This is an optimization exercise on Yosys and OpenROAD, whose aim is small area, not a production implementation.
In this exercise RTL edits were held to simulation tests only and were not proved equivalent to the original.
Not every run is shown, and edits may drop behaviour that the tests do not exercise.
The clock port is modelled as an ideal driver; clocking choices that lean on that would not hold on a real chip.

==> flow/design.v <==
`timescale 1ns / 1ps
module btn_debounce(
    input clk,
    input reset,
    input i_btn,
    output o_btn
    );
    reg [7:0] q_reg, q_next;     
    reg edge_detect;
    wire btn_debounce;
    parameter DB_COUNT = 16;
    reg [$clog2(DB_COUNT)-1:0] counter;
    reg r_1khz;
    always @(posedge clk, posedge reset) begin
        if (reset) begin
            counter <= 0;
            r_1khz <=0;
        end else begin
            if (counter == DB_COUNT - 1) begin
                counter <= 0;
                r_1khz <= 1'b1;  
            end else begin   
                counter <= counter + 1;
                r_1khz <= 1'b0; 
            end
        end
    end
    always @(posedge clk, posedge reset) begin
        if (reset) begin
            q_reg <= 0;
        end else if (r_1khz) begin
            q_reg <= q_next;
        end
    end
    always @(i_btn, r_1khz) begin    
        q_next = {i_btn,q_reg[7:1]} ;    
    end
    assign btn_debounce = &q_reg;
    always @(posedge clk, posedge reset) begin
        if (reset) begin
            edge_detect <= 1'b0;
        end else begin
            edge_detect <= btn_debounce;
        end
    end
    assign o_btn = btn_debounce & (~edge_detect);
endmodule
`timescale 1ns / 1ps
module stopwatch_cu (
    input clk,
    input reset,
    input mode,
    input i_btn_run,
    input i_btn_clear,
    output reg o_run,
    output reg o_clear
);
    parameter STOP = 2'b00, RUN = 2'b01, CLEAR = 2'b10;
    reg [1:0] state, next;
    always @(posedge clk, posedge reset) begin
        if (reset) begin
            state <= STOP;
        end else begin
            state <= next;
        end
    end
    always @(*) begin
        next = state;
        case (state)
            STOP: begin
                if (!mode & i_btn_run) begin
                    next = RUN;
                end else if (!mode & i_btn_clear) begin
                    next = CLEAR;
                end
            end
            RUN: begin
                if (!mode & i_btn_run) begin
                    next = STOP;
                end
            end
            CLEAR: begin
                if (!mode & i_btn_clear == 0) begin
                    next = STOP;
                end
            end
            default: next = state;
        endcase
    end
    always @(*) begin
        o_run   = 0;
        o_clear = 0;
        case (state)
            STOP: begin
                o_run   = 1'b0;
                o_clear = 1'b0;
            end
            RUN: begin
                o_run   = 1'b1;
                o_clear = 1'b0;
            end
            CLEAR: begin
                o_clear = 1'b1;
            end
        endcase
    end
endmodule
`timescale 1ns / 1ps
module stopwatch_dp (
    input clk,
    input reset,
    input run,
    input clear,
    output [6:0] msec,
    output [6:0] sec,
    output [6:0] min,
    output [6:0] hour
);
    wire w_clk_100hz, tick_sec, tick_min;
    clk_div_100 clk_div_100 (
        .clk  (clk),
        .reset(reset),
        .run  (run),
        .clear(clear),
        .o_clk(w_clk_100hz)
    );
    time_counter #(
        .TICK_COUNT(100)
    ) time_counter_msec (
        .clk(clk),
        .reset(reset),
        .tick(w_clk_100hz),
        .clear(clear),
        .o_time(msec),
        .o_tick(tick_msec)
    );
    time_counter #(
        .TICK_COUNT(60)
    ) time_counter_sec (
        .clk(clk),
        .reset(reset),
        .tick(tick_msec),
        .clear(clear),
        .o_time(sec),
        .o_tick(tick_sec)
    );
    time_counter #(
        .TICK_COUNT(60)
    ) time_counter_min (
        .clk(clk),
        .reset(reset),
        .tick(tick_sec),
        .clear(clear),
        .o_time(min),
        .o_tick(tick_min)
    );
    time_counter #(
        .TICK_COUNT(24)
    ) time_counter_hour (
        .clk(clk),
        .reset(reset),
        .tick(tick_min),
        .clear(clear),
        .o_time(hour),
        .o_tick()
    );
endmodule
module time_counter (
    input clk,
    input reset,
    input tick,
    input clear,
    output [6:0] o_time,
    output o_tick
);
    parameter TICK_COUNT = 100;
    reg [$clog2(TICK_COUNT)-1:0] count_reg, count_next;
    reg tick_reg, tick_next;
    assign o_time = count_reg;
    assign o_tick = tick_reg;
    always @(posedge clk, posedge reset) begin
        if (reset) begin
            count_reg <= 0;
            tick_reg  <= 0;
        end else begin
            count_reg <= count_next;
            tick_reg  <= tick_next;
        end
    end
    always @(*) begin
        count_next = count_reg;
        tick_next  = 1'b0;
        if (clear) begin
            count_next = 0;
        end else if (tick) begin
            if (count_reg == TICK_COUNT - 1) begin
                count_next = 0;
                tick_next  = 1'b1;
            end else begin
                count_next = count_reg + 1;
                tick_next  = 1'b0;
            end
        end
    end
endmodule
module clk_div_100 (
    input  clk,
    input  reset,
    input  run,
    input  clear,
    output o_clk
);
    parameter FCOUNT = 2;   
    reg [$clog2(FCOUNT)-1:0] count_reg, count_next;
    reg clk_reg, clk_next;
    assign o_clk = clk_reg;
    always @(posedge clk, posedge reset) begin
        if (reset) begin
            count_reg <= 0;
            clk_reg   <= 0;
        end else begin
            count_reg <= count_next;
            clk_reg   <= clk_next;
        end
    end
    always @(*) begin
        count_next = count_reg;
        clk_next   = 1'b0;
        if (clear == 1'b1) begin
            count_next = 0;
            clk_next   = 0;
        end else if (run == 1'b1) begin
            if (count_reg == FCOUNT - 1) begin
                count_next = 0;
                clk_next   = 1'b1;
            end else begin
                count_next = count_reg + 1;
                clk_next   = 1'b0;
            end
        end
    end
endmodule
`timescale 1ns / 1ps
module watch_cu (
    input clk,
    input reset,
    input mode,
    input i_btn_sec,
    input i_btn_min,
    input i_btn_hour,
    output reg o_btn_sec,
    output reg o_btn_min,
    output reg o_btn_hour
);
    parameter WATCH = 2'b00, SEC_UP = 2'b01, MIN_UP = 2'b10, HOUR_UP = 2'b11;
    reg [1:0] state, next;
    always @(posedge clk, posedge reset) begin
        if (reset) begin
            state <= WATCH;
        end else begin
            state <= next;
        end
    end
    always @(*) begin
        next = state;
        case (state)
            WATCH: begin
                if (mode & i_btn_sec) begin
                    next = SEC_UP;
                end else if (mode & i_btn_min) begin
                    next = MIN_UP;
                end else if (mode & i_btn_hour) begin
                    next = HOUR_UP;
                end
            end
            SEC_UP: begin
                if (mode & i_btn_sec == 0) begin
                    next = WATCH;
                end
            end
            MIN_UP: begin
                if (mode & i_btn_min == 0) begin
                    next = WATCH;
                end
            end
            HOUR_UP: begin
                if (mode & i_btn_hour == 0) begin
                    next = WATCH;
                end
            end
            default: next = state;
        endcase
    end
    always @(*) begin
        o_btn_sec  = 0;
        o_btn_min  = 0;
        o_btn_hour = 0;
        case (state)
            WATCH: begin
                o_btn_sec  = 1'b0;
                o_btn_min  = 1'b0;
                o_btn_hour = 1'b0;
            end
            SEC_UP: begin
                o_btn_sec  = 1'b1;
                o_btn_min  = 1'b0;
                o_btn_hour = 1'b0;
            end
            MIN_UP: begin
                o_btn_sec  = 1'b0;
                o_btn_min  = 1'b1;
                o_btn_hour = 1'b0;
            end
            HOUR_UP: begin
                o_btn_sec  = 1'b0;
                o_btn_min  = 1'b0;
                o_btn_hour = 1'b1;
            end
        endcase
    end
endmodule
`timescale 1ns / 1ps
module watch_dp (
    input clk,
    input reset,
    input btn_sec,
    input btn_min,
    input btn_hour,
    output [6:0] msec,
    output [6:0] sec,
    output [6:0] min,
    output [6:0] hour
);
    wire w_clk_100hz, tick_sec, tick_min;
    clk_div_100 clk_div_100 (
        .clk  (clk),
        .reset(reset),
        .run  (1),
        .clear(0),
        .o_clk(w_clk_100hz)
    );
    time_show #(
        .TICK_COUNT(100),
        .INITIAL_VALUE(0)
    ) time_msec (
        .clk(clk),
        .reset(reset),
        .tick(w_clk_100hz),
        .btn_up(1'b0),
        .o_time(msec),
        .o_tick(tick_msec)
    );
    time_show #(
        .TICK_COUNT(60),
        .INITIAL_VALUE(0)
    ) time_sec (
        .clk(clk),
        .reset(reset),
        .tick(tick_msec),
        .btn_up(btn_sec),
        .o_time(sec),
        .o_tick(tick_sec)
    );
    time_show #(
        .TICK_COUNT(60),
        .INITIAL_VALUE(0)
    ) time_min (
        .clk(clk),
        .reset(reset),
        .tick(tick_sec),
        .btn_up(btn_min),
        .o_time(min),
        .o_tick(tick_min)
    );
    time_show #(
        .TICK_COUNT(24),
        .INITIAL_VALUE(12)
    ) time_hour (
        .clk(clk),
        .reset(reset),
        .tick(tick_min),
        .btn_up(btn_hour),
        .o_time(hour),
        .o_tick()
    );
endmodule
module time_show (
    input clk,
    input reset,
    input tick,
    input btn_up,
    output [6:0] o_time,
    output o_tick
);
    parameter TICK_COUNT = 100, INITIAL_VALUE = 0;
    reg [$clog2(TICK_COUNT)-1:0] count_reg, count_next;
    reg tick_reg, tick_next;
    assign o_time = count_reg;
    assign o_tick = tick_reg;
    always @(posedge clk, posedge reset) begin
        if (reset) begin
            count_reg <= INITIAL_VALUE;
            tick_reg  <= 0;
        end else begin
            count_reg <= count_next;
            tick_reg  <= tick_next;
        end
    end
    always @(*) begin
        count_next = count_reg;
        tick_next  = 1'b0;
        if (btn_up) begin
            count_next = count_reg + 1;
        end  
        if (tick) begin
            if (count_reg == TICK_COUNT - 1) begin
                count_next = 0;
                tick_next  = 1'b1;
            end else begin
                count_next = count_reg + 1;
                tick_next  = 1'b0;
            end
        end
        if(count_next >= TICK_COUNT) begin
            count_next = 0;
            tick_next = 1'b1;
        end
    end
endmodule
`timescale 1ns / 1ps
module fnd_controller (
    input clk,
    input reset,
    input sw_time_mode,
    input [6:0] msec,
    input [6:0] sec,
    input [6:0] min,
    input [6:0] hour,
    output [7:0] fnd_font,
    output [3:0] fnd_comm
);
    wire [3:0]  w_bcd, w_bcd1, w_bcd2, w_dot,
                w_digit_msec_1, w_digit_msec_10, 
                w_digit_sec_1, w_digit_sec_10,
                w_digit_min_1, w_digit_min_10,
                w_digit_hour_1, w_digit_hour_10;
    wire [2:0] w_seg_sel;
    wire w_clk_100hz;
    clk_divider U_Clk_Divider (
        .clk  (clk),
        .reset(reset),
        .o_clk(w_clk_100hz)
    );
    counter_8 U_Counter_8 (
        .clk  (clk),
        .en   (w_clk_100hz),
        .reset(reset),
        .o_sel(w_seg_sel)
    );
    decoder_3x8 U_decoder_3x8 (
        .seg_sel (w_seg_sel),
        .seg_comm(fnd_comm)
    );
    digit_splitter U_Msec_ds (
        .bcd(msec),
        .digit_1(w_digit_msec_1),
        .digit_10(w_digit_msec_10)
    );
    digit_splitter U_sec_ds (
        .bcd(sec),
        .digit_1(w_digit_sec_1),
        .digit_10(w_digit_sec_10)
    );
    digit_splitter U_min_ds (
        .bcd(min),
        .digit_1(w_digit_min_1),
        .digit_10(w_digit_min_10)
    );
    digit_splitter U_hour_ds (
        .bcd(hour),
        .digit_1(w_digit_hour_1),
        .digit_10(w_digit_hour_10)
    );
    comparator_msec U_Comp_dot (
        .msec(msec),
        .dot (w_dot)
    );
    mux_8x1 U_Mux_8x1_msec_sec (
        .sel(w_seg_sel),
        .x_0(w_digit_msec_1),
        .x_1(w_digit_msec_10),
        .x_2(w_digit_sec_1),
        .x_3(w_digit_sec_10),
        .x_4(4'ha),
        .x_5(4'ha),
        .x_6(w_dot),
        .x_7(4'ha),
        .y  (w_bcd1)
    );
    mux_8x1 U_Mux_8x1_min_hour (
        .sel(w_seg_sel),
        .x_0(w_digit_min_1),
        .x_1(w_digit_min_10),
        .x_2(w_digit_hour_1),
        .x_3(w_digit_hour_10),
        .x_4(4'ha),
        .x_5(4'ha),
        .x_6(w_dot),
        .x_7(4'ha),
        .y  (w_bcd2)
    );
    mux_2x1 U_mux_2x1 (
        .sel(sw_time_mode),
        .x_0(w_bcd1),
        .x_1(w_bcd2),
        .y  (w_bcd)
    );
    bcdtoseg U_bcdtoseg (
        .bcd(w_bcd),     
        .seg(fnd_font)
    );
endmodule
module clk_divider (
    input  clk,
    input  reset,
    output o_clk
);
    parameter FCOUNT = 4;   
    reg [$clog2(FCOUNT)-1:0] r_counter;
    reg r_clk;
    assign o_clk = r_clk;
    always @(posedge clk, posedge reset) begin
        if (reset) begin  
            r_counter <= 0;   
            r_clk <= 1'b0;
        end else begin
            if (r_counter == FCOUNT - 1) begin
                r_counter <= 0;
                r_clk <= 1'b1;   
            end else begin
                r_counter <= r_counter + 1;
                r_clk <= 1'b0;   
            end
        end
    end
endmodule
module comparator_msec (
    input  [6:0] msec,
    output [3:0] dot
);
    assign dot = (msec < 50) ? 4'hf : 4'ha;
endmodule
module counter_8 (
    input        clk,
    input        en,
    input        reset,
    output [3:0] o_sel
);
    reg [3:0] r_counter;
    assign o_sel = r_counter;
    always @(posedge clk, posedge reset) begin
        if (reset) begin
            r_counter <= 0;
        end else if (en) begin
            r_counter <= r_counter + 1;
        end
    end
endmodule
module digit_splitter (
    input  [6:0] bcd,
    output [3:0] digit_1,
    output [3:0] digit_10
);
    assign digit_1  = bcd % 10;   
    assign digit_10 = bcd / 10 % 10;   
endmodule
module decoder_3x8 (
    input [2:0] seg_sel,
    output reg [3:0] seg_comm
);
    always @(seg_sel) begin
        case (seg_sel)
            3'b000:  seg_comm = 4'b1110;
            3'b001:  seg_comm = 4'b1101;
            3'b010:  seg_comm = 4'b1011;
            3'b011:  seg_comm = 4'b0111;
            3'b100:  seg_comm = 4'b1110;
            3'b101:  seg_comm = 4'b1101;
            3'b110:  seg_comm = 4'b1011;
            3'b111:  seg_comm = 4'b0111;
            default: seg_comm = 4'b1110;
        endcase
    end
endmodule
module mux_8x1 (
    input [2:0] sel,
    input [3:0] x_0,
    input [3:0] x_1,
    input [3:0] x_2,
    input [3:0] x_3,
    input [3:0] x_4,
    input [3:0] x_5,
    input [3:0] x_6,
    input [3:0] x_7,
    output reg [3:0] y
);
    always @(*) begin
        case (sel)
            3'b000:  y = x_0;
            3'b001:  y = x_1;
            3'b010:  y = x_2;
            3'b011:  y = x_3;
            3'b100:  y = x_4;
            3'b101:  y = x_5;
            3'b110:  y = x_6;
            3'b111:  y = x_7;
            default: y = 4'bx;
        endcase
    end
endmodule
module mux_2x1 (
    input sel,
    input [3:0] x_0,
    input [3:0] x_1,
    output reg [3:0] y
);
    always @(*) begin
        case (sel)
            1'b0: y = x_0;
            1'b1: y = x_1;
            default: y = 4'bx;
        endcase
    end
endmodule
module bcdtoseg (
    input [3:0] bcd,   
    output reg [7:0] seg
);
    always @(bcd) begin
        case (bcd)
            4'h0: seg = 8'hc0;
            4'h1: seg = 8'hF9;
            4'h2: seg = 8'hA4;
            4'h3: seg = 8'hB0;
            4'h4: seg = 8'h99;
            4'h5: seg = 8'h92;
            4'h6: seg = 8'h82;
            4'h7: seg = 8'hf8;
            4'h8: seg = 8'h80;
            4'h9: seg = 8'h90;
            4'hf: seg = 8'h7f;  
            default: seg = 8'hff;  
        endcase
    end
endmodule
module Top_stopwatch (
    input clk,
    input reset,
    input btnL,
    input btnR,
    input btnU,
    input btnD,
    input sw_mode,
    input sw_time_mode,
    output [3:0] led,
    output [3:0] fnd_comm,
    output [7:0] fnd_font
);
    assign led = (sw_mode)? (sw_time_mode)?4'b1000:4'b0100:(sw_time_mode)?4'b0010:4'b0001;
    wire w_btnL, w_btnR, run, clear;
    wire [6:0] s_msec, s_sec, s_min, s_hour;
    wire [6:0] w_msec, w_sec, w_min, w_hour;
    wire [6:0] o_msec, o_sec, o_min, o_hour;
    btn_debounce U_btn_left (
        .clk  (clk),
        .reset(reset),
        .i_btn(btnL),
        .o_btn(w_btnL)
    );
    btn_debounce U_btn_right (
        .clk  (clk),
        .reset(reset),
        .i_btn(btnR),
        .o_btn(w_btnR)
    );
    btn_debounce U_btn_up (
        .clk  (clk),
        .reset(reset),
        .i_btn(btnU),
        .o_btn(w_btnU)
    );
    btn_debounce U_btn_down (
        .clk  (clk),
        .reset(reset),
        .i_btn(btnD),
        .o_btn(w_btnD)
    );
    stopwatch_cu Stopwatch_CU (
        .clk(clk),
        .reset(reset),
        .mode(sw_mode),
        .i_btn_run(w_btnL),
        .i_btn_clear(w_btnR),
        .o_run(run),
        .o_clear(clear)
    );
    stopwatch_dp Stopwatch_DP (
        .clk  (clk),
        .reset(reset),
        .run  (run),
        .clear(clear),
        .msec (s_msec),
        .sec  (s_sec),
        .min  (s_min),
        .hour (s_hour)
    );
    watch_cu U_Watch_CU (
        .clk(clk),
        .reset(reset),
        .mode(sw_mode),
        .i_btn_sec(w_btnU),
        .i_btn_min(w_btnD),
        .i_btn_hour(w_btnL),
        .o_btn_sec(w_btn_sec),
        .o_btn_min(w_btn_min),
        .o_btn_hour(w_btn_hour)
    );
    watch_dp Watch_DP (
        .clk(clk),
        .reset(reset),
        .btn_sec(w_btn_sec),
        .btn_min(w_btn_min),
        .btn_hour(w_btn_hour),
        .msec(w_msec),
        .sec(w_sec),
        .min(w_min),
        .hour(w_hour)
    );
    mux_2x1_watch U_mux_watch_sw (
        .sel(sw_mode),
        .s_msec(s_msec),
        .s_sec(s_sec),
        .s_min(s_min),
        .s_hour(s_hour),
        .w_msec(w_msec),
        .w_sec(w_sec),
        .w_min(w_min),
        .w_hour(w_hour),
        .o_msec(o_msec),
        .o_sec(o_sec),
        .o_min(o_min),
        .o_hour(o_hour)
    );
    fnd_controller U_Fnd_Ctrl (
        .clk(clk),
        .reset(reset),
        .sw_time_mode(sw_time_mode),
        .msec(o_msec),
        .sec(o_sec),
        .min(o_min),
        .hour(o_hour),
        .fnd_font(fnd_font),
        .fnd_comm(fnd_comm)
    );
endmodule
module mux_2x1_watch (
    input sel,
    input [6:0] s_msec,
    input [6:0] s_sec,
    input [6:0] s_min,
    input [6:0] s_hour,
    input [6:0] w_msec,
    input [6:0] w_sec,
    input [6:0] w_min,
    input [6:0] w_hour,
    output reg [6:0] o_msec,
    output reg [6:0] o_sec,
    output reg [6:0] o_min,
    output reg [6:0] o_hour
);
    always @(*) begin
        case (sel)
            1'b0: begin
                o_msec = s_msec;
                o_sec  = s_sec;
                o_min  = s_min;
                o_hour = s_hour;
            end
            1'b1: begin
                o_msec = w_msec;
                o_sec  = w_sec;
                o_min  = w_min;
                o_hour = w_hour;
            end
        endcase
    end
endmodule
==> flow/run.sh <==
#!/bin/bash
# synth_recipe.tcl (not shown) runs the flow's synth.tcl, then flattens the netlist and writes it again
# the make line also repeats each setting of config.mk as NAME=value (left out here)
make -C /OpenROAD-flow-scripts/flow DESIGN_CONFIG=/design/flow/config.mk WORK_HOME=/design/flow/orfs CLKGATE_MAP_FILE= SYNTH_SCRIPT=/design/flow/synth_recipe.tcl finish
==> flow/config.mk <==
export PLATFORM = sky130hd
export DESIGN_NAME = Top_stopwatch
export DESIGN_NICKNAME = Top_stopwatch
export VERILOG_FILES = /design/flow/design.v
export SDC_FILE = /design/flow/constraint.sdc
export NUM_CORES = 4
export LEC_CHECK = 0
export CAP_MARGIN = 20
export CORE_MARGIN = 2
export CORE_UTILIZATION = 40
export SLEW_MARGIN = 20
==> flow/constraint.sdc <==
create_clock -name core_clock -period 15.0 [get_ports {clk}]
set_input_delay 3.0000 -clock core_clock [delete_from_list [all_inputs] [get_ports {clk}]]
set_output_delay 3.0000 -clock core_clock [all_outputs]
set_load 0.01 [all_outputs]
run_1/detail.png
Window x 25 to 50, y 25 to 50 um. Cells in grey, sequential cells in the stronger grey; small squares are vias.
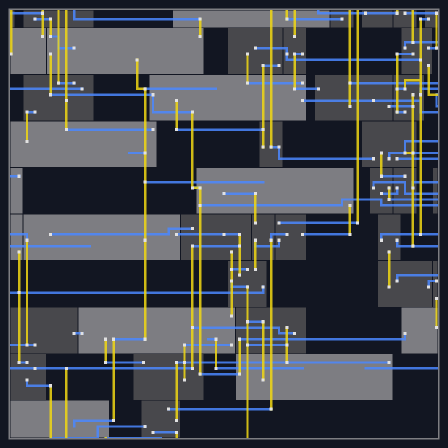
- metal 2: yellow
- metal 1: blue
- sequential cells in the window: 8
- cells with their middle in the window: 28
- netlist names of flops here include: U_btn_right.q_reg (4), U_btn_up.q_reg (2)
- most frequent: dfrtp_1 (8), mux2_2 (5)

run_1/io_placement.png
Drawn at 3 px/um. Pins as bars across the die edge, other pins in grey.
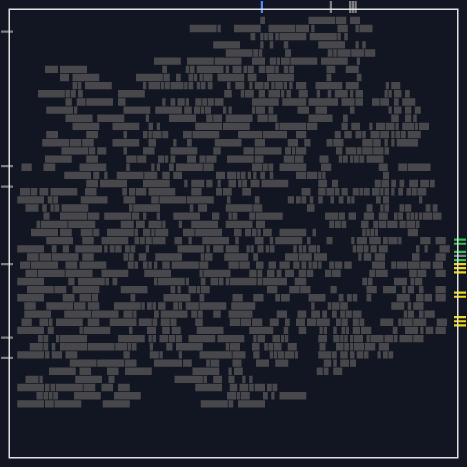
- led: green (pins 4; direction output; edge right)
- fnd_font: yellow (pins 8; direction output; edge right)

run_1/placement.png
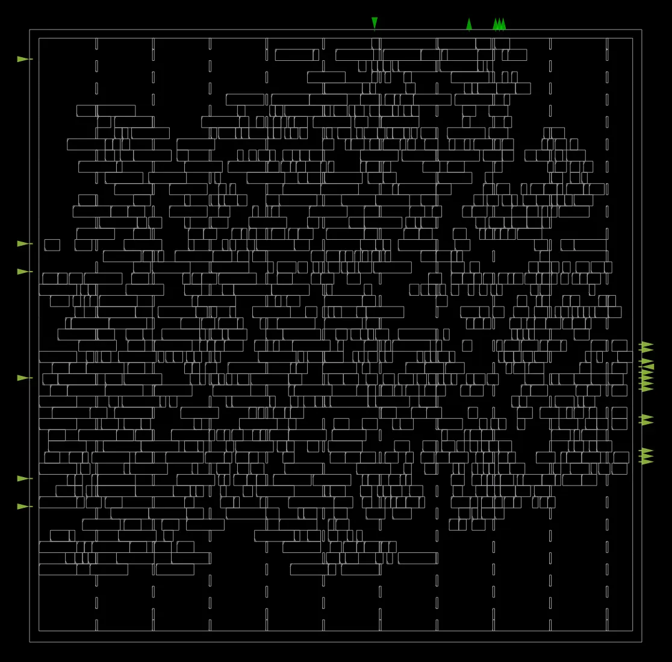
Seq Cell Count: 124
final std cells w/o fill: 1183
row count: 53

run_1/logic_types.png
Drawn at 4 px/um.
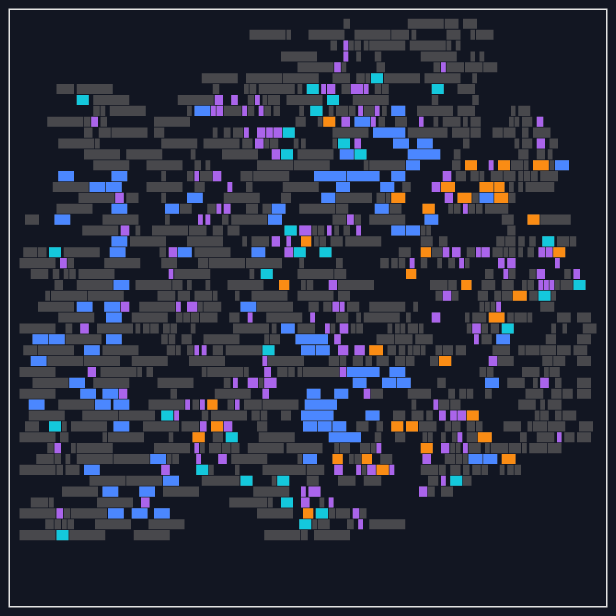
- nand cells: purple (cells 139)
- non-inverting ao/oa cells: orange (cells 35)
- mux cells: blue (cells 83)
- xor and xnor cells: cyan (cells 31; where widely spread)

==> flow_summary_export.csv, run 1 <==
group,metric,value,unit
status,run_status,"no timing/DRC/antenna violations",
worst_setup_path,endpoint_kind,"output pin",
min_path,worstHoldStart,"Watch_DP.clk_div_100.count_reg",
cells_and_area,syn_to_final_growth,10.8,%
min_path,min_path_cells,0,
placed_design,place_ws,2.93,ns
worst_setup_path,reg2reg_to,"Watch_DP.time_msec.count_reg[4]",
placed_design,dpl.hpwl,12700,um
cells_and_area,final_cell_mix,"dfrtp_1, nor2_1, nand2_1",
routing,drtIter0Drc,433,
logic_synthesis,synth_cell_types,91,
logic_synthesis,synth-simple-area-share,18.1,%
clock_network,cts_sinks,124,
cells_and_area,seq-cell-share,33.3,%
logic_synthesis,ys.flop_type,"dfrtp_1",
min_path,min_delay_worst_endpoint,"Watch_DP.clk_div_100.clk_reg",
routing,routed_wl,17800,um
logic_synthesis,synthTopCellsByArea,"dfrtp_1, ha_1, mux2_2",
floorplan,start_util,40.4,%
worst_setup_path,worst_ep_required_time,12.00,ns
logic_synthesis,synth_nets,949,
cells_and_area,biggestCellCategory,"multi-input combinational cells",
logic_synthesis,synth_top_family_by_area,"compound AO/OA/AOI/OAI gates",
routing,first_pass_iters,5,
placed_design,place_congestion,0.871,
logic_synthesis,synth-xor-area-share,3.23,%
cells_and_area,final_common_cell,"dfrtp_1",
clock_network,hold_buffers,0,
timing,clock_skew,0.00579,ns
floorplan,core_area,20800,um^2
floorplan,nWellTaps,275,
routing,topRoutingLayerUsed,"met4",
logic_synthesis,synth_compound_area_share,18.7,%
cells_and_area,ff_latch_area,3110,um^2
logic_synthesis,netlist_instances,901,
worst_setup_path,crit_fanout,31,
cells_and_area,clock_buffers,19,
routing,wirelength_met1,8720,um
routing,via_per_inst,5.66,
routing,detail-route-antenna-nets,0,
timing,period_minus_slack,12.11,ns
logic_synthesis,ys_ff_latch,124,
timing,max_slew_margin,31.4,%
clock_network,postCtsSetupRepairBufs,0,
cells_and_area,bufAreaShareNonClock,2.86,%
cells_and_area,fill_cells,2034,
global_routing,grt-ovfl-total,0,
cells_and_area,nNetsFinal,943,
global_routing,antenna_found_initial,0,
global_routing,grt_max_degree,81,
floorplan,die_x,149,um
cells_and_area,num-nonclk-inverters,44,
routing,drc,0,
placed_design,io_buffers,23,
clock_network,ctsResizeCount,0,
timing,finalCritPeriodShare,80.7,%
floorplan,die_area,22200,um^2
logic_synthesis,muxShareOfSynthArea,11.8,%
clock_network,root_buffer,"clkbuf_16",
timing,hold_slack,0.373,ns
cells_and_area,clk_share,5.95,%
clock_network,cts_tree,"built",
worst_setup_path,start_kind,"input pin",
worst_setup_path,r2r_cells,10,
clock_network,cts.path.max_buffers,2,
timing,slew_violations,0,
worst_setup_path,crit_end,"fnd_font[3]",
min_path,hold_class,"register to register",
timing,setup_tns,0,ns
timing,rsz0062_at_grt,"false",
logic_synthesis,synth_top_area_share,36.3,%
floorplan,die_h,149,um
cells_and_area,nNonClkBuffers,28,
cells_and_area,drive_gt1_share,12.1,%
worst_setup_path,reg2reg_slack,12.75,ns
worst_setup_path,critical_path_class,"input pin to output pin",
timing,hold_viol,0,
cells_and_area,multi_input_cells,680,
floorplan,ios,24,
routing,met2_length,8080,um
logic_synthesis,synth_edf_count,0,
global_routing,grtUsageTotal,16.8,%
logic_synthesis,synth_common_cells,"dfrtp_1, nor2_1, nand2_1, a21oi_1, o21ai_0",
logic_synthesis,synth.most_common_cell,"dfrtp_1",
routing,routed-wl-met3,709,um
cells_and_area,antennaDiodeCount,0,
logic_synthesis,yosys_warnings,27,
logic_synthesis,syn_avg_cell_area,9.33,um^2
cells_and_area,fin_util,44.8,%
logic_synthesis,yosysSeqAreaShare,36.9,%
logic_synthesis,async_flop_share,100,%
clock_network,worstSkewPairLatency,0.42,ns
routing,avgRoutedWirePerCell,15.0,um
logic_synthesis,synth-adder-area-share,6.19,%
worst_setup_path,r2r-start,"Watch_DP.time_msec.count_reg[0]",
timing,finalSetupViolations,0,
logic_synthesis,syn_area,8410,um^2
logic_synthesis,yosysTopAreaCell,"dfrtp_1",
routing,via_count,6695,
clock_network,cts_buffers,17,
timing,fmax,82.6,MHz
## run 1: stage by stage
step | instance area (um^2) | instances
CTS | 9320 | 1183
floorplan | 8410 | 901
finish | 9320 | 1183
global placement | 8760 | 1151
detailed placement | 8760 | 1151
global route | 9320 | 1183
## run 1: worst max-delay path, cell delays in order
cell	delay (ns)
buf_2	0.59
buf_4	0.41
mux2i_1	0.18
o32ai_2	0.54
inv_2	0.19
ha_1	0.30
nand2b_1	0.16
ha_1	0.26
nand2b_1	0.19
nor2_1	0.16
o31a_1	0.36
nor4_1	0.11
a211o_1	0.28
a21oi_1	0.19
mux2i_1	0.10
a21oi_1	0.17
a21boi_2	0.45
inv_1	0.16
ha_1	0.31
inv_1	0.04
and4b_1	0.20
a211oi_2	0.14
clkdlybuf4s50_1	0.56
## run 1: metal layers
metal	up-vias	track usage, %
met5	-	0
met4	0	5.52
met3	23	3.12
met2	147	25.9
met1	3205	23.8
li1	3320	-
## Run 2: files that changed since run 1, shown whole
==> flow/design.v <==
module btn_debounce (
    input  clk,
    input  reset,
    input  smp,
    input  pcyc,
    input  i_btn,
    output o_btn
);
    reg [3:0] r;
    always @(posedge clk, posedge reset) begin
        if (reset) begin
            r <= 4'd0;
        end else if (smp) begin
            if (!i_btn)    r <= 4'd0;
            else if (r[3]) r <= 4'd9;
            else           r <= r + 4'd1;
        end
    end
    assign o_btn = pcyc & r[3] & ~r[0];
endmodule
module stopwatch_cu (
    input clk,
    input reset,
    input mode,
    input i_btn_run,
    input i_btn_clear,
    output reg o_run,
    output reg o_clear
);
    always @(posedge clk, posedge reset) begin
        if (reset) begin
            o_run   <= 1'b0;
            o_clear <= 1'b0;
        end else if (!mode) begin
            if (o_clear) begin
                if (!i_btn_clear) o_clear <= 1'b0;
            end else if (o_run) begin
                if (i_btn_run) o_run <= 1'b0;
            end else if (i_btn_run) begin
                o_run <= 1'b1;
            end else if (i_btn_clear) begin
                o_clear <= 1'b1;
            end
        end
    end
endmodule
module stopwatch_dp (
    input clk,
    input reset,
    input run,
    input clear,
    input ph,
    output reg [3:0] msec_u,
    output reg [3:0] msec_t,
    output reg [3:0] sec_u,
    output reg [2:0] sec_t,
    output reg [3:0] min_u,
    output reg [2:0] min_t,
    output reg [3:0] hour_u,
    output reg [1:0] hour_t
);
    reg tk, tk_msec, tk_sec, tk_min;
    wire msec_u9 = msec_u[3] & msec_u[0];
    wire msec_t9 = msec_t[3] & msec_t[0];
    wire sec_u9  = sec_u[3] & sec_u[0];
    wire sec_t5  = sec_t[2] & sec_t[0];
    wire min_u9  = min_u[3] & min_u[0];
    wire min_t5  = min_t[2] & min_t[0];
    wire hour_u9 = hour_u[3] & hour_u[0];
    wire hour_23 = hour_t[1] & hour_u[1] & hour_u[0];
    always @(posedge clk, posedge reset) begin
        if (reset) begin
            tk <= 1'b0; tk_msec <= 1'b0; tk_sec <= 1'b0; tk_min <= 1'b0;
            msec_u <= 0; msec_t <= 0; sec_u <= 0; sec_t <= 0;
            min_u <= 0; min_t <= 0; hour_u <= 0; hour_t <= 0;
        end else begin
            tk      <= run & ~ph;
            tk_msec <= ~clear & tk & msec_t9 & msec_u9;
            tk_sec  <= ~clear & tk_msec & sec_t5 & sec_u9;
            tk_min  <= ~clear & tk_sec & min_t5 & min_u9;
            if (clear) begin
                msec_u <= 0; msec_t <= 0; sec_u <= 0; sec_t <= 0;
                min_u <= 0; min_t <= 0; hour_u <= 0; hour_t <= 0;
            end else begin
                if (tk) begin
                    msec_u <= msec_u9 ? 4'd0 : msec_u + 4'd1;
                    if (msec_u9) msec_t <= msec_t9 ? 4'd0 : msec_t + 4'd1;
                end
                if (tk_msec) begin
                    sec_u <= sec_u9 ? 4'd0 : sec_u + 4'd1;
                    if (sec_u9) sec_t <= sec_t5 ? 3'd0 : sec_t + 3'd1;
                end
                if (tk_sec) begin
                    min_u <= min_u9 ? 4'd0 : min_u + 4'd1;
                    if (min_u9) min_t <= min_t5 ? 3'd0 : min_t + 3'd1;
                end
                if (tk_min) begin
                    if (hour_23) begin
                        hour_u <= 0; hour_t <= 0;
                    end else if (hour_u9) begin
                        hour_u <= 0; hour_t <= hour_t + 2'd1;
                    end else begin
                        hour_u <= hour_u + 4'd1;
                    end
                end
            end
        end
    end
endmodule
module watch_cu (
    input clk,
    input reset,
    input mode,
    input i_btn_sec,
    input i_btn_min,
    input i_btn_hour,
    output o_btn_sec,
    output o_btn_min,
    output o_btn_hour
);
    parameter WATCH = 2'b00, SEC_UP = 2'b01, MIN_UP = 2'b10, HOUR_UP = 2'b11;
    reg [1:0] state;
    always @(posedge clk, posedge reset) begin
        if (reset) begin
            state <= WATCH;
        end else if (mode) begin
            case (state)
                WATCH:
                    if (i_btn_sec)       state <= SEC_UP;
                    else if (i_btn_min)  state <= MIN_UP;
                    else if (i_btn_hour) state <= HOUR_UP;
                SEC_UP:  if (!i_btn_sec)  state <= WATCH;
                MIN_UP:  if (!i_btn_min)  state <= WATCH;
                HOUR_UP: if (!i_btn_hour) state <= WATCH;
            endcase
        end
    end
    assign o_btn_sec  = state == SEC_UP;
    assign o_btn_min  = state == MIN_UP;
    assign o_btn_hour = state == HOUR_UP;
endmodule
module watch_dp (
    input clk,
    input reset,
    input tick,
    input btn_sec,
    input btn_min,
    input btn_hour,
    output reg [3:0] msec_u,
    output reg [3:0] msec_t,
    output reg [3:0] sec_u,
    output reg [2:0] sec_t,
    output reg [3:0] min_u,
    output reg [2:0] min_t,
    output reg [3:0] hour_u,
    output reg [1:0] hour_t
);
    reg tk_msec, tk_sec, tk_min;
    wire msec_u9 = msec_u[3] & msec_u[0];
    wire msec_t9 = msec_t[3] & msec_t[0];
    wire sec_u9  = sec_u[3] & sec_u[0];
    wire sec_t5  = sec_t[2] & sec_t[0];
    wire min_u9  = min_u[3] & min_u[0];
    wire min_t5  = min_t[2] & min_t[0];
    wire hour_u9 = hour_u[3] & hour_u[0];
    wire hour_23 = hour_t[1] & hour_u[1] & hour_u[0];
    wire i_sec  = tk_msec | btn_sec;
    wire i_min  = tk_sec | btn_min;
    wire i_hour = tk_min | btn_hour;
    always @(posedge clk, posedge reset) begin
        if (reset) begin
            tk_msec <= 1'b0; tk_sec <= 1'b0; tk_min <= 1'b0;
            msec_u <= 0; msec_t <= 0; sec_u <= 0; sec_t <= 0;
            min_u <= 0; min_t <= 0; hour_u <= 4'd2; hour_t <= 2'd1;
        end else begin
            tk_msec <= tick & msec_t9 & msec_u9;
            tk_sec  <= i_sec & sec_t5 & sec_u9;
            tk_min  <= i_min & min_t5 & min_u9;
            if (tick) begin
                msec_u <= msec_u9 ? 4'd0 : msec_u + 4'd1;
                if (msec_u9) msec_t <= msec_t9 ? 4'd0 : msec_t + 4'd1;
            end
            if (i_sec) begin
                sec_u <= sec_u9 ? 4'd0 : sec_u + 4'd1;
                if (sec_u9) sec_t <= sec_t5 ? 3'd0 : sec_t + 3'd1;
            end
            if (i_min) begin
                min_u <= min_u9 ? 4'd0 : min_u + 4'd1;
                if (min_u9) min_t <= min_t5 ? 3'd0 : min_t + 3'd1;
            end
            if (i_hour) begin
                if (hour_23) begin
                    hour_u <= 0; hour_t <= 0;
                end else if (hour_u9) begin
                    hour_u <= 0; hour_t <= hour_t + 2'd1;
                end else begin
                    hour_u <= hour_u + 4'd1;
                end
            end
        end
    end
endmodule
module fnd_controller (
    input [2:0] sel,
    input sw_mode,
    input sw_time_mode,
    input [3:0] s_msec_u, input [3:0] s_msec_t, input [3:0] s_sec_u, input [2:0] s_sec_t,
    input [3:0] s_min_u,  input [2:0] s_min_t,  input [3:0] s_hour_u, input [1:0] s_hour_t,
    input [3:0] w_msec_u, input [3:0] w_msec_t, input [3:0] w_sec_u, input [2:0] w_sec_t,
    input [3:0] w_min_u,  input [2:0] w_min_t,  input [3:0] w_hour_u, input [1:0] w_hour_t,
    output reg [7:0] fnd_font,
    output reg [3:0] fnd_comm
);
    wire [3:0] msec_t = sw_mode ? w_msec_t : s_msec_t;
    wire dot = ~(msec_t[3] | (msec_t[2] & (msec_t[1] | msec_t[0])));   
    reg [3:0] digit;
    always @(*) begin
        case ({sw_mode, sw_time_mode, sel[1:0]})
            4'b0000: digit = s_msec_u;
            4'b0001: digit = s_msec_t;
            4'b0010: digit = s_sec_u;
            4'b0011: digit = {1'b0, s_sec_t};
            4'b0100: digit = s_min_u;
            4'b0101: digit = {1'b0, s_min_t};
            4'b0110: digit = s_hour_u;
            4'b0111: digit = {2'b0, s_hour_t};
            4'b1000: digit = w_msec_u;
            4'b1001: digit = w_msec_t;
            4'b1010: digit = w_sec_u;
            4'b1011: digit = {1'b0, w_sec_t};
            4'b1100: digit = w_min_u;
            4'b1101: digit = {1'b0, w_min_t};
            4'b1110: digit = w_hour_u;
            default: digit = {2'b0, w_hour_t};
        endcase
    end
    always @(*) begin
        case (sel[1:0])
            2'd0: fnd_comm = 4'b1110;
            2'd1: fnd_comm = 4'b1101;
            2'd2: fnd_comm = 4'b1011;
            default: fnd_comm = 4'b0111;
        endcase
    end
    always @(*) begin
        if (sel[2]) begin
            fnd_font = (sel[1:0] == 2'd2 && dot) ? 8'h7f : 8'hff;
        end else begin
            case (digit)
                4'h0: fnd_font = 8'hc0;
                4'h1: fnd_font = 8'hf9;
                4'h2: fnd_font = 8'ha4;
                4'h3: fnd_font = 8'hb0;
                4'h4: fnd_font = 8'h99;
                4'h5: fnd_font = 8'h92;
                4'h6: fnd_font = 8'h82;
                4'h7: fnd_font = 8'hf8;
                4'h8: fnd_font = 8'h80;
                default: fnd_font = 8'h90;
            endcase
        end
    end
endmodule
module Top_stopwatch (
    input clk,
    input reset,
    input btnL,
    input btnR,
    input btnU,
    input btnD,
    input sw_mode,
    input sw_time_mode,
    output [3:0] led,
    output [3:0] fnd_comm,
    output [7:0] fnd_font
);
    assign led = (sw_mode)? (sw_time_mode)?4'b1000:4'b0100:(sw_time_mode)?4'b0010:4'b0001;
    reg       s;
    reg [4:0] d;
    always @(posedge clk, posedge reset) begin
        if (reset) begin
            s <= 1'b0;
            d <= 5'd31;
        end else begin
            s <= 1'b1;
            d <= d + 5'd1;
        end
    end
    wire smp  = s & (&d[3:0]);
    wire pcyc = ~|d[3:0];
    wire w_btnL, w_btnR, w_btnU, w_btnD;
    btn_debounce U_btn_left  (.clk(clk), .reset(reset), .smp(smp), .pcyc(pcyc), .i_btn(btnL), .o_btn(w_btnL));
    btn_debounce U_btn_right (.clk(clk), .reset(reset), .smp(smp), .pcyc(pcyc), .i_btn(btnR), .o_btn(w_btnR));
    btn_debounce U_btn_up    (.clk(clk), .reset(reset), .smp(smp), .pcyc(pcyc), .i_btn(btnU), .o_btn(w_btnU));
    btn_debounce U_btn_down  (.clk(clk), .reset(reset), .smp(smp), .pcyc(pcyc), .i_btn(btnD), .o_btn(w_btnD));
    wire run, clear;
    stopwatch_cu Stopwatch_CU (
        .clk(clk), .reset(reset), .mode(sw_mode),
        .i_btn_run(w_btnL), .i_btn_clear(w_btnR),
        .o_run(run), .o_clear(clear)
    );
    wire [3:0] s_msec_u, s_msec_t, s_sec_u, s_min_u, s_hour_u;
    wire [2:0] s_sec_t, s_min_t;
    wire [1:0] s_hour_t;
    stopwatch_dp Stopwatch_DP (
        .clk(clk), .reset(reset), .run(run), .clear(clear), .ph(d[0]),
        .msec_u(s_msec_u), .msec_t(s_msec_t), .sec_u(s_sec_u), .sec_t(s_sec_t),
        .min_u(s_min_u), .min_t(s_min_t), .hour_u(s_hour_u), .hour_t(s_hour_t)
    );
    wire w_btn_sec, w_btn_min, w_btn_hour;
    watch_cu U_Watch_CU (
        .clk(clk), .reset(reset), .mode(sw_mode),
        .i_btn_sec(w_btnU), .i_btn_min(w_btnD), .i_btn_hour(w_btnL),
        .o_btn_sec(w_btn_sec), .o_btn_min(w_btn_min), .o_btn_hour(w_btn_hour)
    );
    wire [3:0] w_msec_u, w_msec_t, w_sec_u, w_min_u, w_hour_u;
    wire [2:0] w_sec_t, w_min_t;
    wire [1:0] w_hour_t;
    watch_dp Watch_DP (
        .clk(clk), .reset(reset), .tick(s & d[0]),
        .btn_sec(w_btn_sec), .btn_min(w_btn_min), .btn_hour(w_btn_hour),
        .msec_u(w_msec_u), .msec_t(w_msec_t), .sec_u(w_sec_u), .sec_t(w_sec_t),
        .min_u(w_min_u), .min_t(w_min_t), .hour_u(w_hour_u), .hour_t(w_hour_t)
    );
    fnd_controller U_Fnd_Ctrl (
        .sel({3{s}} & d[4:2]), .sw_mode(sw_mode), .sw_time_mode(sw_time_mode),
        .s_msec_u(s_msec_u), .s_msec_t(s_msec_t), .s_sec_u(s_sec_u), .s_sec_t(s_sec_t),
        .s_min_u(s_min_u), .s_min_t(s_min_t), .s_hour_u(s_hour_u), .s_hour_t(s_hour_t),
        .w_msec_u(w_msec_u), .w_msec_t(w_msec_t), .w_sec_u(w_sec_u), .w_sec_t(w_sec_t),
        .w_min_u(w_min_u), .w_min_t(w_min_t), .w_hour_u(w_hour_u), .w_hour_t(w_hour_t),
        .fnd_font(fnd_font), .fnd_comm(fnd_comm)
    );
endmodule
==> flow_summary_export.csv, run 2 <==
group,metric,value,unit
status,run_status,"no timing/DRC/antenna violations",
clock_network,cts_buffers,9,
cells_and_area,drive_gt1_share,8.13,%
global_routing,antenna_found_initial,0,
timing,hold_slack,0.495,ns
routing,drtIter0Drc,223,
worst_setup_path,start_kind,"input pin",
worst_setup_path,reg2reg_slack,12.84,ns
timing,period_minus_slack,9.50,ns
logic_synthesis,async_flop_share,100,%
cells_and_area,design_area,5760,um^2
cells_and_area,final_cell_mix,"dfrtp_1, nand2_1, nor2_1, o21ai_0, nand3_1",
logic_synthesis,syn_avg_cell_area,9.30,um^2
min_path,worstHoldStart,"Stopwatch_CU.o_run",
routing,via_count,3893,
min_path,min_path_cells,1,
logic_synthesis,synthTopCellsByArea,"dfrtp_1, ha_1, nand2_1",
floorplan,start_util,40.6,%
timing,worst_pin_slew,0.978,ns
routing,routed_wl,11200,um
logic_synthesis,yosysTopAreaCell,"dfrtp_1",
clock_network,htree_levels,3,
cells_and_area,nNetsFinal,598,
min_path,hold_class,"register to register",
floorplan,placementRows,41,
clock_network,root_buffer,"clkbuf_16",
logic_synthesis,yosys_warnings,7,
cells_and_area,final_common_cell,"dfrtp_1",
worst_setup_path,worst_ep_required_time,12.00,ns
timing,finalSetupViolations,0,
worst_setup_path,critPathBufInv,2,
cells_and_area,top_register,"d",
routing,drc,0,
worst_setup_path,r2r_cells,4,
routing,first_pass_iters,4,
logic_synthesis,synth_nets,581,
clock_network,cts_sinks,89,
clock_network,worstSkewPairLatency,0.35,ns
placed_design,place_inst,721,
timing,setup_ws,5.50,ns
placed_design,place_ws,5.54,ns
global_routing,grt_pass1_vias,3741,
worst_setup_path,r2r-start,"d[3]",
floorplan,die_area,13600,um^2
worst_setup_path,cp.arrival,6.50,ns
worst_setup_path,critical_path_class,"input pin to output pin",
logic_synthesis,syn_area,5060,um^2
routing,detail-route-antenna-nets,0,
logic_synthesis,synth_top_area_share,40.5,%
global_routing,grt_max_degree,76,
worst_setup_path,crit_fanout,27,
cells_and_area,fin_util,46.2,%
timing,rsz0062_at_grt,"false",
logic_synthesis,ys.flop_type,"dfrtp_1",
clock_network,hold_buffers,0,
timing,max_slew_margin,34.6,%
clock_network,cts.path.max_buffers,2,
worst_setup_path,cpPeakStageDelay,1.11,ns
placed_design,place_congestion,0.841,
timing,fmax,105,MHz
clock_network,ctsResizeCount,0,
floorplan,ios,24,
min_path,min_delay_worst_endpoint,"Stopwatch_CU.o_run",
floorplan,die_x,116,um
floorplan,core_area,12500,um^2
worst_setup_path,crit_path_cell_trace,"clkdlybuf4s50_1, nand2_1, or4b_1, o211a_1, o221a_2, ha_1, nor3b_1, o31ai_1, clkdlybuf4s50_1",
worst_setup_path,cp_common_cell,"clkdlybuf4s50_1",
timing,slew_violations,0,
worst_setup_path,reg2reg_to,"U_btn_left.r[2]",
clock_network,postCtsSetupRepairBufs,0,
logic_synthesis,synth_edf_count,0,
routing,avgRoutedWirePerCell,15.1,um
cells_and_area,fin_cells,738,
clock_network,path_clk_slew,0.06,ns
timing,clock_skew,0.00703,ns
global_routing,grt_pass1_wl,18700,um
clock_network,cts_tree,"built",
timing,finalCritPeriodShare,63.4,%
global_routing,grtUsageTotal,17.9,%
routing,via_per_inst,5.28,
worst_setup_path,critPathTopFamily,"buffers and inverters",
timing,hold_viol,0,
global_routing,grt-ovfl-total,0,
logic_synthesis,synth.most_common_cell,"dfrtp_1",
logic_synthesis,ys_ff_latch,89,
placed_design,dpl.hpwl,7910,um
placed_design,place_area,5420,um^2
worst_setup_path,slowest_stage,"clkdlybuf4s50_1",
worst_setup_path,endpoint_kind,"output pin",
cells_and_area,syn_to_final_growth,13.7,%
cells_and_area,antennaDiodeCount,0,
flow_run,maxCapViolations,0,
logic_synthesis,synth_cell_types,61,
logic_synthesis,synth_common_cells,"dfrtp_1, nand2_1, nor2_1, o21ai_0, nand3_1",
timing,setup_tns,0,ns
logic_synthesis,yosysSeqAreaShare,44.2,%
logic_synthesis,netlist_instances,544,
## run 2: per-layer routing
metal  up-vias  GRT usage [%]  part of all wire (%)
met4         0           6.51                   1.8
met3        19           4.72                   3.7
met1      1873           23.4                    48
met5         -              0                     0
li1       1937              -                     -
met2        64           28.6                    46
## run 2: worst max-delay path by stage
stage,from,endpoint,cells after the start
final,sw_mode,fnd_font[4],9
after global routing,sw_mode,fnd_font[4],9
after CTS,sw_mode,fnd_font[4],9
after detailed placement,sw_mode,fnd_font[4],9
after global placement,sw_mode,fnd_font[4],9
after floorplan,sw_mode,fnd_font[1],9
## run 2: layout make-up
class	count	area (um^2)
Clock inverter	2	60.1
Clock buffer	14	264
Sequential cell	89	2240
Inverter	27	103
Tap cell	172	215
Multi-Input combinational cell	408	2620
Fill cell	1206	6710
Timing Repair Buffer	26	256
## run 2: cell families after synthesis
logic type	Yosys count	share of synthesized area [%]
AO/OA/AOI/OAI	121	15.0
XOR/XNOR	26	4.50
adder cells (fa/ha/maj)	29	7.17
buffers and inverters	47	4.00
flip-flops	89	44.2
multiplexers	22	5.09
other	1	0.0741
AND/OR/NAND/NOR	209	20.0
run_2/detail.png
Window x 17 to 42, y 17 to 42 um. Cells in grey, sequential cells in the stronger grey; small squares are vias.
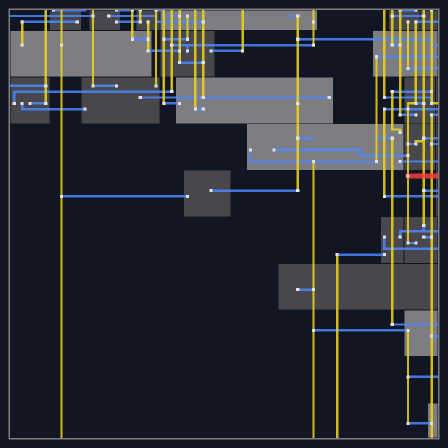
- metal 1: blue
- metal 3: red
- metal 2: yellow
- most frequent: dfrtp_1 (3)
- sequential cells in the window: 3
- netlist names of flops here include: U_btn_right.r (2), Stopwatch_DP.min_t (1)
- cells with their middle in the window: 12

run_2/io_placement.png
Drawn at 4 px/um. Pins as bars across the die edge, other pins in grey.
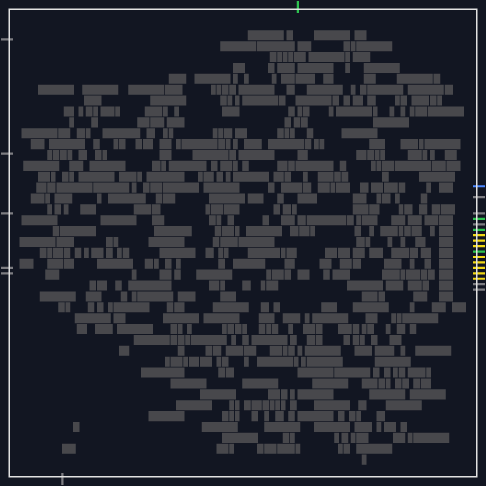
- fnd_font: yellow (pins 8; direction output; edge right)
- led: green (pins 4; direction output; edge 3 right, 1 top)
PortBufs: 23
chip height: 116 um

## Run 3: files that changed since run 2, shown whole
removed: flow/run.sh
==> flow/design.v <==
module btn_debounce (
    input  clk,
    input  reset,
    input  smp,
    input  pcyc,
    input  i_btn,
    output o_btn
);
    reg [3:0] r;
    always @(posedge clk, posedge reset) begin
        if (reset) begin
            r <= 4'd0;
        end else if (smp) begin
            if (!i_btn)    r <= 4'd0;
            else if (r[3]) r <= 4'd9;
            else           r <= r + 4'd1;
        end
    end
    assign o_btn = pcyc & r[3] & ~r[0];
endmodule
module stopwatch_cu (
    input clk,
    input reset,
    input mode,
    input i_btn_run,
    input i_btn_clear,
    output reg o_run,
    output reg o_clear
);
    always @(posedge clk, posedge reset) begin
        if (reset) begin
            o_run   <= 1'b0;
            o_clear <= 1'b0;
        end else if (!mode) begin
            if (o_clear) begin
                if (!i_btn_clear) o_clear <= 1'b0;
            end else if (o_run) begin
                if (i_btn_run) o_run <= 1'b0;
            end else if (i_btn_run) begin
                o_run <= 1'b1;
            end else if (i_btn_clear) begin
                o_clear <= 1'b1;
            end
        end
    end
endmodule
module stopwatch_dp (
    input clk,
    input reset,
    input run,
    input clear,
    input ph,
    output reg [6:0] msec,
    output reg [5:0] sec,
    output reg [5:0] min,
    output reg [4:0] hour
);
    reg tk, tk_msec, tk_sec, tk_min;
    wire msec_w = msec[6] & msec[5] & msec[1] & msec[0];       
    wire sec_w  = sec[5] & sec[4] & sec[3] & sec[1] & sec[0];  
    wire min_w  = min[5] & min[4] & min[3] & min[1] & min[0];
    wire hour_w = hour[4] & hour[2] & hour[1] & hour[0];       
    always @(posedge clk, posedge reset) begin
        if (reset) begin
            tk <= 1'b0; tk_msec <= 1'b0; tk_sec <= 1'b0; tk_min <= 1'b0;
            msec <= 0; sec <= 0; min <= 0; hour <= 0;
        end else begin
            tk      <= run & ~ph;
            tk_msec <= ~clear & tk & msec_w;
            tk_sec  <= ~clear & tk_msec & sec_w;
            tk_min  <= ~clear & tk_sec & min_w;
            if (clear) begin
                msec <= 0; sec <= 0; min <= 0; hour <= 0;
            end else begin
                if (tk)      msec <= msec_w ? 7'd0 : msec + 7'd1;
                if (tk_msec) sec  <= sec_w  ? 6'd0 : sec + 6'd1;
                if (tk_sec)  min  <= min_w  ? 6'd0 : min + 6'd1;
                if (tk_min)  hour <= hour_w ? 5'd0 : hour + 5'd1;
            end
        end
    end
endmodule
module watch_cu (
    input clk,
    input reset,
    input mode,
    input i_btn_sec,
    input i_btn_min,
    input i_btn_hour,
    output reg o_btn_sec,
    output reg o_btn_min,
    output reg o_btn_hour
);
    wire idle = ~(o_btn_sec | o_btn_min | o_btn_hour);
    always @(posedge clk, posedge reset) begin
        if (reset) begin
            o_btn_sec  <= 1'b0;
            o_btn_min  <= 1'b0;
            o_btn_hour <= 1'b0;
        end else if (mode) begin
            o_btn_sec  <= i_btn_sec & (idle | o_btn_sec);
            o_btn_min  <= i_btn_min & ((idle & ~i_btn_sec) | o_btn_min);
            o_btn_hour <= i_btn_hour & ((idle & ~i_btn_sec & ~i_btn_min) | o_btn_hour);
        end
    end
endmodule
module watch_dp (
    input clk,
    input reset,
    input tick,
    input btn_sec,
    input btn_min,
    input btn_hour,
    output reg [6:0] msec,
    output reg [5:0] sec,
    output reg [5:0] min,
    output reg [4:0] hour
);
    reg tk_msec, tk_sec, tk_min;
    wire msec_w = msec[6] & msec[5] & msec[1] & msec[0];
    wire sec_w  = sec[5] & sec[4] & sec[3] & sec[1] & sec[0];
    wire min_w  = min[5] & min[4] & min[3] & min[1] & min[0];
    wire hour_w = hour[4] & hour[2] & hour[1] & hour[0];
    wire i_sec  = tk_msec | btn_sec;
    wire i_min  = tk_sec | btn_min;
    wire i_hour = tk_min | btn_hour;
    always @(posedge clk, posedge reset) begin
        if (reset) begin
            tk_msec <= 1'b0; tk_sec <= 1'b0; tk_min <= 1'b0;
            msec <= 0; sec <= 0; min <= 0; hour <= 5'd12;
        end else begin
            tk_msec <= tick & msec_w;
            tk_sec  <= i_sec & sec_w;
            tk_min  <= i_min & min_w;
            if (tick)   msec <= msec_w ? 7'd0 : msec + 7'd1;
            if (i_sec)  sec  <= sec_w  ? 6'd0 : sec + 6'd1;
            if (i_min)  min  <= min_w  ? 6'd0 : min + 6'd1;
            if (i_hour) hour <= hour_w ? 5'd0 : hour + 5'd1;
        end
    end
endmodule
module fnd_controller (
    input [2:0] sel,
    input sw_time_mode,
    input [6:0] msec,
    input [5:0] sec,
    input [5:0] min,
    input [4:0] hour,
    output reg [7:0] fnd_font,
    output reg [3:0] fnd_comm
);
    reg [6:0] v;
    always @(*) begin
        case ({sw_time_mode, sel[1]})
            2'b00: v = msec;
            2'b01: v = {1'b0, sec};
            2'b10: v = {1'b0, min};
            default: v = {2'b0, hour};
        endcase
    end
    reg [3:0] tens, units;
    integer k;
    always @(*) begin
        tens = 0; units = 0;
        for (k = 6; k >= 0; k = k - 1) begin
            if (tens >= 5) tens = tens + 3;
            if (units >= 5) units = units + 3;
            tens = {tens[2:0], units[3]};
            units = {units[2:0], v[k]};
        end
    end
    wire [3:0] digit = sel[0] ? tens : units;
    wire dot = msec < 7'd50;
    always @(*) begin
        case (sel[1:0])
            2'd0: fnd_comm = 4'b1110;
            2'd1: fnd_comm = 4'b1101;
            2'd2: fnd_comm = 4'b1011;
            default: fnd_comm = 4'b0111;
        endcase
    end
    always @(*) begin
        if (sel[2]) begin
            fnd_font = (sel[1:0] == 2'd2 && dot) ? 8'h7f : 8'hff;
        end else begin
            case (digit)
                4'h0: fnd_font = 8'hc0;
                4'h1: fnd_font = 8'hf9;
                4'h2: fnd_font = 8'ha4;
                4'h3: fnd_font = 8'hb0;
                4'h4: fnd_font = 8'h99;
                4'h5: fnd_font = 8'h92;
                4'h6: fnd_font = 8'h82;
                4'h7: fnd_font = 8'hf8;
                4'h8: fnd_font = 8'h80;
                default: fnd_font = 8'h90;
            endcase
        end
    end
endmodule
module Top_stopwatch (
    input clk,
    input reset,
    input btnL,
    input btnR,
    input btnU,
    input btnD,
    input sw_mode,
    input sw_time_mode,
    output [3:0] led,
    output [3:0] fnd_comm,
    output [7:0] fnd_font
);
    assign led = (sw_mode)? (sw_time_mode)?4'b1000:4'b0100:(sw_time_mode)?4'b0010:4'b0001;
    reg       s;
    reg [4:0] d;
    always @(posedge clk, posedge reset) begin
        if (reset) begin
            s <= 1'b0;
            d <= 5'd31;
        end else begin
            s <= 1'b1;
            d <= d + 5'd1;
        end
    end
    wire smp  = s & (&d[3:0]);
    wire pcyc = ~|d[3:0];
    wire w_btnL, w_btnR, w_btnU, w_btnD;
    btn_debounce U_btn_left  (.clk(clk), .reset(reset), .smp(smp), .pcyc(pcyc), .i_btn(btnL), .o_btn(w_btnL));
    btn_debounce U_btn_right (.clk(clk), .reset(reset), .smp(smp), .pcyc(pcyc), .i_btn(btnR), .o_btn(w_btnR));
    btn_debounce U_btn_up    (.clk(clk), .reset(reset), .smp(smp), .pcyc(pcyc), .i_btn(btnU), .o_btn(w_btnU));
    btn_debounce U_btn_down  (.clk(clk), .reset(reset), .smp(smp), .pcyc(pcyc), .i_btn(btnD), .o_btn(w_btnD));
    wire run, clear;
    stopwatch_cu Stopwatch_CU (.clk(clk), .reset(reset), .mode(sw_mode), .i_btn_run(w_btnL), .i_btn_clear(w_btnR), .o_run(run), .o_clear(clear));
    wire [6:0] s_msec; wire [5:0] s_sec, s_min; wire [4:0] s_hour;
    stopwatch_dp Stopwatch_DP (.clk(clk), .reset(reset), .run(run), .clear(clear), .ph(d[0]), .msec(s_msec), .sec(s_sec), .min(s_min), .hour(s_hour));
    wire w_btn_sec, w_btn_min, w_btn_hour;
    watch_cu U_Watch_CU (.clk(clk), .reset(reset), .mode(sw_mode), .i_btn_sec(w_btnU), .i_btn_min(w_btnD), .i_btn_hour(w_btnL),
        .o_btn_sec(w_btn_sec), .o_btn_min(w_btn_min), .o_btn_hour(w_btn_hour));
    wire [6:0] w_msec; wire [5:0] w_sec, w_min; wire [4:0] w_hour;
    watch_dp Watch_DP (.clk(clk), .reset(reset), .tick(s & d[0]), .btn_sec(w_btn_sec), .btn_min(w_btn_min), .btn_hour(w_btn_hour),
        .msec(w_msec), .sec(w_sec), .min(w_min), .hour(w_hour));
    wire [6:0] o_msec = sw_mode ? w_msec : s_msec;
    wire [5:0] o_sec  = sw_mode ? w_sec  : s_sec;
    wire [5:0] o_min  = sw_mode ? w_min  : s_min;
    wire [4:0] o_hour = sw_mode ? w_hour : s_hour;
    fnd_controller U_Fnd_Ctrl (.sel({3{s}} & d[4:2]), .sw_time_mode(sw_time_mode), .msec(o_msec), .sec(o_sec), .min(o_min), .hour(o_hour),
        .fnd_font(fnd_font), .fnd_comm(fnd_comm));
endmodule
==> flow/flow/run.sh <==
#!/bin/bash
# Standard ORFS flow, with two changes:
#  - after the standard synthesis, the combinational logic is re-mapped by ABC
#    with an area-oriented script (registers untouched);
#  - CTS without dummy loads, port buffers of the smallest buffer.
set -euo pipefail
R=orfs/results/sky130hd/Top_stopwatch/base
bash standard.sh synth > std_synth.log 2>&1
cp $R/1_2_yosys.v std_1_2_yosys.v
bash flow/resynth.sh std_1_2_yosys.v $R/1_2_yosys.v flow/area.abc resynth.log
rm -f $R/1_synth.odb
bash standard.sh synth > synth_odb.log 2>&1
bash standard.sh finish \
  "CTS_ARGS=-sink_clustering_enable -repair_clock_nets -dont_use_dummy_load" \
  "BUFFER_PORTS_ARGS=-buffer_cell sky130_fd_sc_hd__buf_1" > finish.log 2>&1
==> flow/flow/area.abc <==
strash
 &get -n
 &deepsyn -T 30
 &dch -f
 &nf -a -R 1000
 &put
==> flow/flow/resynth.sh <==
#!/bin/bash
# Re-map the combinational logic of the standard synthesis netlist for area.
# The registers (instances, names, cell types) and ports are left as they are.
# usage: resynth.sh IN.v OUT.v ABC_SCRIPT LOG
set -euo pipefail
IN=$1; OUT=$2; ABCS=$3; LOG=$4
LIB=$FLOW_HOME/platforms/sky130hd/lib/sky130_fd_sc_hd__tt_025C_1v80.lib
CFG=$FLOW_HOME/platforms/sky130hd/config.mk
DU=""
for c in $(sed -n '/DONT_USE_CELLS/,/^$/p' $CFG | grep -o 'sky130_fd_sc_hd__[a-z0-9_]*'); do DU="$DU -dont_use $c"; done
cat > resynth.ys <<EOY
read_liberty -ignore_miss_func $LIB
read_verilog $IN
hierarchy -top $FLOW_TOP
setattr -mod -set keep_hierarchy 1 sky130_fd_sc_hd__df* sky130_fd_sc_hd__sdf* sky130_fd_sc_hd__edf* sky130_fd_sc_hd__dl*
flatten
opt_clean -purge
abc -script $ABCS -liberty $LIB $DU
setundef -zero
opt_clean -purge
hilomap -singleton -hicell sky130_fd_sc_hd__conb_1 HI -locell sky130_fd_sc_hd__conb_1 LO
insbuf -buf sky130_fd_sc_hd__buf_4 A X
splitnets
opt_clean -purge
setattr -mod -set blackbox 1 sky130_fd_sc_hd__*
stat -liberty $LIB
write_verilog -noattr -nohex -nodec $OUT
EOY
yosys -s resynth.ys > $LOG 2>&1
==> flow/standard.sh <==
#!/bin/bash
# synth_recipe.tcl (not shown) runs the flow's synth.tcl, then flattens the netlist and writes it again
# the make line also repeats each setting of config.mk as NAME=value (left out here)
make -C /OpenROAD-flow-scripts/flow DESIGN_CONFIG=/design/flow/config.mk WORK_HOME=/design/flow/orfs CLKGATE_MAP_FILE= SYNTH_SCRIPT=/design/flow/synth_recipe.tcl "${@:-finish}"
==> flow_summary_export.csv, run 3 <==
group,metric,value,unit
status,run_status,"no timing/DRC/antenna violations",
global_routing,grtUsageTotal,18.0,%
worst_setup_path,start_kind,"input pin",
worst_setup_path,r2r_cells,5,
floorplan,die_area,10500,um^2
timing,setup_ws,4.60,ns
min_path,min_delay_worst_endpoint,"Stopwatch_CU.o_run",
logic_synthesis,yosys_warnings,7,
routing,detail-route-antenna-nets,0,
worst_setup_path,crit_start,"sw_mode",
clock_network,cts.path.max_buffers,2,
cells_and_area,nNetsFinal,454,
cells_and_area,fin_util,44.7,%
worst_setup_path,reg2reg_to,"U_btn_left.r[2]",
timing,max_slew_margin,39.5,%
clock_network,cts_buffers,9,
routing,routed_wl,8560,um
cells_and_area,antennaDiodeCount,0,
worst_setup_path,critPathTopFamily,"compound AO/OA/AOI/OAI gates",
cells_and_area,final_cell_mix,"dfrtp_1, a21oi_1, nor2_1",
floorplan,ios,24,
global_routing,grt_util_met3,3.93,%
placed_design,dpl.hpwl,6230,um
logic_synthesis,syn_avg_cell_area,9.48,um^2
placed_design,io_buffers,23,
logic_synthesis,netlist_instances,411,
worst_setup_path,crit_fanout,18,
worst_setup_path,worst_ep_required_time,12.00,ns
routing,drtIter0Drc,194,
timing,finalSetupViolations,0,
timing,hold_viol,0,
flow_run,maxCapViolations,0,
worst_setup_path,cpPeakStageDelay,0.57,ns
worst_setup_path,crit_path_cell_trace,"buf_1, nand2b_1, clkinv_1, a222oi_1, nand2_1, nor4_1, a21oi_1, o21ai_0, xor2_1, xnor2_1, nand2_1, o31ai_1, clkinv_1, nor2_1, a311oi_1, a21boi_0, a21oi_1, o21a_1, nor2b_1, buf_1",
global_routing,grtUsageMet1,25.4,%
placed_design,place_ws,4.70,ns
worst_setup_path,reg2reg_slack,12.75,ns
global_routing,busiest_layer,"met2",
timing,clock_skew,0.0171,ns
global_routing,grt_pass1_wl,14600,um
clock_network,ctsResizeCount,0,
global_routing,grt-ovfl-total,0,
min_path,min_path_cells,1,
timing,finalCritPeriodShare,69.3,%
routing,avgRoutedWirePerCell,14.8,um
worst_setup_path,r2r-start,"d[3]",
routing,via_per_inst,5.40,
clock_network,hold_buffers,0,
routing,via_count,3114,
floorplan,start_util,40.6,%
timing,worst_pin_slew,0.904,ns
cells_and_area,fin_cells,577,
logic_synthesis,synth_nets,419,
timing,slew_violations,0,
timing,setup_tns,0,ns
clock_network,path_clk_slew,0.08,ns
clock_network,postCtsSetupRepairBufs,0,
floorplan,core_area,9590,um^2
cells_and_area,drive_gt1_share,4.05,%
worst_setup_path,slowest_stage,"buf_1",
timing,rsz0062_at_grt,"false",
clock_network,worstSkewPairLatency,0.35,ns
global_routing,grtUsageMet2,26.9,%
routing,first_pass_iters,5,
clock_network,cts_sinks,82,
worst_setup_path,critical_path_class,"input pin to output pin",
timing,period_minus_slack,10.40,ns
clock_network,htree_levels,3,
worst_setup_path,path_depth,20,
==> run 3: cell count changes in the layout (fill, tap and decap cells not counted), moves of 10 or more <==
cell | previous run | this run
ha_1 | 29 | 0
o21a_1 | 0 | 14
clkdlybuf4s50_1 | 23 | 0
and3_1 | 5 | 19
nand2_1 | 70 | 31
a21oi_1 | 27 | 62
nor2_1 | 45 | 57
inv_1 | 26 | 0
buf_1 | 0 | 23
clkinv_1 | 0 | 10
o21ai_0 | 45 | 11
nand3_1 | 31 | 3
==> run 3: final cells by class <==
cell class | instances | area, um^2
clock buffers | 9 | 124
repair buffers | 24 | 97.6
multi-input cells | 318 | 1790
flip-flops and latches | 82 | 2060
well taps | 133 | 166
fillers | 913 | 5310
inverters | 11 | 42.5
==> run 3: metal layers <==
layer | vias to the layer above | share of wire [%]
met1 | 1473 | 49
met4 | 0 | 2.3
li1 | 1558 | -
met2 | 64 | 44
met3 | 19 | 3.9
met5 | - | 0
==> run 3: through the flow <==
stage               instance area (um^2)  hold slack [ns]
floorplan                           3890            0.455
global placement                    4160            0.478
detailed placement                  4160            0.488
CTS                                 4280            0.500
global route                        4280            0.520
finish                              4280            0.493
run_3/io_placement.png
Drawn at 4 px/um. Pins as bars across the die edge, other pins in grey.
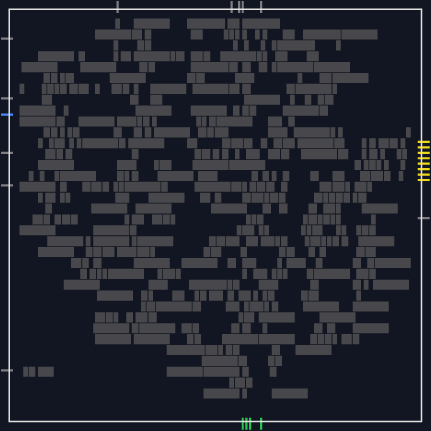
- fnd_font: yellow (pins 8; direction output; edge right)
- led: green (pins 4; direction output; edge bottom)
- all pins by edge: 9 right, 6 left, 5 top, 4 bottom
chip height: 103 um
Die X: 103 um

run_3/detail.png
Window x 13 to 38, y 13 to 38 um. Cells in grey, sequential cells in the stronger grey; small squares are vias.
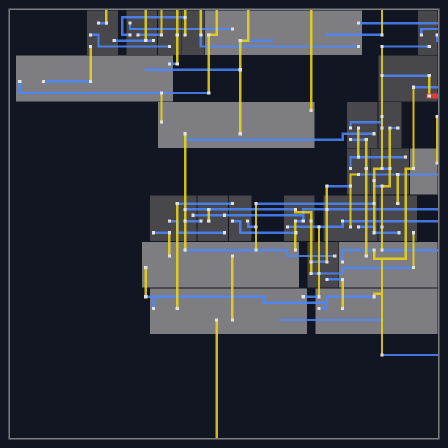
- metal 2: yellow
- metal 3: red
- metal 1: blue
- sequential cells in the window: 7
- most frequent: dfrtp_1 (7), nor2_1 (6), nor3_1 (4)
- netlist names of flops here include: Watch_DP.sec (4), Watch_DP.min (2)
- cells with their middle in the window: 24

==> inputs of run 4 (changes only) <==
--- a/flow/design.v
+++ b/flow/design.v
@@ -55,25 +55,25 @@
     output reg [5:0] min,
     output reg [4:0] hour
 );
-    reg tk, tk_msec, tk_sec, tk_min;
-    wire msec_w = msec[6] & msec[5] & msec[1] & msec[0];       
+    reg tk, tk_sec, tk_min;
+    wire msec_p = msec[6] & msec[5] & msec[2];                 
     wire sec_w  = sec[5] & sec[4] & sec[3] & sec[1] & sec[0];  
     wire min_w  = min[5] & min[4] & min[3] & min[1] & min[0];
     wire hour_w = hour[4] & hour[2] & hour[1] & hour[0];       
     always @(posedge clk, posedge reset) begin
         if (reset) begin
-            tk <= 1'b0; tk_msec <= 1'b0; tk_sec <= 1'b0; tk_min <= 1'b0;
+            tk <= 1'b0; tk_sec <= 1'b0; tk_min <= 1'b0;
             msec <= 0; sec <= 0; min <= 0; hour <= 0;
         end else begin
             tk      <= run & ~ph;
-            tk_msec <= ~clear & tk & msec_w;
-            tk_sec  <= ~clear & tk_msec & sec_w;
+            tk_sec  <= ~clear & msec_p & sec_w;
             tk_min  <= ~clear & tk_sec & min_w;
             if (clear) begin
                 msec <= 0; sec <= 0; min <= 0; hour <= 0;
             end else begin
-                if (tk)      msec <= msec_w ? 7'd0 : msec + 7'd1;
-                if (tk_msec) sec  <= sec_w  ? 6'd0 : sec + 6'd1;
+                if (msec_p)  msec <= 7'd0;
+                else if (tk) msec <= msec + 7'd1;
+                if (msec_p)  sec  <= sec_w  ? 6'd0 : sec + 6'd1;
                 if (tk_sec)  min  <= min_w  ? 6'd0 : min + 6'd1;
                 if (tk_min)  hour <= hour_w ? 5'd0 : hour + 5'd1;
             end
@@ -116,23 +116,23 @@
     output reg [5:0] min,
     output reg [4:0] hour
 );
-    reg tk_msec, tk_sec, tk_min;
-    wire msec_w = msec[6] & msec[5] & msec[1] & msec[0];
+    reg tk_sec, tk_min;
+    wire msec_p = msec[6] & msec[5] & msec[2];
     wire sec_w  = sec[5] & sec[4] & sec[3] & sec[1] & sec[0];
     wire min_w  = min[5] & min[4] & min[3] & min[1] & min[0];
     wire hour_w = hour[4] & hour[2] & hour[1] & hour[0];
-    wire i_sec  = tk_msec | btn_sec;
+    wire i_sec  = msec_p | btn_sec;
     wire i_min  = tk_sec | btn_min;
     wire i_hour = tk_min | btn_hour;
     always @(posedge clk, posedge reset) begin
         if (reset) begin
-            tk_msec <= 1'b0; tk_sec <= 1'b0; tk_min <= 1'b0;
+            tk_sec <= 1'b0; tk_min <= 1'b0;
             msec <= 0; sec <= 0; min <= 0; hour <= 5'd12;
         end else begin
-            tk_msec <= tick & msec_w;
             tk_sec  <= i_sec & sec_w;
             tk_min  <= i_min & min_w;
-            if (tick)   msec <= msec_w ? 7'd0 : msec + 7'd1;
+            if (msec_p)    msec <= 7'd0;
+            else if (tick) msec <= msec + 7'd1;
             if (i_sec)  sec  <= sec_w  ? 6'd0 : sec + 6'd1;
             if (i_min)  min  <= min_w  ? 6'd0 : min + 6'd1;
             if (i_hour) hour <= hour_w ? 5'd0 : hour + 5'd1;
@@ -170,7 +170,7 @@
         end
     end
     wire [3:0] digit = sel[0] ? tens : units;
-    wire dot = msec < 7'd50;
+    wire dot = (msec < 7'd50) | (msec[6] & msec[5] & msec[2]);
     always @(*) begin
         case (sel[1:0])
             2'd0: fnd_comm = 4'b1110;
==> flow/flow/run.sh (replaced) <==
#!/bin/bash
# Standard ORFS flow, with two changes:
#  - after the standard synthesis, the combinational logic is re-mapped by ABC
#    for area (registers untouched), see resynth.sh;
#  - CTS without dummy loads, port buffers of the smallest buffer.
set -euo pipefail
R=orfs/results/sky130hd/Top_stopwatch/base
bash standard.sh synth > std_synth.log 2>&1
cp $R/1_2_yosys.v std_1_2_yosys.v
bash flow/resynth.sh std_1_2_yosys.v $R/1_2_yosys.v
rm -f $R/1_synth.odb
bash standard.sh synth > synth_odb.log 2>&1
bash standard.sh finish \
  "CTS_ARGS=-sink_clustering_enable -repair_clock_nets -dont_use_dummy_load -buf_list sky130_fd_sc_hd__clkbuf_8" \
  "BUFFER_PORTS_ARGS=-buffer_cell sky130_fd_sc_hd__buf_1" > finish.log 2>&1
==> flow/flow/abc/ds1.abc (new file) <==
strash
&get -n
&deepsyn -J 150 -S 1 -T 300
&dch -f
&nf -a -R 1000
&put
==> flow/flow/abc/ds2.abc (new file) <==
strash
&get -n
&deepsyn -J 150 -S 2 -T 300
&dch -f
&nf -a -R 1000
&put
==> flow/flow/abc/ds3.abc (new file) <==
strash
&get -n
&deepsyn -J 150 -S 3 -T 300
&dch -f
&nf -a -R 1000
&put
==> flow/flow/abc/ds4.abc (new file) <==
strash
&get -n
&deepsyn -J 150 -S 4 -T 300
&dch -f
&nf -a -R 1000
&put
==> flow/flow/abc/ds5.abc (new file) <==
strash
&get -n
&deepsyn -J 150 -S 5 -T 300
&dch -f
&nf -a -R 1000
&put
==> flow/flow/abc/ds6.abc (new file) <==
strash
&get -n
&deepsyn -J 150 -S 6 -T 300
&dch -f
&nf -a -R 1000
&put
==> flow/flow/abc/ds7.abc (new file) <==
strash
&get -n
&deepsyn -J 150 -S 7 -T 300
&dch -f
&nf -a -R 1000
&put
==> flow/flow/abc/ds8.abc (new file) <==
strash
&get -n
&deepsyn -J 150 -S 8 -T 300
&dch -f
&nf -a -R 1000
&put
==> flow/flow/resynth.sh (replaced) <==
#!/bin/bash
# Re-map the combinational logic of the standard synthesis netlist for area.
# The registers (instances, names, cell types) and ports are left as they are.
# Several ABC scripts (flow/abc/*.abc) are tried in parallel; the netlist with
# the smallest cell area is kept.
# usage: resynth.sh IN.v OUT.v
set -euo pipefail
IN=$(readlink -f $1); OUT=$(readlink -f $2)
HERE=$(cd $(dirname $0) && pwd)
LIB=$FLOW_HOME/platforms/sky130hd/lib/sky130_fd_sc_hd__tt_025C_1v80.lib
CFG=$FLOW_HOME/platforms/sky130hd/config.mk
DU=""
for c in $(sed -n '/DONT_USE_CELLS/,/^$/p' $CFG | grep -o 'sky130_fd_sc_hd__[a-z0-9_]*'); do DU="$DU -dont_use $c"; done
mkdir -p resynth
cat > resynth/pre.ys <<EOY
read_liberty -ignore_miss_func $LIB
read_verilog $IN
hierarchy -top $FLOW_TOP
setattr -mod -set keep_hierarchy 1 sky130_fd_sc_hd__df* sky130_fd_sc_hd__sdf* sky130_fd_sc_hd__edf* sky130_fd_sc_hd__dl*
flatten
opt_clean -purge
write_rtlil resynth/pre.il
EOY
yosys -s resynth/pre.ys > resynth_pre.log 2>&1
for S in $HERE/abc/*.abc; do
  N=$(basename $S .abc)
  cat > resynth/$N.ys <<EOY
read_rtlil resynth/pre.il
abc -script $S -liberty $LIB $DU
setundef -zero
opt_clean -purge
hilomap -singleton -hicell sky130_fd_sc_hd__conb_1 HI -locell sky130_fd_sc_hd__conb_1 LO
insbuf -buf sky130_fd_sc_hd__buf_4 A X
splitnets
opt_clean -purge
setattr -mod -set blackbox 1 sky130_fd_sc_hd__*
tee -o resynth/$N.stat stat -liberty $LIB
write_verilog -noattr -nohex -nodec resynth/$N.v
EOY
  ( timeout 900 yosys -s resynth/$N.ys > resynth_$N.log 2>&1 || true ) &
  while [ $(jobs -r | wc -l) -ge 4 ]; do sleep 1; done
done
wait
BEST=""; BA=""
for S in $HERE/abc/*.abc; do
  N=$(basename $S .abc)
  A=$(grep -o "Chip area for module '\\\\$FLOW_TOP': [0-9.]*" resynth/$N.stat 2>/dev/null | grep -o '[0-9.]*$' || true)
  echo "$N ${A:-failed}" >> resynth_summary.log
  if [ -n "$A" ] && { [ -z "$BA" ] || awk "BEGIN{exit !($A < $BA)}"; }; then BA=$A; BEST=$N; fi
done
echo "best: $BEST $BA" >> resynth_summary.log
cp resynth/$BEST.v $OUT
removed: flow/flow/area.abc
==> flow_summary_export.csv, run 4 <==
group,metric,value,unit
cells_and_area,multi_input_comb_area,1760,um^2
routing,detail-route-antenna-nets,0,
clock_network,cts.path.max_buffers,2,
worst_setup_path,critPathTopFamily,"compound AO/OA/AOI/OAI gates",
status,run_status,"no timing/DRC/antenna violations",
timing,finalCritPeriodShare,71.5,%
placed_design,place_ws,4.44,ns
cells_and_area,fin_util,45.4,%
timing,fmax,93.2,MHz
worst_setup_path,crit_path_cell_trace,"buf_1, nor2b_1, a22oi_1, o21ai_0, a21oi_1, or3_1, clkinv_1, nor2_1, a21oi_1, nor2_1, o32ai_1, o21ai_0, a21o_1, o211ai_1, nor2_1, o21ai_0, o21ai_0, a22oi_1, clkinv_1, and2_0, buf_1",
clock_network,postCtsSetupRepairBufs,0,
cells_and_area,ff_latch_area,2010,um^2
worst_setup_path,reg2reg_to,"U_btn_left.r[2]",
cells_and_area,nNetsFinal,443,
global_routing,grt-ovfl-total,0,
worst_setup_path,crit_fanout,14,
timing,period_minus_slack,10.73,ns
timing,slew_violations,0,
worst_setup_path,path_depth,21,
placed_design,dpl.hpwl,6420,um
logic_synthesis,syn_avg_cell_area,9.53,um^2
clock_network,hold_buffers,0,
cells_and_area,drive_gt1_share,4.16,%
logic_synthesis,yosys_warnings,7,
worst_setup_path,critPathBufInv,4,
clock_network,cts_sinks,80,
cells_and_area,final_cell_mix,"dfrtp_1, a21oi_1, nor2_1",
timing,max_slew_margin,34.4,%
flow_run,maxCapViolations,0,
routing,first_pass_iters,6,
min_path,worstHoldStart,"Watch_DP.tk_min",
timing,worst_pin_slew,0.981,ns
cells_and_area,final_common_cell,"dfrtp_1",
global_routing,antenna_found_initial,0,
timing,setup_tns,0,ns
logic_synthesis,netlist_instances,400,
clock_network,path_clk_slew,0.07,ns
logic_synthesis,syn_area,3810,um^2
clock_network,ctsResizeCount,0,
logic_synthesis,synth_nets,408,
floorplan,start_util,41.2,%
worst_setup_path,slowest_stage,"nor2b_1",
floorplan,placementRows,35,
clock_network,cts_tree,"built",
timing,hold_viol,0,
timing,clock_skew,0.0185,ns
worst_setup_path,r2r_cells,5,
clock_network,cts_buffers,9,
floorplan,die_area,10300,um^2
clock_network,root_buffer,"clkbuf_8",
min_path,hold_class,"register to register",
global_routing,grt_pass1_wl,15000,um
worst_setup_path,start_kind,"input pin",
routing,routed_wl,8870,um
cells_and_area,fill_cells,894,
worst_setup_path,worst_ep_required_time,12.00,ns
routing,via_count,3095,
worst_setup_path,reg2reg_slack,12.67,ns
floorplan,die_x,102,um
global_routing,grtUsageTotal,18.6,%
routing,avgRoutedWirePerCell,15.8,um
cells_and_area,syn_to_final_growth,10.1,%
floorplan,ios,24,
worst_setup_path,cp_common_cell,"o21ai_0",
worst_setup_path,cpPeakStageDelay,0.79,ns
clock_network,worstSkewPairLatency,0.34,ns
timing,rsz0062_at_grt,"false",
min_path,min_path_cells,2,
cells_and_area,antennaDiodeCount,0,
worst_setup_path,r2r-start,"d[3]",
worst_setup_path,critical_path_class,"input pin to output pin",
routing,drtIter0Drc,203,
timing,finalSetupViolations,0,
placed_design,io_buffers,23,
floorplan,die_h,102,um
routing,via_per_inst,5.51,
min_path,min_delay_worst_endpoint,"Watch_DP.hour[0]",
clock_network,htree_levels,3,
floorplan,core_area,9240,um^2
worst_setup_path,cp.arrival,7.73,ns
routing,drc,0,
global_routing,grt_max_degree,81,
[run 4: worst max path at each step]
stage / from / end / slack (ns)
2_1_floorplan: sw_mode / fnd_font[0] / 5.44
3_3_place_gp: sw_mode / fnd_font[0] / 4.89
3_5_place_dp: sw_mode / fnd_font[0] / 4.44
4_1_cts: sw_mode / fnd_font[0] / 4.43
5_1_grt: sw_mode / fnd_font[0] / 3.84
6_report: sw_mode / fnd_font[0] / 4.27
[run 4: metrics by stage]
step                      hold slack, ns  cells  instance area, um^2
after floorplan                    0.456    400                 3810
after global placement             0.476    553                 4070
after detailed placement           0.484    553                 4070
after CTS                          0.505    562                 4190
after global routing               0.514    562                 4200
final                              0.496    562                 4200
[run 4: area by class of cell]
| class | instances | area share [%] |
|---|---|---|
| timing repair buffer | 24 | 2.33 |
| sequential | 80 | 47.9 |
| multi-input combinational | 309 | 41.9 |
| clock buffer | 9 | 2.95 |
| tap | 129 | 3.85 |
| inverter | 11 | 1.01 |
[run 4: routing by layer]
metal / global-route usage (%) / vias to the layer above / wire length [um]
met4: 6.24 / 0 / 204
met2: 27.9 / 88 / 3910
met3: 4.69 / 18 / 516
met1: 26.5 / 1461 / 4240
li1: - / 1528 / -
met5: 0 / - / 0
run_4/logic_types.png
Drawn at 6 px/um.
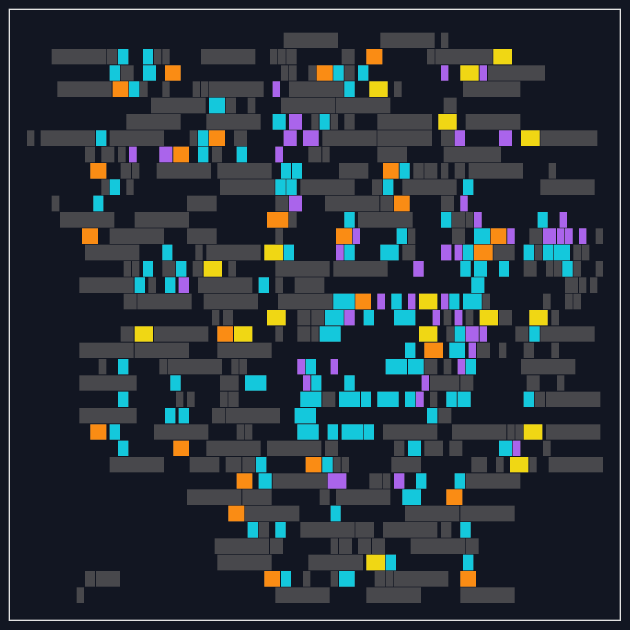
- nand cells: purple (cells 44)
- aoi and oai cells: cyan (cells 103)
- xor and xnor cells: yellow (cells 17)
- non-inverting ao/oa cells: orange (cells 25)

run_4/detail.png
Window x 13 to 38, y 13 to 38 um. Cells in grey, sequential cells in the stronger grey; small squares are vias.
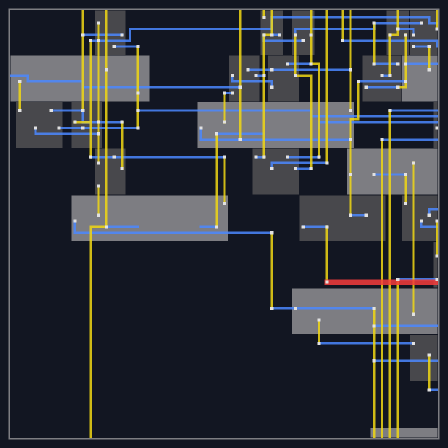
- metal 2: yellow
- metal 3: red
- metal 1: blue
- netlist names of flops here include: Stopwatch_DP.hour (2), Watch_DP.hour (2)
- most frequent: dfrtp_1 (4), a21oi_1 (4), nor2_1 (3)
- sequential cells in the window: 5
- cells with their middle in the window: 20

==> inputs of run 5 (changes only) <==
--- a/flow/design.v
+++ b/flow/design.v
@@ -53,30 +53,29 @@
     output reg [6:0] msec,
     output reg [5:0] sec,
     output reg [5:0] min,
-    output reg [4:0] hour
-);
-    reg tk, tk_sec, tk_min;
-    wire msec_p = msec[6] & msec[5] & msec[2];                 
-    wire sec_w  = sec[5] & sec[4] & sec[3] & sec[1] & sec[0];  
-    wire min_w  = min[5] & min[4] & min[3] & min[1] & min[0];
-    wire hour_w = hour[4] & hour[2] & hour[1] & hour[0];       
-    always @(posedge clk, posedge reset) begin
-        if (reset) begin
-            tk <= 1'b0; tk_sec <= 1'b0; tk_min <= 1'b0;
+    output reg [4:0] hour,
+    output sec_p,
+    output min_p
+);
+    reg tk;
+    wire msec_p = msec[6] & msec[5] & msec[2];                
+    assign sec_p = sec[5] & sec[4] & sec[3] & sec[2];         
+    assign min_p = min[5] & min[4] & min[3] & min[2];         
+    wire hour_w = hour[4] & hour[2] & hour[1] & hour[0];      
+    always @(posedge clk, posedge reset) begin
+        if (reset) begin
+            tk <= 1'b0;
             msec <= 0; sec <= 0; min <= 0; hour <= 0;
         end else begin
-            tk      <= run & ~ph;
-            tk_sec  <= ~clear & msec_p & sec_w;
-            tk_min  <= ~clear & tk_sec & min_w;
-            if (clear) begin
-                msec <= 0; sec <= 0; min <= 0; hour <= 0;
-            end else begin
-                if (msec_p)  msec <= 7'd0;
-                else if (tk) msec <= msec + 7'd1;
-                if (msec_p)  sec  <= sec_w  ? 6'd0 : sec + 6'd1;
-                if (tk_sec)  min  <= min_w  ? 6'd0 : min + 6'd1;
-                if (tk_min)  hour <= hour_w ? 5'd0 : hour + 5'd1;
-            end
+            tk <= run & ~ph;
+            if (clear | msec_p) msec <= 7'd0;
+            else if (tk)        msec <= msec + 7'd1;
+            if (clear | sec_p)  sec <= 6'd0;
+            else if (msec_p)    sec <= sec + 6'd1;
+            if (clear | min_p)  min <= 6'd0;
+            else if (sec_p)     min <= min + 6'd1;
+            if (clear)          hour <= 5'd0;
+            else if (min_p)     hour <= hour_w ? 5'd0 : hour + 5'd1;
         end
     end
 endmodule
@@ -141,23 +140,30 @@
 endmodule
 module fnd_controller (
     input [2:0] sel,
+    input sw_mode,
     input sw_time_mode,
-    input [6:0] msec,
-    input [5:0] sec,
-    input [5:0] min,
-    input [4:0] hour,
+    input [6:0] s_msec, input [5:0] s_sec, input [5:0] s_min, input [4:0] s_hour,
+    input s_sec_p, input s_min_p,
+    input [6:0] w_msec, input [5:0] w_sec, input [5:0] w_min, input [4:0] w_hour,
     output reg [7:0] fnd_font,
     output reg [3:0] fnd_comm
 );
     reg [6:0] v;
     always @(*) begin
-        case ({sw_time_mode, sel[1]})
-            2'b00: v = msec;
-            2'b01: v = {1'b0, sec};
-            2'b10: v = {1'b0, min};
-            default: v = {2'b0, hour};
+        case ({sw_mode, sw_time_mode, sel[1]})
+            3'b000: v = s_msec;
+            3'b001: v = s_sec_p ? 7'd0 : {1'b0, s_sec};
+            3'b010: v = s_min_p ? 7'd0 : {1'b0, s_min};
+            3'b011: v = {2'b0, s_hour};
+            3'b100: v = w_msec;
+            3'b101: v = {1'b0, w_sec};
+            3'b110: v = {1'b0, w_min};
+            default: v = {2'b0, w_hour};
         endcase
     end
+    wire s_dot = (s_msec < 7'd50) | (s_msec[6] & s_msec[5] & s_msec[2]);
+    wire w_dot = (w_msec < 7'd50) | (w_msec[6] & w_msec[5] & w_msec[2]);
+    wire dot = sw_mode ? w_dot : s_dot;
     reg [3:0] tens, units;
     integer k;
     always @(*) begin
@@ -170,7 +176,6 @@
         end
     end
     wire [3:0] digit = sel[0] ? tens : units;
-    wire dot = (msec < 7'd50) | (msec[6] & msec[5] & msec[2]);
     always @(*) begin
         case (sel[1:0])
             2'd0: fnd_comm = 4'b1110;
@@ -233,17 +238,17 @@
     wire run, clear;
     stopwatch_cu Stopwatch_CU (.clk(clk), .reset(reset), .mode(sw_mode), .i_btn_run(w_btnL), .i_btn_clear(w_btnR), .o_run(run), .o_clear(clear));
     wire [6:0] s_msec; wire [5:0] s_sec, s_min; wire [4:0] s_hour;
-    stopwatch_dp Stopwatch_DP (.clk(clk), .reset(reset), .run(run), .clear(clear), .ph(d[0]), .msec(s_msec), .sec(s_sec), .min(s_min), .hour(s_hour));
+    wire s_sec_p, s_min_p;
+    stopwatch_dp Stopwatch_DP (.clk(clk), .reset(reset), .run(run), .clear(clear), .ph(d[0]), .msec(s_msec), .sec(s_sec), .min(s_min), .hour(s_hour),
+        .sec_p(s_sec_p), .min_p(s_min_p));
     wire w_btn_sec, w_btn_min, w_btn_hour;
     watch_cu U_Watch_CU (.clk(clk), .reset(reset), .mode(sw_mode), .i_btn_sec(w_btnU), .i_btn_min(w_btnD), .i_btn_hour(w_btnL),
         .o_btn_sec(w_btn_sec), .o_btn_min(w_btn_min), .o_btn_hour(w_btn_hour));
     wire [6:0] w_msec; wire [5:0] w_sec, w_min; wire [4:0] w_hour;
     watch_dp Watch_DP (.clk(clk), .reset(reset), .tick(s & d[0]), .btn_sec(w_btn_sec), .btn_min(w_btn_min), .btn_hour(w_btn_hour),
         .msec(w_msec), .sec(w_sec), .min(w_min), .hour(w_hour));
-    wire [6:0] o_msec = sw_mode ? w_msec : s_msec;
-    wire [5:0] o_sec  = sw_mode ? w_sec  : s_sec;
-    wire [5:0] o_min  = sw_mode ? w_min  : s_min;
-    wire [4:0] o_hour = sw_mode ? w_hour : s_hour;
-    fnd_controller U_Fnd_Ctrl (.sel({3{s}} & d[4:2]), .sw_time_mode(sw_time_mode), .msec(o_msec), .sec(o_sec), .min(o_min), .hour(o_hour),
+    fnd_controller U_Fnd_Ctrl (.sel({3{s}} & d[4:2]), .sw_mode(sw_mode), .sw_time_mode(sw_time_mode),
+        .s_msec(s_msec), .s_sec(s_sec), .s_min(s_min), .s_hour(s_hour), .s_sec_p(s_sec_p), .s_min_p(s_min_p),
+        .w_msec(w_msec), .w_sec(w_sec), .w_min(w_min), .w_hour(w_hour),
         .fnd_font(fnd_font), .fnd_comm(fnd_comm));
 endmodule
--- a/flow/flow/run.sh
+++ b/flow/flow/run.sh
@@ -11,5 +11,6 @@
 rm -f $R/1_synth.odb
 bash standard.sh synth > synth_odb.log 2>&1
 bash standard.sh finish \
-  "CTS_ARGS=-sink_clustering_enable -repair_clock_nets -dont_use_dummy_load -buf_list sky130_fd_sc_hd__clkbuf_8" \
+  "CTS_ARGS=-sink_clustering_enable -repair_clock_nets -dont_use_dummy_load -buf_list sky130_fd_sc_hd__clkbuf_16" \
+  "PRE_CTS_TCL=$PWD/flow/pre_cts.tcl" \
   "BUFFER_PORTS_ARGS=-buffer_cell sky130_fd_sc_hd__buf_1" > finish.log 2>&1
==> flow/flow/pre_cts.tcl (new file) <==
# Clock buffering in place of TritonCTS: the clock port drives NG buffers,
# each placed at the centre of a group of flip-flops (k-means on their
# positions) and driving that group's clock pins. TritonCTS then finds the
# clock already buffered and leaves it as it is.
set ng   [expr {[info exists ::env(CLK_GROUPS)] ? $::env(CLK_GROUPS) : 3}]
set bufc [expr {[info exists ::env(CLK_BUF)] ? $::env(CLK_BUF) : "sky130_fd_sc_hd__clkbuf_16"}]
set block [ord::get_db_block]
set clknet [$block findNet clk]
set pins {}
foreach it [$clknet getITerms] {
  if {[$it isInputSignal]} {
    set inst [$it getInst]
    set bb [$inst getBBox]
    lappend pins [list [$inst getName]/[[$it getMTerm] getName] \
      [expr {([$bb xMin] + [$bb xMax]) / 2.0}] [expr {([$bb yMin] + [$bb yMax]) / 2.0}]]
  }
}
set n [llength $pins]
puts "clock sinks: $n, groups: $ng"
# k-means, seeded with points spread along the sorted x order
set sorted [lsort -real -index 1 $pins]
set cx {}; set cy {}
for {set g 0} {$g < $ng} {incr g} {
  set p [lindex $sorted [expr {int(($g + 0.5) * $n / $ng)}]]
  lappend cx [lindex $p 1]; lappend cy [lindex $p 2]
}
for {set iter 0} {$iter < 50} {incr iter} {
  set asg {}
  foreach p $pins {
    set best 0; set bd 1e30
    for {set g 0} {$g < $ng} {incr g} {
      set dx [expr {[lindex $p 1] - [lindex $cx $g]}]; set dy [expr {[lindex $p 2] - [lindex $cy $g]}]
      set d [expr {$dx*$dx + $dy*$dy}]
      if {$d < $bd} { set bd $d; set best $g }
    }
    lappend asg $best
  }
  set ncx {}; set ncy {}
  for {set g 0} {$g < $ng} {incr g} {
    set sx 0; set sy 0; set c 0
    foreach p $pins a $asg { if {$a == $g} { set sx [expr {$sx + [lindex $p 1]}]; set sy [expr {$sy + [lindex $p 2]}]; incr c } }
    if {$c > 0} { lappend ncx [expr {$sx / $c}]; lappend ncy [expr {$sy / $c}] } else { lappend ncx [lindex $cx $g]; lappend ncy [lindex $cy $g] }
  }
  set cx $ncx; set cy $ncy
}
set dbu [$block getDbUnitsPerMicron]
for {set g 0} {$g < $ng} {incr g} {
  set lp {}
  foreach p $pins a $asg { if {$a == $g} { lappend lp [get_pins [lindex $p 0]] } }
  if {[llength $lp] == 0} { continue }
  set x [expr {[lindex $cx $g] / $dbu}]; set y [expr {[lindex $cy $g] / $dbu}]
  puts "clock group $g: [llength $lp] sinks at ($x, $y)"
  insert_buffer -buffer_cell $bufc -net clk -load_pins $lp -location [list $x $y] -buffer_name clkbuf_g$g -net_name clk_g$g
}
==> flow_summary_export.csv, run 5 <==
group,metric,value,unit
status,run_status,"no timing/DRC/antenna violations",
timing,clock_skew,0.0353,ns
clock_network,ctsResizeCount,0,
floorplan,die_x,101,um
timing,period_minus_slack,10.85,ns
global_routing,grt_pass1_wl,14300,um
worst_setup_path,cp.arrival,7.85,ns
clock_network,path_clk_slew,0.08,ns
global_routing,grtUsageTotal,16.9,%
flow_run,maxCapViolations,0,
routing,routed_wl,8330,um
worst_setup_path,slowest_stage,"nor2b_1",
worst_setup_path,endpoint_kind,"output pin",
floorplan,start_util,41.1,%
timing,rsz0062_at_grt,"false",
placed_design,place_area,4010,um^2
clock_network,worstSkewPairLatency,0.18,ns
timing,max_slew_margin,35.4,%
worst_setup_path,critPathTopFamily,"compound AO/OA/AOI/OAI gates",
placed_design,place_ws,4.24,ns
global_routing,grt_max_degree,79,
cells_and_area,drive_gt1_share,2.80,%
worst_setup_path,worst_ep_required_time,12.00,ns
global_routing,grt_pass1_vias,2925,
logic_synthesis,synth_nets,409,
routing,via_count,3068,
floorplan,core_area,9200,um^2
cells_and_area,nNetsFinal,438,
cells_and_area,multi_input_comb_area,1770,um^2
worst_setup_path,crit_fanout,15,
timing,setup_ws,4.15,ns
timing,fmax,92.2,MHz
cells_and_area,final_common_cell,"dfrtp_1",
global_routing,antenna_found_initial,0,
worst_setup_path,cp_common_cell,"o21ai_0",
worst_setup_path,critical_path_class,"input pin to output pin",
placed_design,dpl.hpwl,6320,um
timing,finalCritPeriodShare,72.3,%
worst_setup_path,cpPeakStageDelay,0.73,ns
routing,first_pass_iters,5,
worst_setup_path,critPathBufInv,3,
floorplan,ios,24,
routing,drtIter0Drc,214,
cells_and_area,design_area,4080,um^2
logic_synthesis,syn_area,3780,um^2
logic_synthesis,yosys_warnings,7,
cells_and_area,final_cell_mix,"dfrtp_1, a21oi_1, nor2_1",
routing,via_per_inst,5.69,
floorplan,die_h,101,um
cells_and_area,fill_cells,924,
worst_setup_path,crit_path_cell_trace,"buf_1, nor2b_1, a221o_1, a21oi_1, a31oi_1, a21oi_1, a31oi_1, clkinv_1, nand2_1, xnor2_1, or3b_1, o21ai_0, o21ai_0, and3_1, o31ai_1, o21ai_0, nand3_1, o21ai_0, o21a_1, o21ai_0, buf_1",
timing,finalSetupViolations,0,
timing,hold_viol,0,
routing,avgRoutedWirePerCell,15.5,um
clock_network,postCtsSetupRepairBufs,0,
min_path,hold_class,"register to register",
logic_synthesis,netlist_instances,401,
routing,detail-route-antenna-nets,0,
cells_and_area,fin_cells,539,
[run 5: area by class of cell, without the clock buffers]
| cell class | instances | area share (%) |
|---|---|---|
| inverters | 12 | 1.10 |
| repair buffers | 24 | 2.30 |
| flip-flops and latches | 78 | 48.0 |
| well taps | 111 | 3.40 |
| multi-input cells | 311 | 43.4 |
[run 5: final timing paths]
kind / start / to / slack (ns) / cells after the start
min: Stopwatch_CU.o_run / Stopwatch_CU.o_run / 0.49 / 1
min reg2reg: Stopwatch_CU.o_run / Stopwatch_CU.o_run / 0.49 / 1
max in group asynchronous: reset / Stopwatch_CU.o_clear / 11.27 / 3
min in group asynchronous: reset / Watch_DP.tk_sec / 3.09 / 3
max: sw_mode / fnd_font[1] / 4.15 / 21
max reg2reg: d[3] / U_btn_right.r[2] / 12.76 / 5
[run 5: metal layers]
layer	global-route usage [%]	vias up	wire [um]
met5	0	-	0
met4	2.39	0	141
met3	1.04	13	438
met2	28.5	63	3770
met1	24.7	1463	3980
li1	-	1529	-
run_5/placement.png
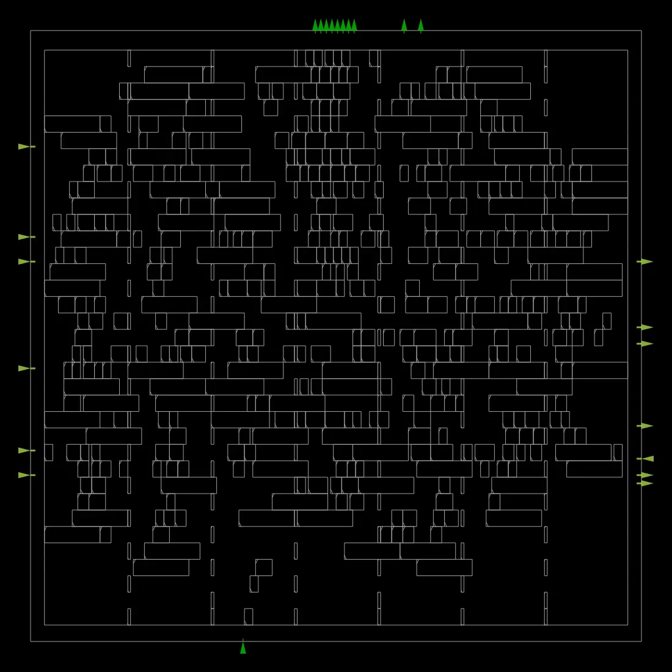
row count: 35
Tapcells: 111
Seq Cell Count: 78

run_5/flops_by_reg.png
Drawn at 4 px/um. Other sequential cells in the stronger grey, the rest of the logic in the fainter grey.
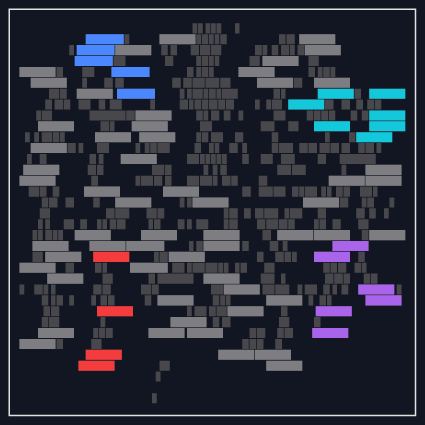
- Stopwatch_DP.msec: cyan (flops 7; where upper right)
- d: blue (flops 5; where upper left)
- U_btn_up.r: red (flops 4; where lower left)
- Stopwatch_DP.sec: purple (flops 6)
Layout Utilization: 44.4%
register area: 1960 um^2

==> inputs of run 6 (changes only) <==
--- a/flow/design.v
+++ b/flow/design.v
@@ -7,16 +7,15 @@
     output o_btn
 );
     reg [3:0] r;
+    wire [3:0] n = {r[0], ~r[1], ~r[0] & ~r[3], r[2]};
     always @(posedge clk, posedge reset) begin
         if (reset) begin
             r <= 4'd0;
         end else if (smp) begin
-            if (!i_btn)    r <= 4'd0;
-            else if (r[3]) r <= 4'd9;
-            else           r <= r + 4'd1;
-        end
-    end
-    assign o_btn = pcyc & r[3] & ~r[0];
+            r <= i_btn ? n : 4'd0;
+        end
+    end
+    assign o_btn = pcyc & r[0] & ~r[1] & ~r[3];
 endmodule
 module stopwatch_cu (
     input clk,
@@ -86,22 +85,30 @@
     input i_btn_sec,
     input i_btn_min,
     input i_btn_hour,
-    output reg o_btn_sec,
-    output reg o_btn_min,
-    output reg o_btn_hour
-);
-    wire idle = ~(o_btn_sec | o_btn_min | o_btn_hour);
-    always @(posedge clk, posedge reset) begin
-        if (reset) begin
-            o_btn_sec  <= 1'b0;
-            o_btn_min  <= 1'b0;
-            o_btn_hour <= 1'b0;
+    output o_btn_sec,
+    output o_btn_min,
+    output o_btn_hour
+);
+    parameter WATCH = 2'b00, SEC_UP = 2'b01, MIN_UP = 2'b10, HOUR_UP = 2'b11;
+    reg [1:0] state;
+    always @(posedge clk, posedge reset) begin
+        if (reset) begin
+            state <= WATCH;
         end else if (mode) begin
-            o_btn_sec  <= i_btn_sec & (idle | o_btn_sec);
-            o_btn_min  <= i_btn_min & ((idle & ~i_btn_sec) | o_btn_min);
-            o_btn_hour <= i_btn_hour & ((idle & ~i_btn_sec & ~i_btn_min) | o_btn_hour);
-        end
-    end
+            case (state)
+                WATCH:
+                    if (i_btn_sec)       state <= SEC_UP;
+                    else if (i_btn_min)  state <= MIN_UP;
+                    else if (i_btn_hour) state <= HOUR_UP;
+                SEC_UP:  if (!i_btn_sec)  state <= WATCH;
+                MIN_UP:  if (!i_btn_min)  state <= WATCH;
+                HOUR_UP: if (!i_btn_hour) state <= WATCH;
+            endcase
+        end
+    end
+    assign o_btn_sec  = state == SEC_UP;
+    assign o_btn_min  = state == MIN_UP;
+    assign o_btn_hour = state == HOUR_UP;
 endmodule
 module watch_dp (
     input clk,
@@ -150,7 +157,7 @@
 );
     reg [6:0] v;
     always @(*) begin
-        case ({sw_mode, sw_time_mode, sel[1]})
+        case ({sw_mode, sw_time_mode & ~sel[2], sel[1] & ~sel[2]})
             3'b000: v = s_msec;
             3'b001: v = s_sec_p ? 7'd0 : {1'b0, s_sec};
             3'b010: v = s_min_p ? 7'd0 : {1'b0, s_min};
@@ -161,9 +168,6 @@
             default: v = {2'b0, w_hour};
         endcase
     end
-    wire s_dot = (s_msec < 7'd50) | (s_msec[6] & s_msec[5] & s_msec[2]);
-    wire w_dot = (w_msec < 7'd50) | (w_msec[6] & w_msec[5] & w_msec[2]);
-    wire dot = sw_mode ? w_dot : s_dot;
     reg [3:0] tens, units;
     integer k;
     always @(*) begin
@@ -176,6 +180,7 @@
         end
     end
     wire [3:0] digit = sel[0] ? tens : units;
+    wire dot = ~(tens[3] | (tens[2] & (tens[1] | tens[0])));
     always @(*) begin
         case (sel[1:0])
             2'd0: fnd_comm = 4'b1110;
@@ -218,16 +223,17 @@
 );
     assign led = (sw_mode)? (sw_time_mode)?4'b1000:4'b0100:(sw_time_mode)?4'b0010:4'b0001;
     reg       s;
-    reg [4:0] d;
+    reg [4:0] e;
     always @(posedge clk, posedge reset) begin
         if (reset) begin
             s <= 1'b0;
-            d <= 5'd31;
+            e <= 5'd0;
         end else begin
             s <= 1'b1;
-            d <= d + 5'd1;
-        end
-    end
+            e <= e - 5'd1;
+        end
+    end
+    wire [4:0] d = ~e;
     wire smp  = s & (&d[3:0]);
     wire pcyc = ~|d[3:0];
     wire w_btnL, w_btnR, w_btnU, w_btnD;
--- a/flow/flow/run.sh
+++ b/flow/flow/run.sh
@@ -2,7 +2,8 @@
 # Standard ORFS flow, with two changes:
 #  - after the standard synthesis, the combinational logic is re-mapped by ABC
 #    for area (registers untouched), see resynth.sh;
-#  - CTS without dummy loads, port buffers of the smallest buffer.
+#  - the clock is buffered by pre_cts.tcl (a few clkbuf_16, one per group of
+#    flip-flops) instead of TritonCTS; port buffers of the smallest buffer.
 set -euo pipefail
 R=orfs/results/sky130hd/Top_stopwatch/base
 bash standard.sh synth > std_synth.log 2>&1
==> flow_summary_export.csv, run 6 <==
group,metric,value,unit
status,run_status,"no timing/DRC/antenna violations",
routing,routed_wl,8790,um
worst_setup_path,crit_fanout,17,
global_routing,grtUsageMet2,29.9,%
routing,via_per_inst,5.87,
floorplan,ios,24,
routing,met2_length,4250,um
cells_and_area,final_common_cell,"dfrtp_1",
worst_setup_path,endpoint_kind,"output pin",
logic_synthesis,syn_area,3740,um^2
worst_setup_path,crit_path_cell_trace,"buf_1, nor2b_1, nand2_1, nor2_1, a22o_1, a221oi_1, o31a_1, nor2_1, and2_0, nor2b_1, o22ai_1, a21oi_1, a21oi_1, or2_0, clkinv_1, o21ai_0, a31oi_1, o21a_1, a211o_1, o21ai_0, a22o_1, a21boi_0, buf_1",
global_routing,antenna_found_initial,0,
cells_and_area,syn_to_final_growth,8.43,%
logic_synthesis,syn_avg_cell_area,9.56,um^2
worst_setup_path,start_kind,"input pin",
worst_setup_path,reg2reg_to,"U_btn_up.r[0]",
cells_and_area,fill_cells,899,
routing,via_count,3109,
worst_setup_path,path_depth,23,
worst_setup_path,critical_path_class,"input pin to output pin",
clock_network,hold_buffers,0,
placed_design,dpl.hpwl,6520,um
routing,drtIter0Drc,146,
placed_design,place_area,3980,um^2
timing,setup_ws,4.33,ns
timing,period_minus_slack,10.67,ns
timing,setup_tns,0,ns
logic_synthesis,synth_nets,399,
clock_network,worstSkewPairLatency,0.17,ns
floorplan,start_util,40.8,%
logic_synthesis,netlist_instances,391,
timing,max_slew_margin,37.8,%
routing,detail-route-antenna-nets,0,
worst_setup_path,critPathBufInv,3,
routing,drc,0,
timing,clock_skew,0.0209,ns
worst_setup_path,r2r-start,"e[2]",
floorplan,placementRows,35,
worst_setup_path,reg2reg_slack,12.89,ns
worst_setup_path,critPathTopFamily,"compound AO/OA/AOI/OAI gates",
timing,finalCritPeriodShare,71.2,%
timing,finalSetupViolations,0,
routing,routed-wl-met3,340,um
timing,slew_violations,0,
cells_and_area,antennaDiodeCount,0,
worst_setup_path,r2r_cells,3,
routing,topRoutingLayerUsed,"met4",
placed_design,io_buffers,23,
cells_and_area,nNetsFinal,429,
routing,first_pass_iters,6,
floorplan,core_area,9150,um^2
worst_setup_path,crit_start,"sw_mode",
floorplan,die_x,101,um
logic_synthesis,yosys_warnings,7,
placed_design,place_ws,4.45,ns
worst_setup_path,cp.arrival,7.67,ns
cells_and_area,final_cell_mix,"dfrtp_1, nor2_1, nand2_1",
cells_and_area,design_area,4050,um^2
timing,rsz0062_at_grt,"false",
timing,fmax,93.7,MHz
global_routing,grt_max_degree,78,
global_routing,busiest_layer,"met2",
worst_setup_path,cpPeakStageDelay,0.49,ns
global_routing,grt_pass1_wl,14500,um
global_routing,grt_util_met3,1.53,%
routing,avgRoutedWirePerCell,16.6,um
global_routing,grt-ovfl-total,0,
min_path,hold_class,"register to register",
timing,hold_viol,0,
global_routing,grt_pass1_vias,2886,
timing,worst_pin_slew,0.933,ns
worst_setup_path,crit_end,"fnd_font[0]",
cells_and_area,reg_top3,"Stopwatch_DP.msec: 7 flops, Watch_DP.msec: 7 flops",
floorplan,die_h,101,um
global_routing,grtUsageMet1,24.5,%
global_routing,grtUsageTotal,17.4,%
clock_network,postCtsSetupRepairBufs,0,
routing,wirelength_met1,4070,um
cells_and_area,drive_gt1_share,1.91,%
floorplan,die_area,10100,um^2
clock_network,ctsResizeCount,0,
worst_setup_path,slowest_stage,"buf_1",
clock_network,path_clk_slew,0.11,ns
placed_design,place_congestion,0.863,
worst_setup_path,worst_ep_required_time,12.00,ns
flow_run,maxCapViolations,0,
run 6: area by class of cell, without the clock buffers:
class / count / area [um^2] / area share, %
Multi-Input combinational cell: 306 / 1780 / 43.9
Tap cell: 111 / 139 / 3.43
Sequential cell: 77 / 1930 / 47.6
Inverter: 8 / 30.0 / 0.741
Timing Repair Buffer: 25 / 101 / 2.50
run 6: worst min-delay path by stage:
stage	startpoint	endpoint	slack (ns)	depth (start not counted)
after CTS	U_btn_left.r[2]	U_btn_left.r[2]	0.48	2
after detailed placement	U_btn_down.r[2]	U_btn_down.r[2]	0.48	2
final	U_btn_left.r[2]	U_btn_left.r[2]	0.50	2
after global placement	U_btn_down.r[2]	U_btn_down.r[2]	0.47	2
after global routing	U_btn_left.r[2]	U_btn_left.r[2]	0.53	2
after floorplan	Stopwatch_DP.tk	Stopwatch_DP.msec[0]	0.45	1
run 6: stage by stage:
step	utilization (%)	hold WS [ns]	cells
final	44.3	0.501	530
after global routing	44.3	0.529	530
after CTS	44.3	0.480	530
after detailed placement	43.5	0.478	527
after global placement	43.5	0.472	527
after floorplan	-	0.448	391
run_6/logic_types.png
Drawn at 6 px/um.
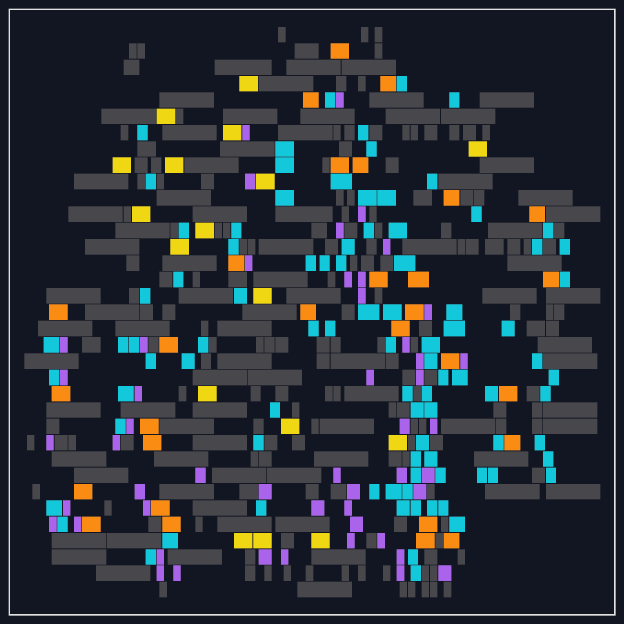
- xor and xnor cells: yellow (cells 17)
- nand cells: purple (cells 50)
- aoi and oai cells: cyan (cells 89)
- non-inverting ao/oa cells: orange (cells 29; where widely spread)

run_6/detail.png
Window x 13 to 38, y 13 to 38 um. Cells in grey, sequential cells in the stronger grey; small squares are vias.
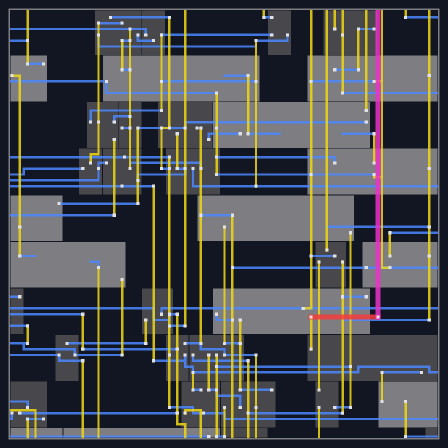
- metal 3: red
- metal 4: magenta
- metal 1: blue
- metal 2: yellow
- cells with their middle in the window: 27
- netlist names of flops here include: U_btn_right.r (3), U_btn_left.r (2)
- most frequent: dfrtp_1 (7), a22o_1 (5), nand2_1 (4)
- sequential cells in the window: 7

==> inputs of run 7 (changes only) <==
--- a/flow/design.v
+++ b/flow/design.v
@@ -120,27 +120,27 @@
     output reg [6:0] msec,
     output reg [5:0] sec,
     output reg [5:0] min,
-    output reg [4:0] hour
-);
-    reg tk_sec, tk_min;
-    wire msec_p = msec[6] & msec[5] & msec[2];
-    wire sec_w  = sec[5] & sec[4] & sec[3] & sec[1] & sec[0];
-    wire min_w  = min[5] & min[4] & min[3] & min[1] & min[0];
-    wire hour_w = hour[4] & hour[2] & hour[1] & hour[0];
+    output reg [4:0] hour,
+    output sec_p,
+    output min_p
+);
+    wire msec_p = msec[6] & msec[5] & msec[2];                
+    assign sec_p = sec[5] & sec[4] & sec[3] & sec[2];         
+    assign min_p = min[5] & min[4] & min[3] & min[2];         
+    wire hour_w = hour[4] & hour[2] & hour[1] & hour[0];      
     wire i_sec  = msec_p | btn_sec;
-    wire i_min  = tk_sec | btn_min;
-    wire i_hour = tk_min | btn_hour;
-    always @(posedge clk, posedge reset) begin
-        if (reset) begin
-            tk_sec <= 1'b0; tk_min <= 1'b0;
+    wire i_min  = sec_p | btn_min;
+    wire i_hour = min_p | btn_hour;
+    wire [5:0] sec_b = sec_p ? 6'd0 : sec;
+    wire [5:0] min_b = min_p ? 6'd0 : min;
+    always @(posedge clk, posedge reset) begin
+        if (reset) begin
             msec <= 0; sec <= 0; min <= 0; hour <= 5'd12;
         end else begin
-            tk_sec  <= i_sec & sec_w;
-            tk_min  <= i_min & min_w;
             if (msec_p)    msec <= 7'd0;
             else if (tick) msec <= msec + 7'd1;
-            if (i_sec)  sec  <= sec_w  ? 6'd0 : sec + 6'd1;
-            if (i_min)  min  <= min_w  ? 6'd0 : min + 6'd1;
+            sec <= i_sec ? sec_b + 6'd1 : sec_b;
+            min <= i_min ? min_b + 6'd1 : min_b;
             if (i_hour) hour <= hour_w ? 5'd0 : hour + 5'd1;
         end
     end
@@ -152,6 +152,7 @@
     input [6:0] s_msec, input [5:0] s_sec, input [5:0] s_min, input [4:0] s_hour,
     input s_sec_p, input s_min_p,
     input [6:0] w_msec, input [5:0] w_sec, input [5:0] w_min, input [4:0] w_hour,
+    input w_sec_p, input w_min_p,
     output reg [7:0] fnd_font,
     output reg [3:0] fnd_comm
 );
@@ -163,8 +164,8 @@
             3'b010: v = s_min_p ? 7'd0 : {1'b0, s_min};
             3'b011: v = {2'b0, s_hour};
             3'b100: v = w_msec;
-            3'b101: v = {1'b0, w_sec};
-            3'b110: v = {1'b0, w_min};
+            3'b101: v = w_sec_p ? 7'd0 : {1'b0, w_sec};
+            3'b110: v = w_min_p ? 7'd0 : {1'b0, w_min};
             default: v = {2'b0, w_hour};
         endcase
     end
@@ -251,10 +252,11 @@
     watch_cu U_Watch_CU (.clk(clk), .reset(reset), .mode(sw_mode), .i_btn_sec(w_btnU), .i_btn_min(w_btnD), .i_btn_hour(w_btnL),
         .o_btn_sec(w_btn_sec), .o_btn_min(w_btn_min), .o_btn_hour(w_btn_hour));
     wire [6:0] w_msec; wire [5:0] w_sec, w_min; wire [4:0] w_hour;
+    wire w_sec_p, w_min_p;
     watch_dp Watch_DP (.clk(clk), .reset(reset), .tick(s & d[0]), .btn_sec(w_btn_sec), .btn_min(w_btn_min), .btn_hour(w_btn_hour),
-        .msec(w_msec), .sec(w_sec), .min(w_min), .hour(w_hour));
+        .msec(w_msec), .sec(w_sec), .min(w_min), .hour(w_hour), .sec_p(w_sec_p), .min_p(w_min_p));
     fnd_controller U_Fnd_Ctrl (.sel({3{s}} & d[4:2]), .sw_mode(sw_mode), .sw_time_mode(sw_time_mode),
         .s_msec(s_msec), .s_sec(s_sec), .s_min(s_min), .s_hour(s_hour), .s_sec_p(s_sec_p), .s_min_p(s_min_p),
-        .w_msec(w_msec), .w_sec(w_sec), .w_min(w_min), .w_hour(w_hour),
+        .w_msec(w_msec), .w_sec(w_sec), .w_min(w_min), .w_hour(w_hour), .w_sec_p(w_sec_p), .w_min_p(w_min_p),
         .fnd_font(fnd_font), .fnd_comm(fnd_comm));
 endmodule
==> flow_summary_export.csv, run 7 <==
group,metric,value,unit
logic_synthesis,synth_nets,396,
worst_setup_path,path_depth,23,
min_path,min_path_cells,1,
routing,drc,0,
min_path,hold_class,"register to register",
cells_and_area,multi_input_comb_area,1760,um^2
timing,finalCritPeriodShare,69.6,%
logic_synthesis,syn_area,3670,um^2
cells_and_area,syn_to_final_growth,8.29,%
global_routing,grtUsageTotal,17.4,%
timing,rsz0062_at_grt,"false",
cells_and_area,final_common_cell,"dfrtp_1",
cells_and_area,final_cell_mix,"dfrtp_1, nand2_1, a21oi_1",
cells_and_area,multi_input_area_share,44.3,%
cells_and_area,design_area,3970,um^2
floorplan,die_h,99.7,um
flow_run,maxCapViolations,0,
timing,period_minus_slack,10.44,ns
timing,worst_pin_slew,0.982,ns
routing,detail-route-antenna-nets,0,
worst_setup_path,cp_common_cell,"nor2_1",
worst_setup_path,worst_ep_required_time,12.00,ns
timing,max_slew_margin,34.4,%
cells_and_area,num-nonclk-inverters,7,
cells_and_area,biggestCellCategory,"registers",
timing,clock_skew,0.0103,ns
placed_design,dpl.hpwl,6200,um
floorplan,die_area,9950,um^2
logic_synthesis,syn_avg_cell_area,9.45,um^2
floorplan,ios,24,
clock_network,ctsResizeCount,0,
placed_design,place_inst,520,
worst_setup_path,endpoint_kind,"output pin",
routing,via_per_inst,5.80,
timing,setup_tns,0,ns
worst_setup_path,cp.arrival,7.44,ns
cells_and_area,fill_cells,856,
worst_setup_path,critPathTopFamily,"simple AND/OR/NAND/NOR gates",
placed_design,place_ws,4.68,ns
global_routing,grt-ovfl-total,0,
worst_setup_path,crit_path_cell_trace,"buf_1, nor2b_1, nor3b_1, a22oi_1, and3_1, or2_0, o21ai_0, mux2i_1, nor2_1, nor2_1, nand2_1, o21ai_0, nor2_1, nor2_1, nor2_1, nand2_1, o21ai_0, clkinv_1, o21ai_0, nand3_1, nand2_1, nand2_1, buf_1",
routing,avgRoutedWirePerCell,16.3,um
clock_network,worstSkewPairLatency,0.16,ns
clock_network,path_clk_slew,0.09,ns
clock_network,hold_buffers,0,
cells_and_area,antennaDiodeCount,0,
floorplan,start_util,41.6,%
floorplan,placementRows,34,
worst_setup_path,reg2reg_slack,12.66,ns
status,run_status,"no timing/DRC/antenna violations",
routing,drtIter0Drc,220,
cells_and_area,seq_cells,75,
placed_design,place_congestion,0.887,
worst_setup_path,start_kind,"input pin",
clock_network,postCtsSetupRepairBufs,0,
timing,fmax,95.8,MHz
global_routing,grt_pass1_wl,14200,um
cells_and_area,reg_top3,"Stopwatch_DP.msec: 7 flops, Watch_DP.msec: 7 flops",
cells_and_area,nNetsFinal,425,
floorplan,core_area,8810,um^2
routing,routed_wl,8520,um
placed_design,place_area,3890,um^2
global_routing,grt_max_degree,76,
worst_setup_path,cpPeakStageDelay,0.61,ns
timing,hold_slack,0.489,ns
cells_and_area,multi_input_cells,306,
placed_design,io_buffers,23,
worst_setup_path,r2r_cells,3,
logic_synthesis,netlist_instances,388,
timing,setup_ws,4.56,ns
floorplan,die_x,99.7,um
worst_setup_path,critPathBufInv,3,
routing,via_count,3032,
global_routing,antenna_found_initial,0,
timing,finalSetupViolations,0,
timing,slew_violations,0,
worst_setup_path,critical_path_class,"input pin to output pin",
routing,first_pass_iters,5,
floorplan,nWellTaps,108,
cells_and_area,drive_gt1_share,1.69,%
timing,hold_viol,0,
logic_synthesis,yosys_warnings,7,
cells_and_area,fin_cells,523,
worst_setup_path,slowest_stage,"nor3b_1",
worst_setup_path,crit_fanout,17,
global_routing,grt_pass1_vias,2788,
-- run 7: cell count changes in the layout (fill, tap and decap cells not counted), sizes merged, moves of 4 or more --
cell,delta
o22ai,-5
nand4,+4
mux2i,+4
nor2b,-6
xnor2,-8
nor2,-7
nand2,+8
a31oi,-4
a21oi,+4
o21ai,+7
a22oi,+4
-- run 7: metal layers --
metal / global-route usage (%) / part of all wire, % / vias to the layer above
li1: - / - / 1495
met1: 27.3 / 51 / 1464
met2: 27.9 / 43 / 68
met3: 0.914 / 4.9 / 5
met4: 1.58 / 1.1 / 0
met5: 0 / 0 / -
-- run 7: worst paths after layout --
check,from,endpoint
max in group asynchronous,reset,Watch_DP.msec[6]
min reg2reg,U_btn_left.r[3],U_btn_left.r[1]
max,sw_mode,fnd_font[5]
min,U_btn_left.r[3],U_btn_left.r[1]
max reg2reg,e[3],U_btn_right.r[0]
min in group asynchronous,reset,U_btn_down.r[2]
run_7/flops_by_reg.png
Drawn at 4 px/um. Other sequential cells in the stronger grey, the rest of the logic in the fainter grey.
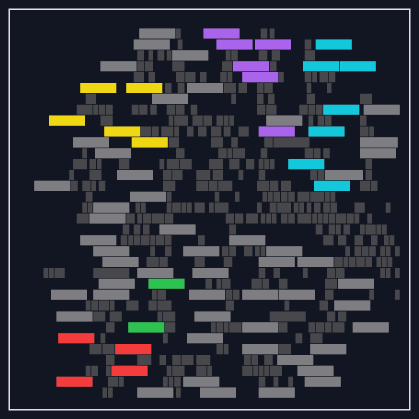
- Stopwatch_DP.msec: cyan (flops 7; where upper right)
- U_btn_up.r: red (flops 4; where lower left)
- Stopwatch_DP.sec: purple (flops 6; where top centre)
- U_Watch_CU.state: green (flops 2)
- Stopwatch_DP.hour: yellow (flops 5; where upper left)
register area: 1880 um^2
Layout Utilization: 45.1%
sequential cell area share: 47.3%

run_7/logic_types.png
Drawn at 6 px/um.
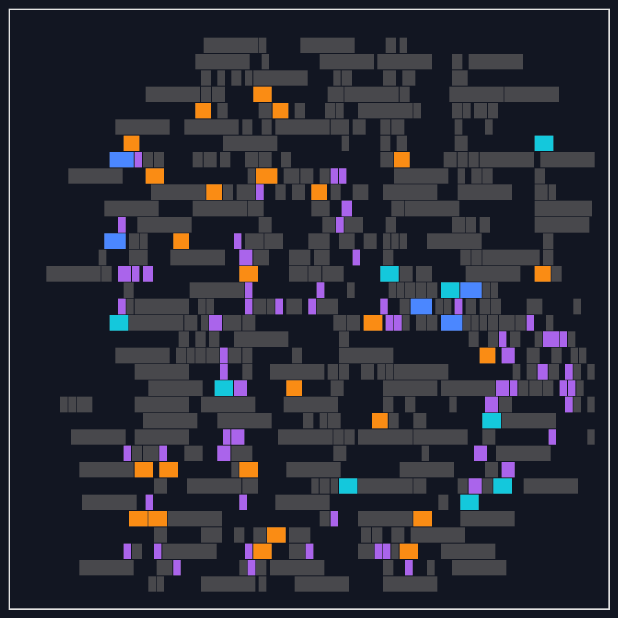
- non-inverting ao/oa cells: orange (cells 25)
- nand cells: purple (cells 61)
- xor and xnor cells: cyan (cells 9)
- mux cells: blue (cells 5)

==> inputs of run 8 (changes only) <==
==> flow/flow/run.sh (replaced) <==
#!/bin/bash
# Standard ORFS flow, with two changes:
#  - after the standard synthesis, the combinational logic is re-mapped by ABC
#    for area (registers untouched), see resynth.sh;
#  - the clock is buffered by pre_cts.tcl (four clkbuf_8, one per group of
#    flip-flops) instead of TritonCTS; port buffers of the smallest buffer.
set -euo pipefail
R=orfs/results/sky130hd/Top_stopwatch/base
bash standard.sh synth > std_synth.log 2>&1
cp $R/1_2_yosys.v std_1_2_yosys.v
bash flow/resynth.sh std_1_2_yosys.v $R/1_2_yosys.v
rm -f $R/1_synth.odb
bash standard.sh synth > synth_odb.log 2>&1
bash standard.sh finish \
  "CTS_ARGS=-sink_clustering_enable -repair_clock_nets -dont_use_dummy_load -buf_list sky130_fd_sc_hd__clkbuf_8" \
  "PRE_CTS_TCL=$PWD/flow/pre_cts.tcl" \
  "BUFFER_PORTS_ARGS=-buffer_cell sky130_fd_sc_hd__buf_1" > finish.log 2>&1
==> flow/flow/abc/ds10.abc (new file) <==
strash
&get -n
&deepsyn -J 150 -S 10 -T 300
&dch -f
&nf -a -R 1000
&put
==> flow/flow/abc/ds11.abc (new file) <==
strash
&get -n
&deepsyn -J 150 -S 11 -T 300
&dch -f
&nf -a -R 1000
&put
==> flow/flow/abc/ds12.abc (new file) <==
strash
&get -n
&deepsyn -J 150 -S 12 -T 300
&dch -f
&nf -a -R 1000
&put
==> flow/flow/abc/ds13.abc (new file) <==
strash
&get -n
&deepsyn -J 150 -S 13 -T 300
&dch -f
&nf -a -R 1000
&put
==> flow/flow/abc/ds14.abc (new file) <==
strash
&get -n
&deepsyn -J 150 -S 14 -T 300
&dch -f
&nf -a -R 1000
&put
==> flow/flow/abc/ds15.abc (new file) <==
strash
&get -n
&deepsyn -J 150 -S 15 -T 300
&dch -f
&nf -a -R 1000
&put
==> flow/flow/abc/ds16.abc (new file) <==
strash
&get -n
&deepsyn -J 150 -S 16 -T 300
&dch -f
&nf -a -R 1000
&put
==> flow/flow/abc/ds9.abc (new file) <==
strash
&get -n
&deepsyn -J 150 -S 9 -T 300
&dch -f
&nf -a -R 1000
&put
--- a/flow/flow/pre_cts.tcl
+++ b/flow/flow/pre_cts.tcl
@@ -2,8 +2,8 @@
 # each placed at the centre of a group of flip-flops (k-means on their
 # positions) and driving that group's clock pins. TritonCTS then finds the
 # clock already buffered and leaves it as it is.
-set ng   [expr {[info exists ::env(CLK_GROUPS)] ? $::env(CLK_GROUPS) : 3}]
-set bufc [expr {[info exists ::env(CLK_BUF)] ? $::env(CLK_BUF) : "sky130_fd_sc_hd__clkbuf_16"}]
+set ng   [expr {[info exists ::env(CLK_GROUPS)] ? $::env(CLK_GROUPS) : 4}]
+set bufc [expr {[info exists ::env(CLK_BUF)] ? $::env(CLK_BUF) : "sky130_fd_sc_hd__clkbuf_8"}]
 set block [ord::get_db_block]
 set clknet [$block findNet clk]
 set pins {}
@@ -25,15 +25,25 @@
   lappend cx [lindex $p 1]; lappend cy [lindex $p 2]
 }
 for {set iter 0} {$iter < 50} {incr iter} {
-  set asg {}
+  # balanced assignment: closest (sink, group) pairs first, each group
+  # taking at most ceil(n / ng) sinks
+  set cap [expr {($n + $ng - 1) / $ng}]
+  set pairs {}
+  set i 0
   foreach p $pins {
-    set best 0; set bd 1e30
     for {set g 0} {$g < $ng} {incr g} {
       set dx [expr {[lindex $p 1] - [lindex $cx $g]}]; set dy [expr {[lindex $p 2] - [lindex $cy $g]}]
-      set d [expr {$dx*$dx + $dy*$dy}]
-      if {$d < $bd} { set bd $d; set best $g }
+      lappend pairs [list [expr {$dx*$dx + $dy*$dy}] $i $g]
     }
-    lappend asg $best
+    incr i
+  }
+  set asg [lrepeat $n -1]
+  set cnt [lrepeat $ng 0]
+  foreach pr [lsort -real -index 0 $pairs] {
+    lassign $pr d i g
+    if {[lindex $asg $i] >= 0 || [lindex $cnt $g] >= $cap} { continue }
+    lset asg $i $g
+    lset cnt $g [expr {[lindex $cnt $g] + 1}]
   }
   set ncx {}; set ncy {}
   for {set g 0} {$g < $ng} {incr g} {
--- a/flow/config.mk
+++ b/flow/config.mk
@@ -7,5 +7,6 @@
 export LEC_CHECK = 0
 export CAP_MARGIN = 20
 export CORE_MARGIN = 2
-export CORE_UTILIZATION = 40
+export CORE_UTILIZATION = 85
+export PLACE_DENSITY = 0.92
 export SLEW_MARGIN = 20
==> flow_summary_export.csv, run 8 <==
group,metric,value,unit
status,run_status,"aborted with a tool error",
status,failing_step,"global placement without I/O",
status,stop_error,"[ERROR GPL-0301] Utilization 102.500 % exceeds 100%.",
logic_synthesis,yosys_warnings,7,
floorplan,placementRows,23,
floorplan,start_util,89.9,%
logic_synthesis,syn_area,3650,um^2
floorplan,die_h,69.5,um
logic_synthesis,syn_avg_cell_area,9.21,um^2
logic_synthesis,synth_nets,404,
floorplan,die_x,69.5,um
logic_synthesis,netlist_instances,396,

afterwards: timing with drivers on the ports:
How much do the figures lean on ideal ports? The routed layouts below were timed once more, with nothing changed but the port constraints. Step 1 (the two cells are an assumption about what drives the block):
set clk [get_ports {clk}]
set_driving_cell -lib_cell sky130_fd_sc_hd__clkbuf_16 $clk
set_driving_cell -lib_cell sky130_fd_sc_hd__buf_2 [delete_from_list [all_inputs] $clk]
Step 2 times the ports against the registers' clock, not the clock port: input delays grow and output delays shrink by t, the midpoint of the rising clock arrivals with the driver on. Slacks: ideal / step 1 / step 2; pairs: ideal / step 1.
run | t, ns | setup WS [ns] | worst setup path after step 2
run 1 | 0.458 | 2.888 / 2.865 / 2.865 | input to output
run 2 | 0.382 | 5.497 / 5.470 / 5.470 | input to output
run 3 | 0.370 | 4.598 / 4.567 / 4.567 | input to output
run 4 | 0.365 | 4.269 / 4.240 / 4.240 | input to output
run 5 | 0.223 | 4.150 / 4.126 / 4.126 | input to output
run 6 | 0.226 | 4.326 / 4.301 / 4.301 | input to output
run 7 | 0.223 | 4.557 / 4.537 / 4.537 | input to output
After both steps setup and hold are still met in every run listed. For run 3, which loses most, drivers alone change the setup slack by -0.031 ns; drivers and shift together by -0.031 ns.
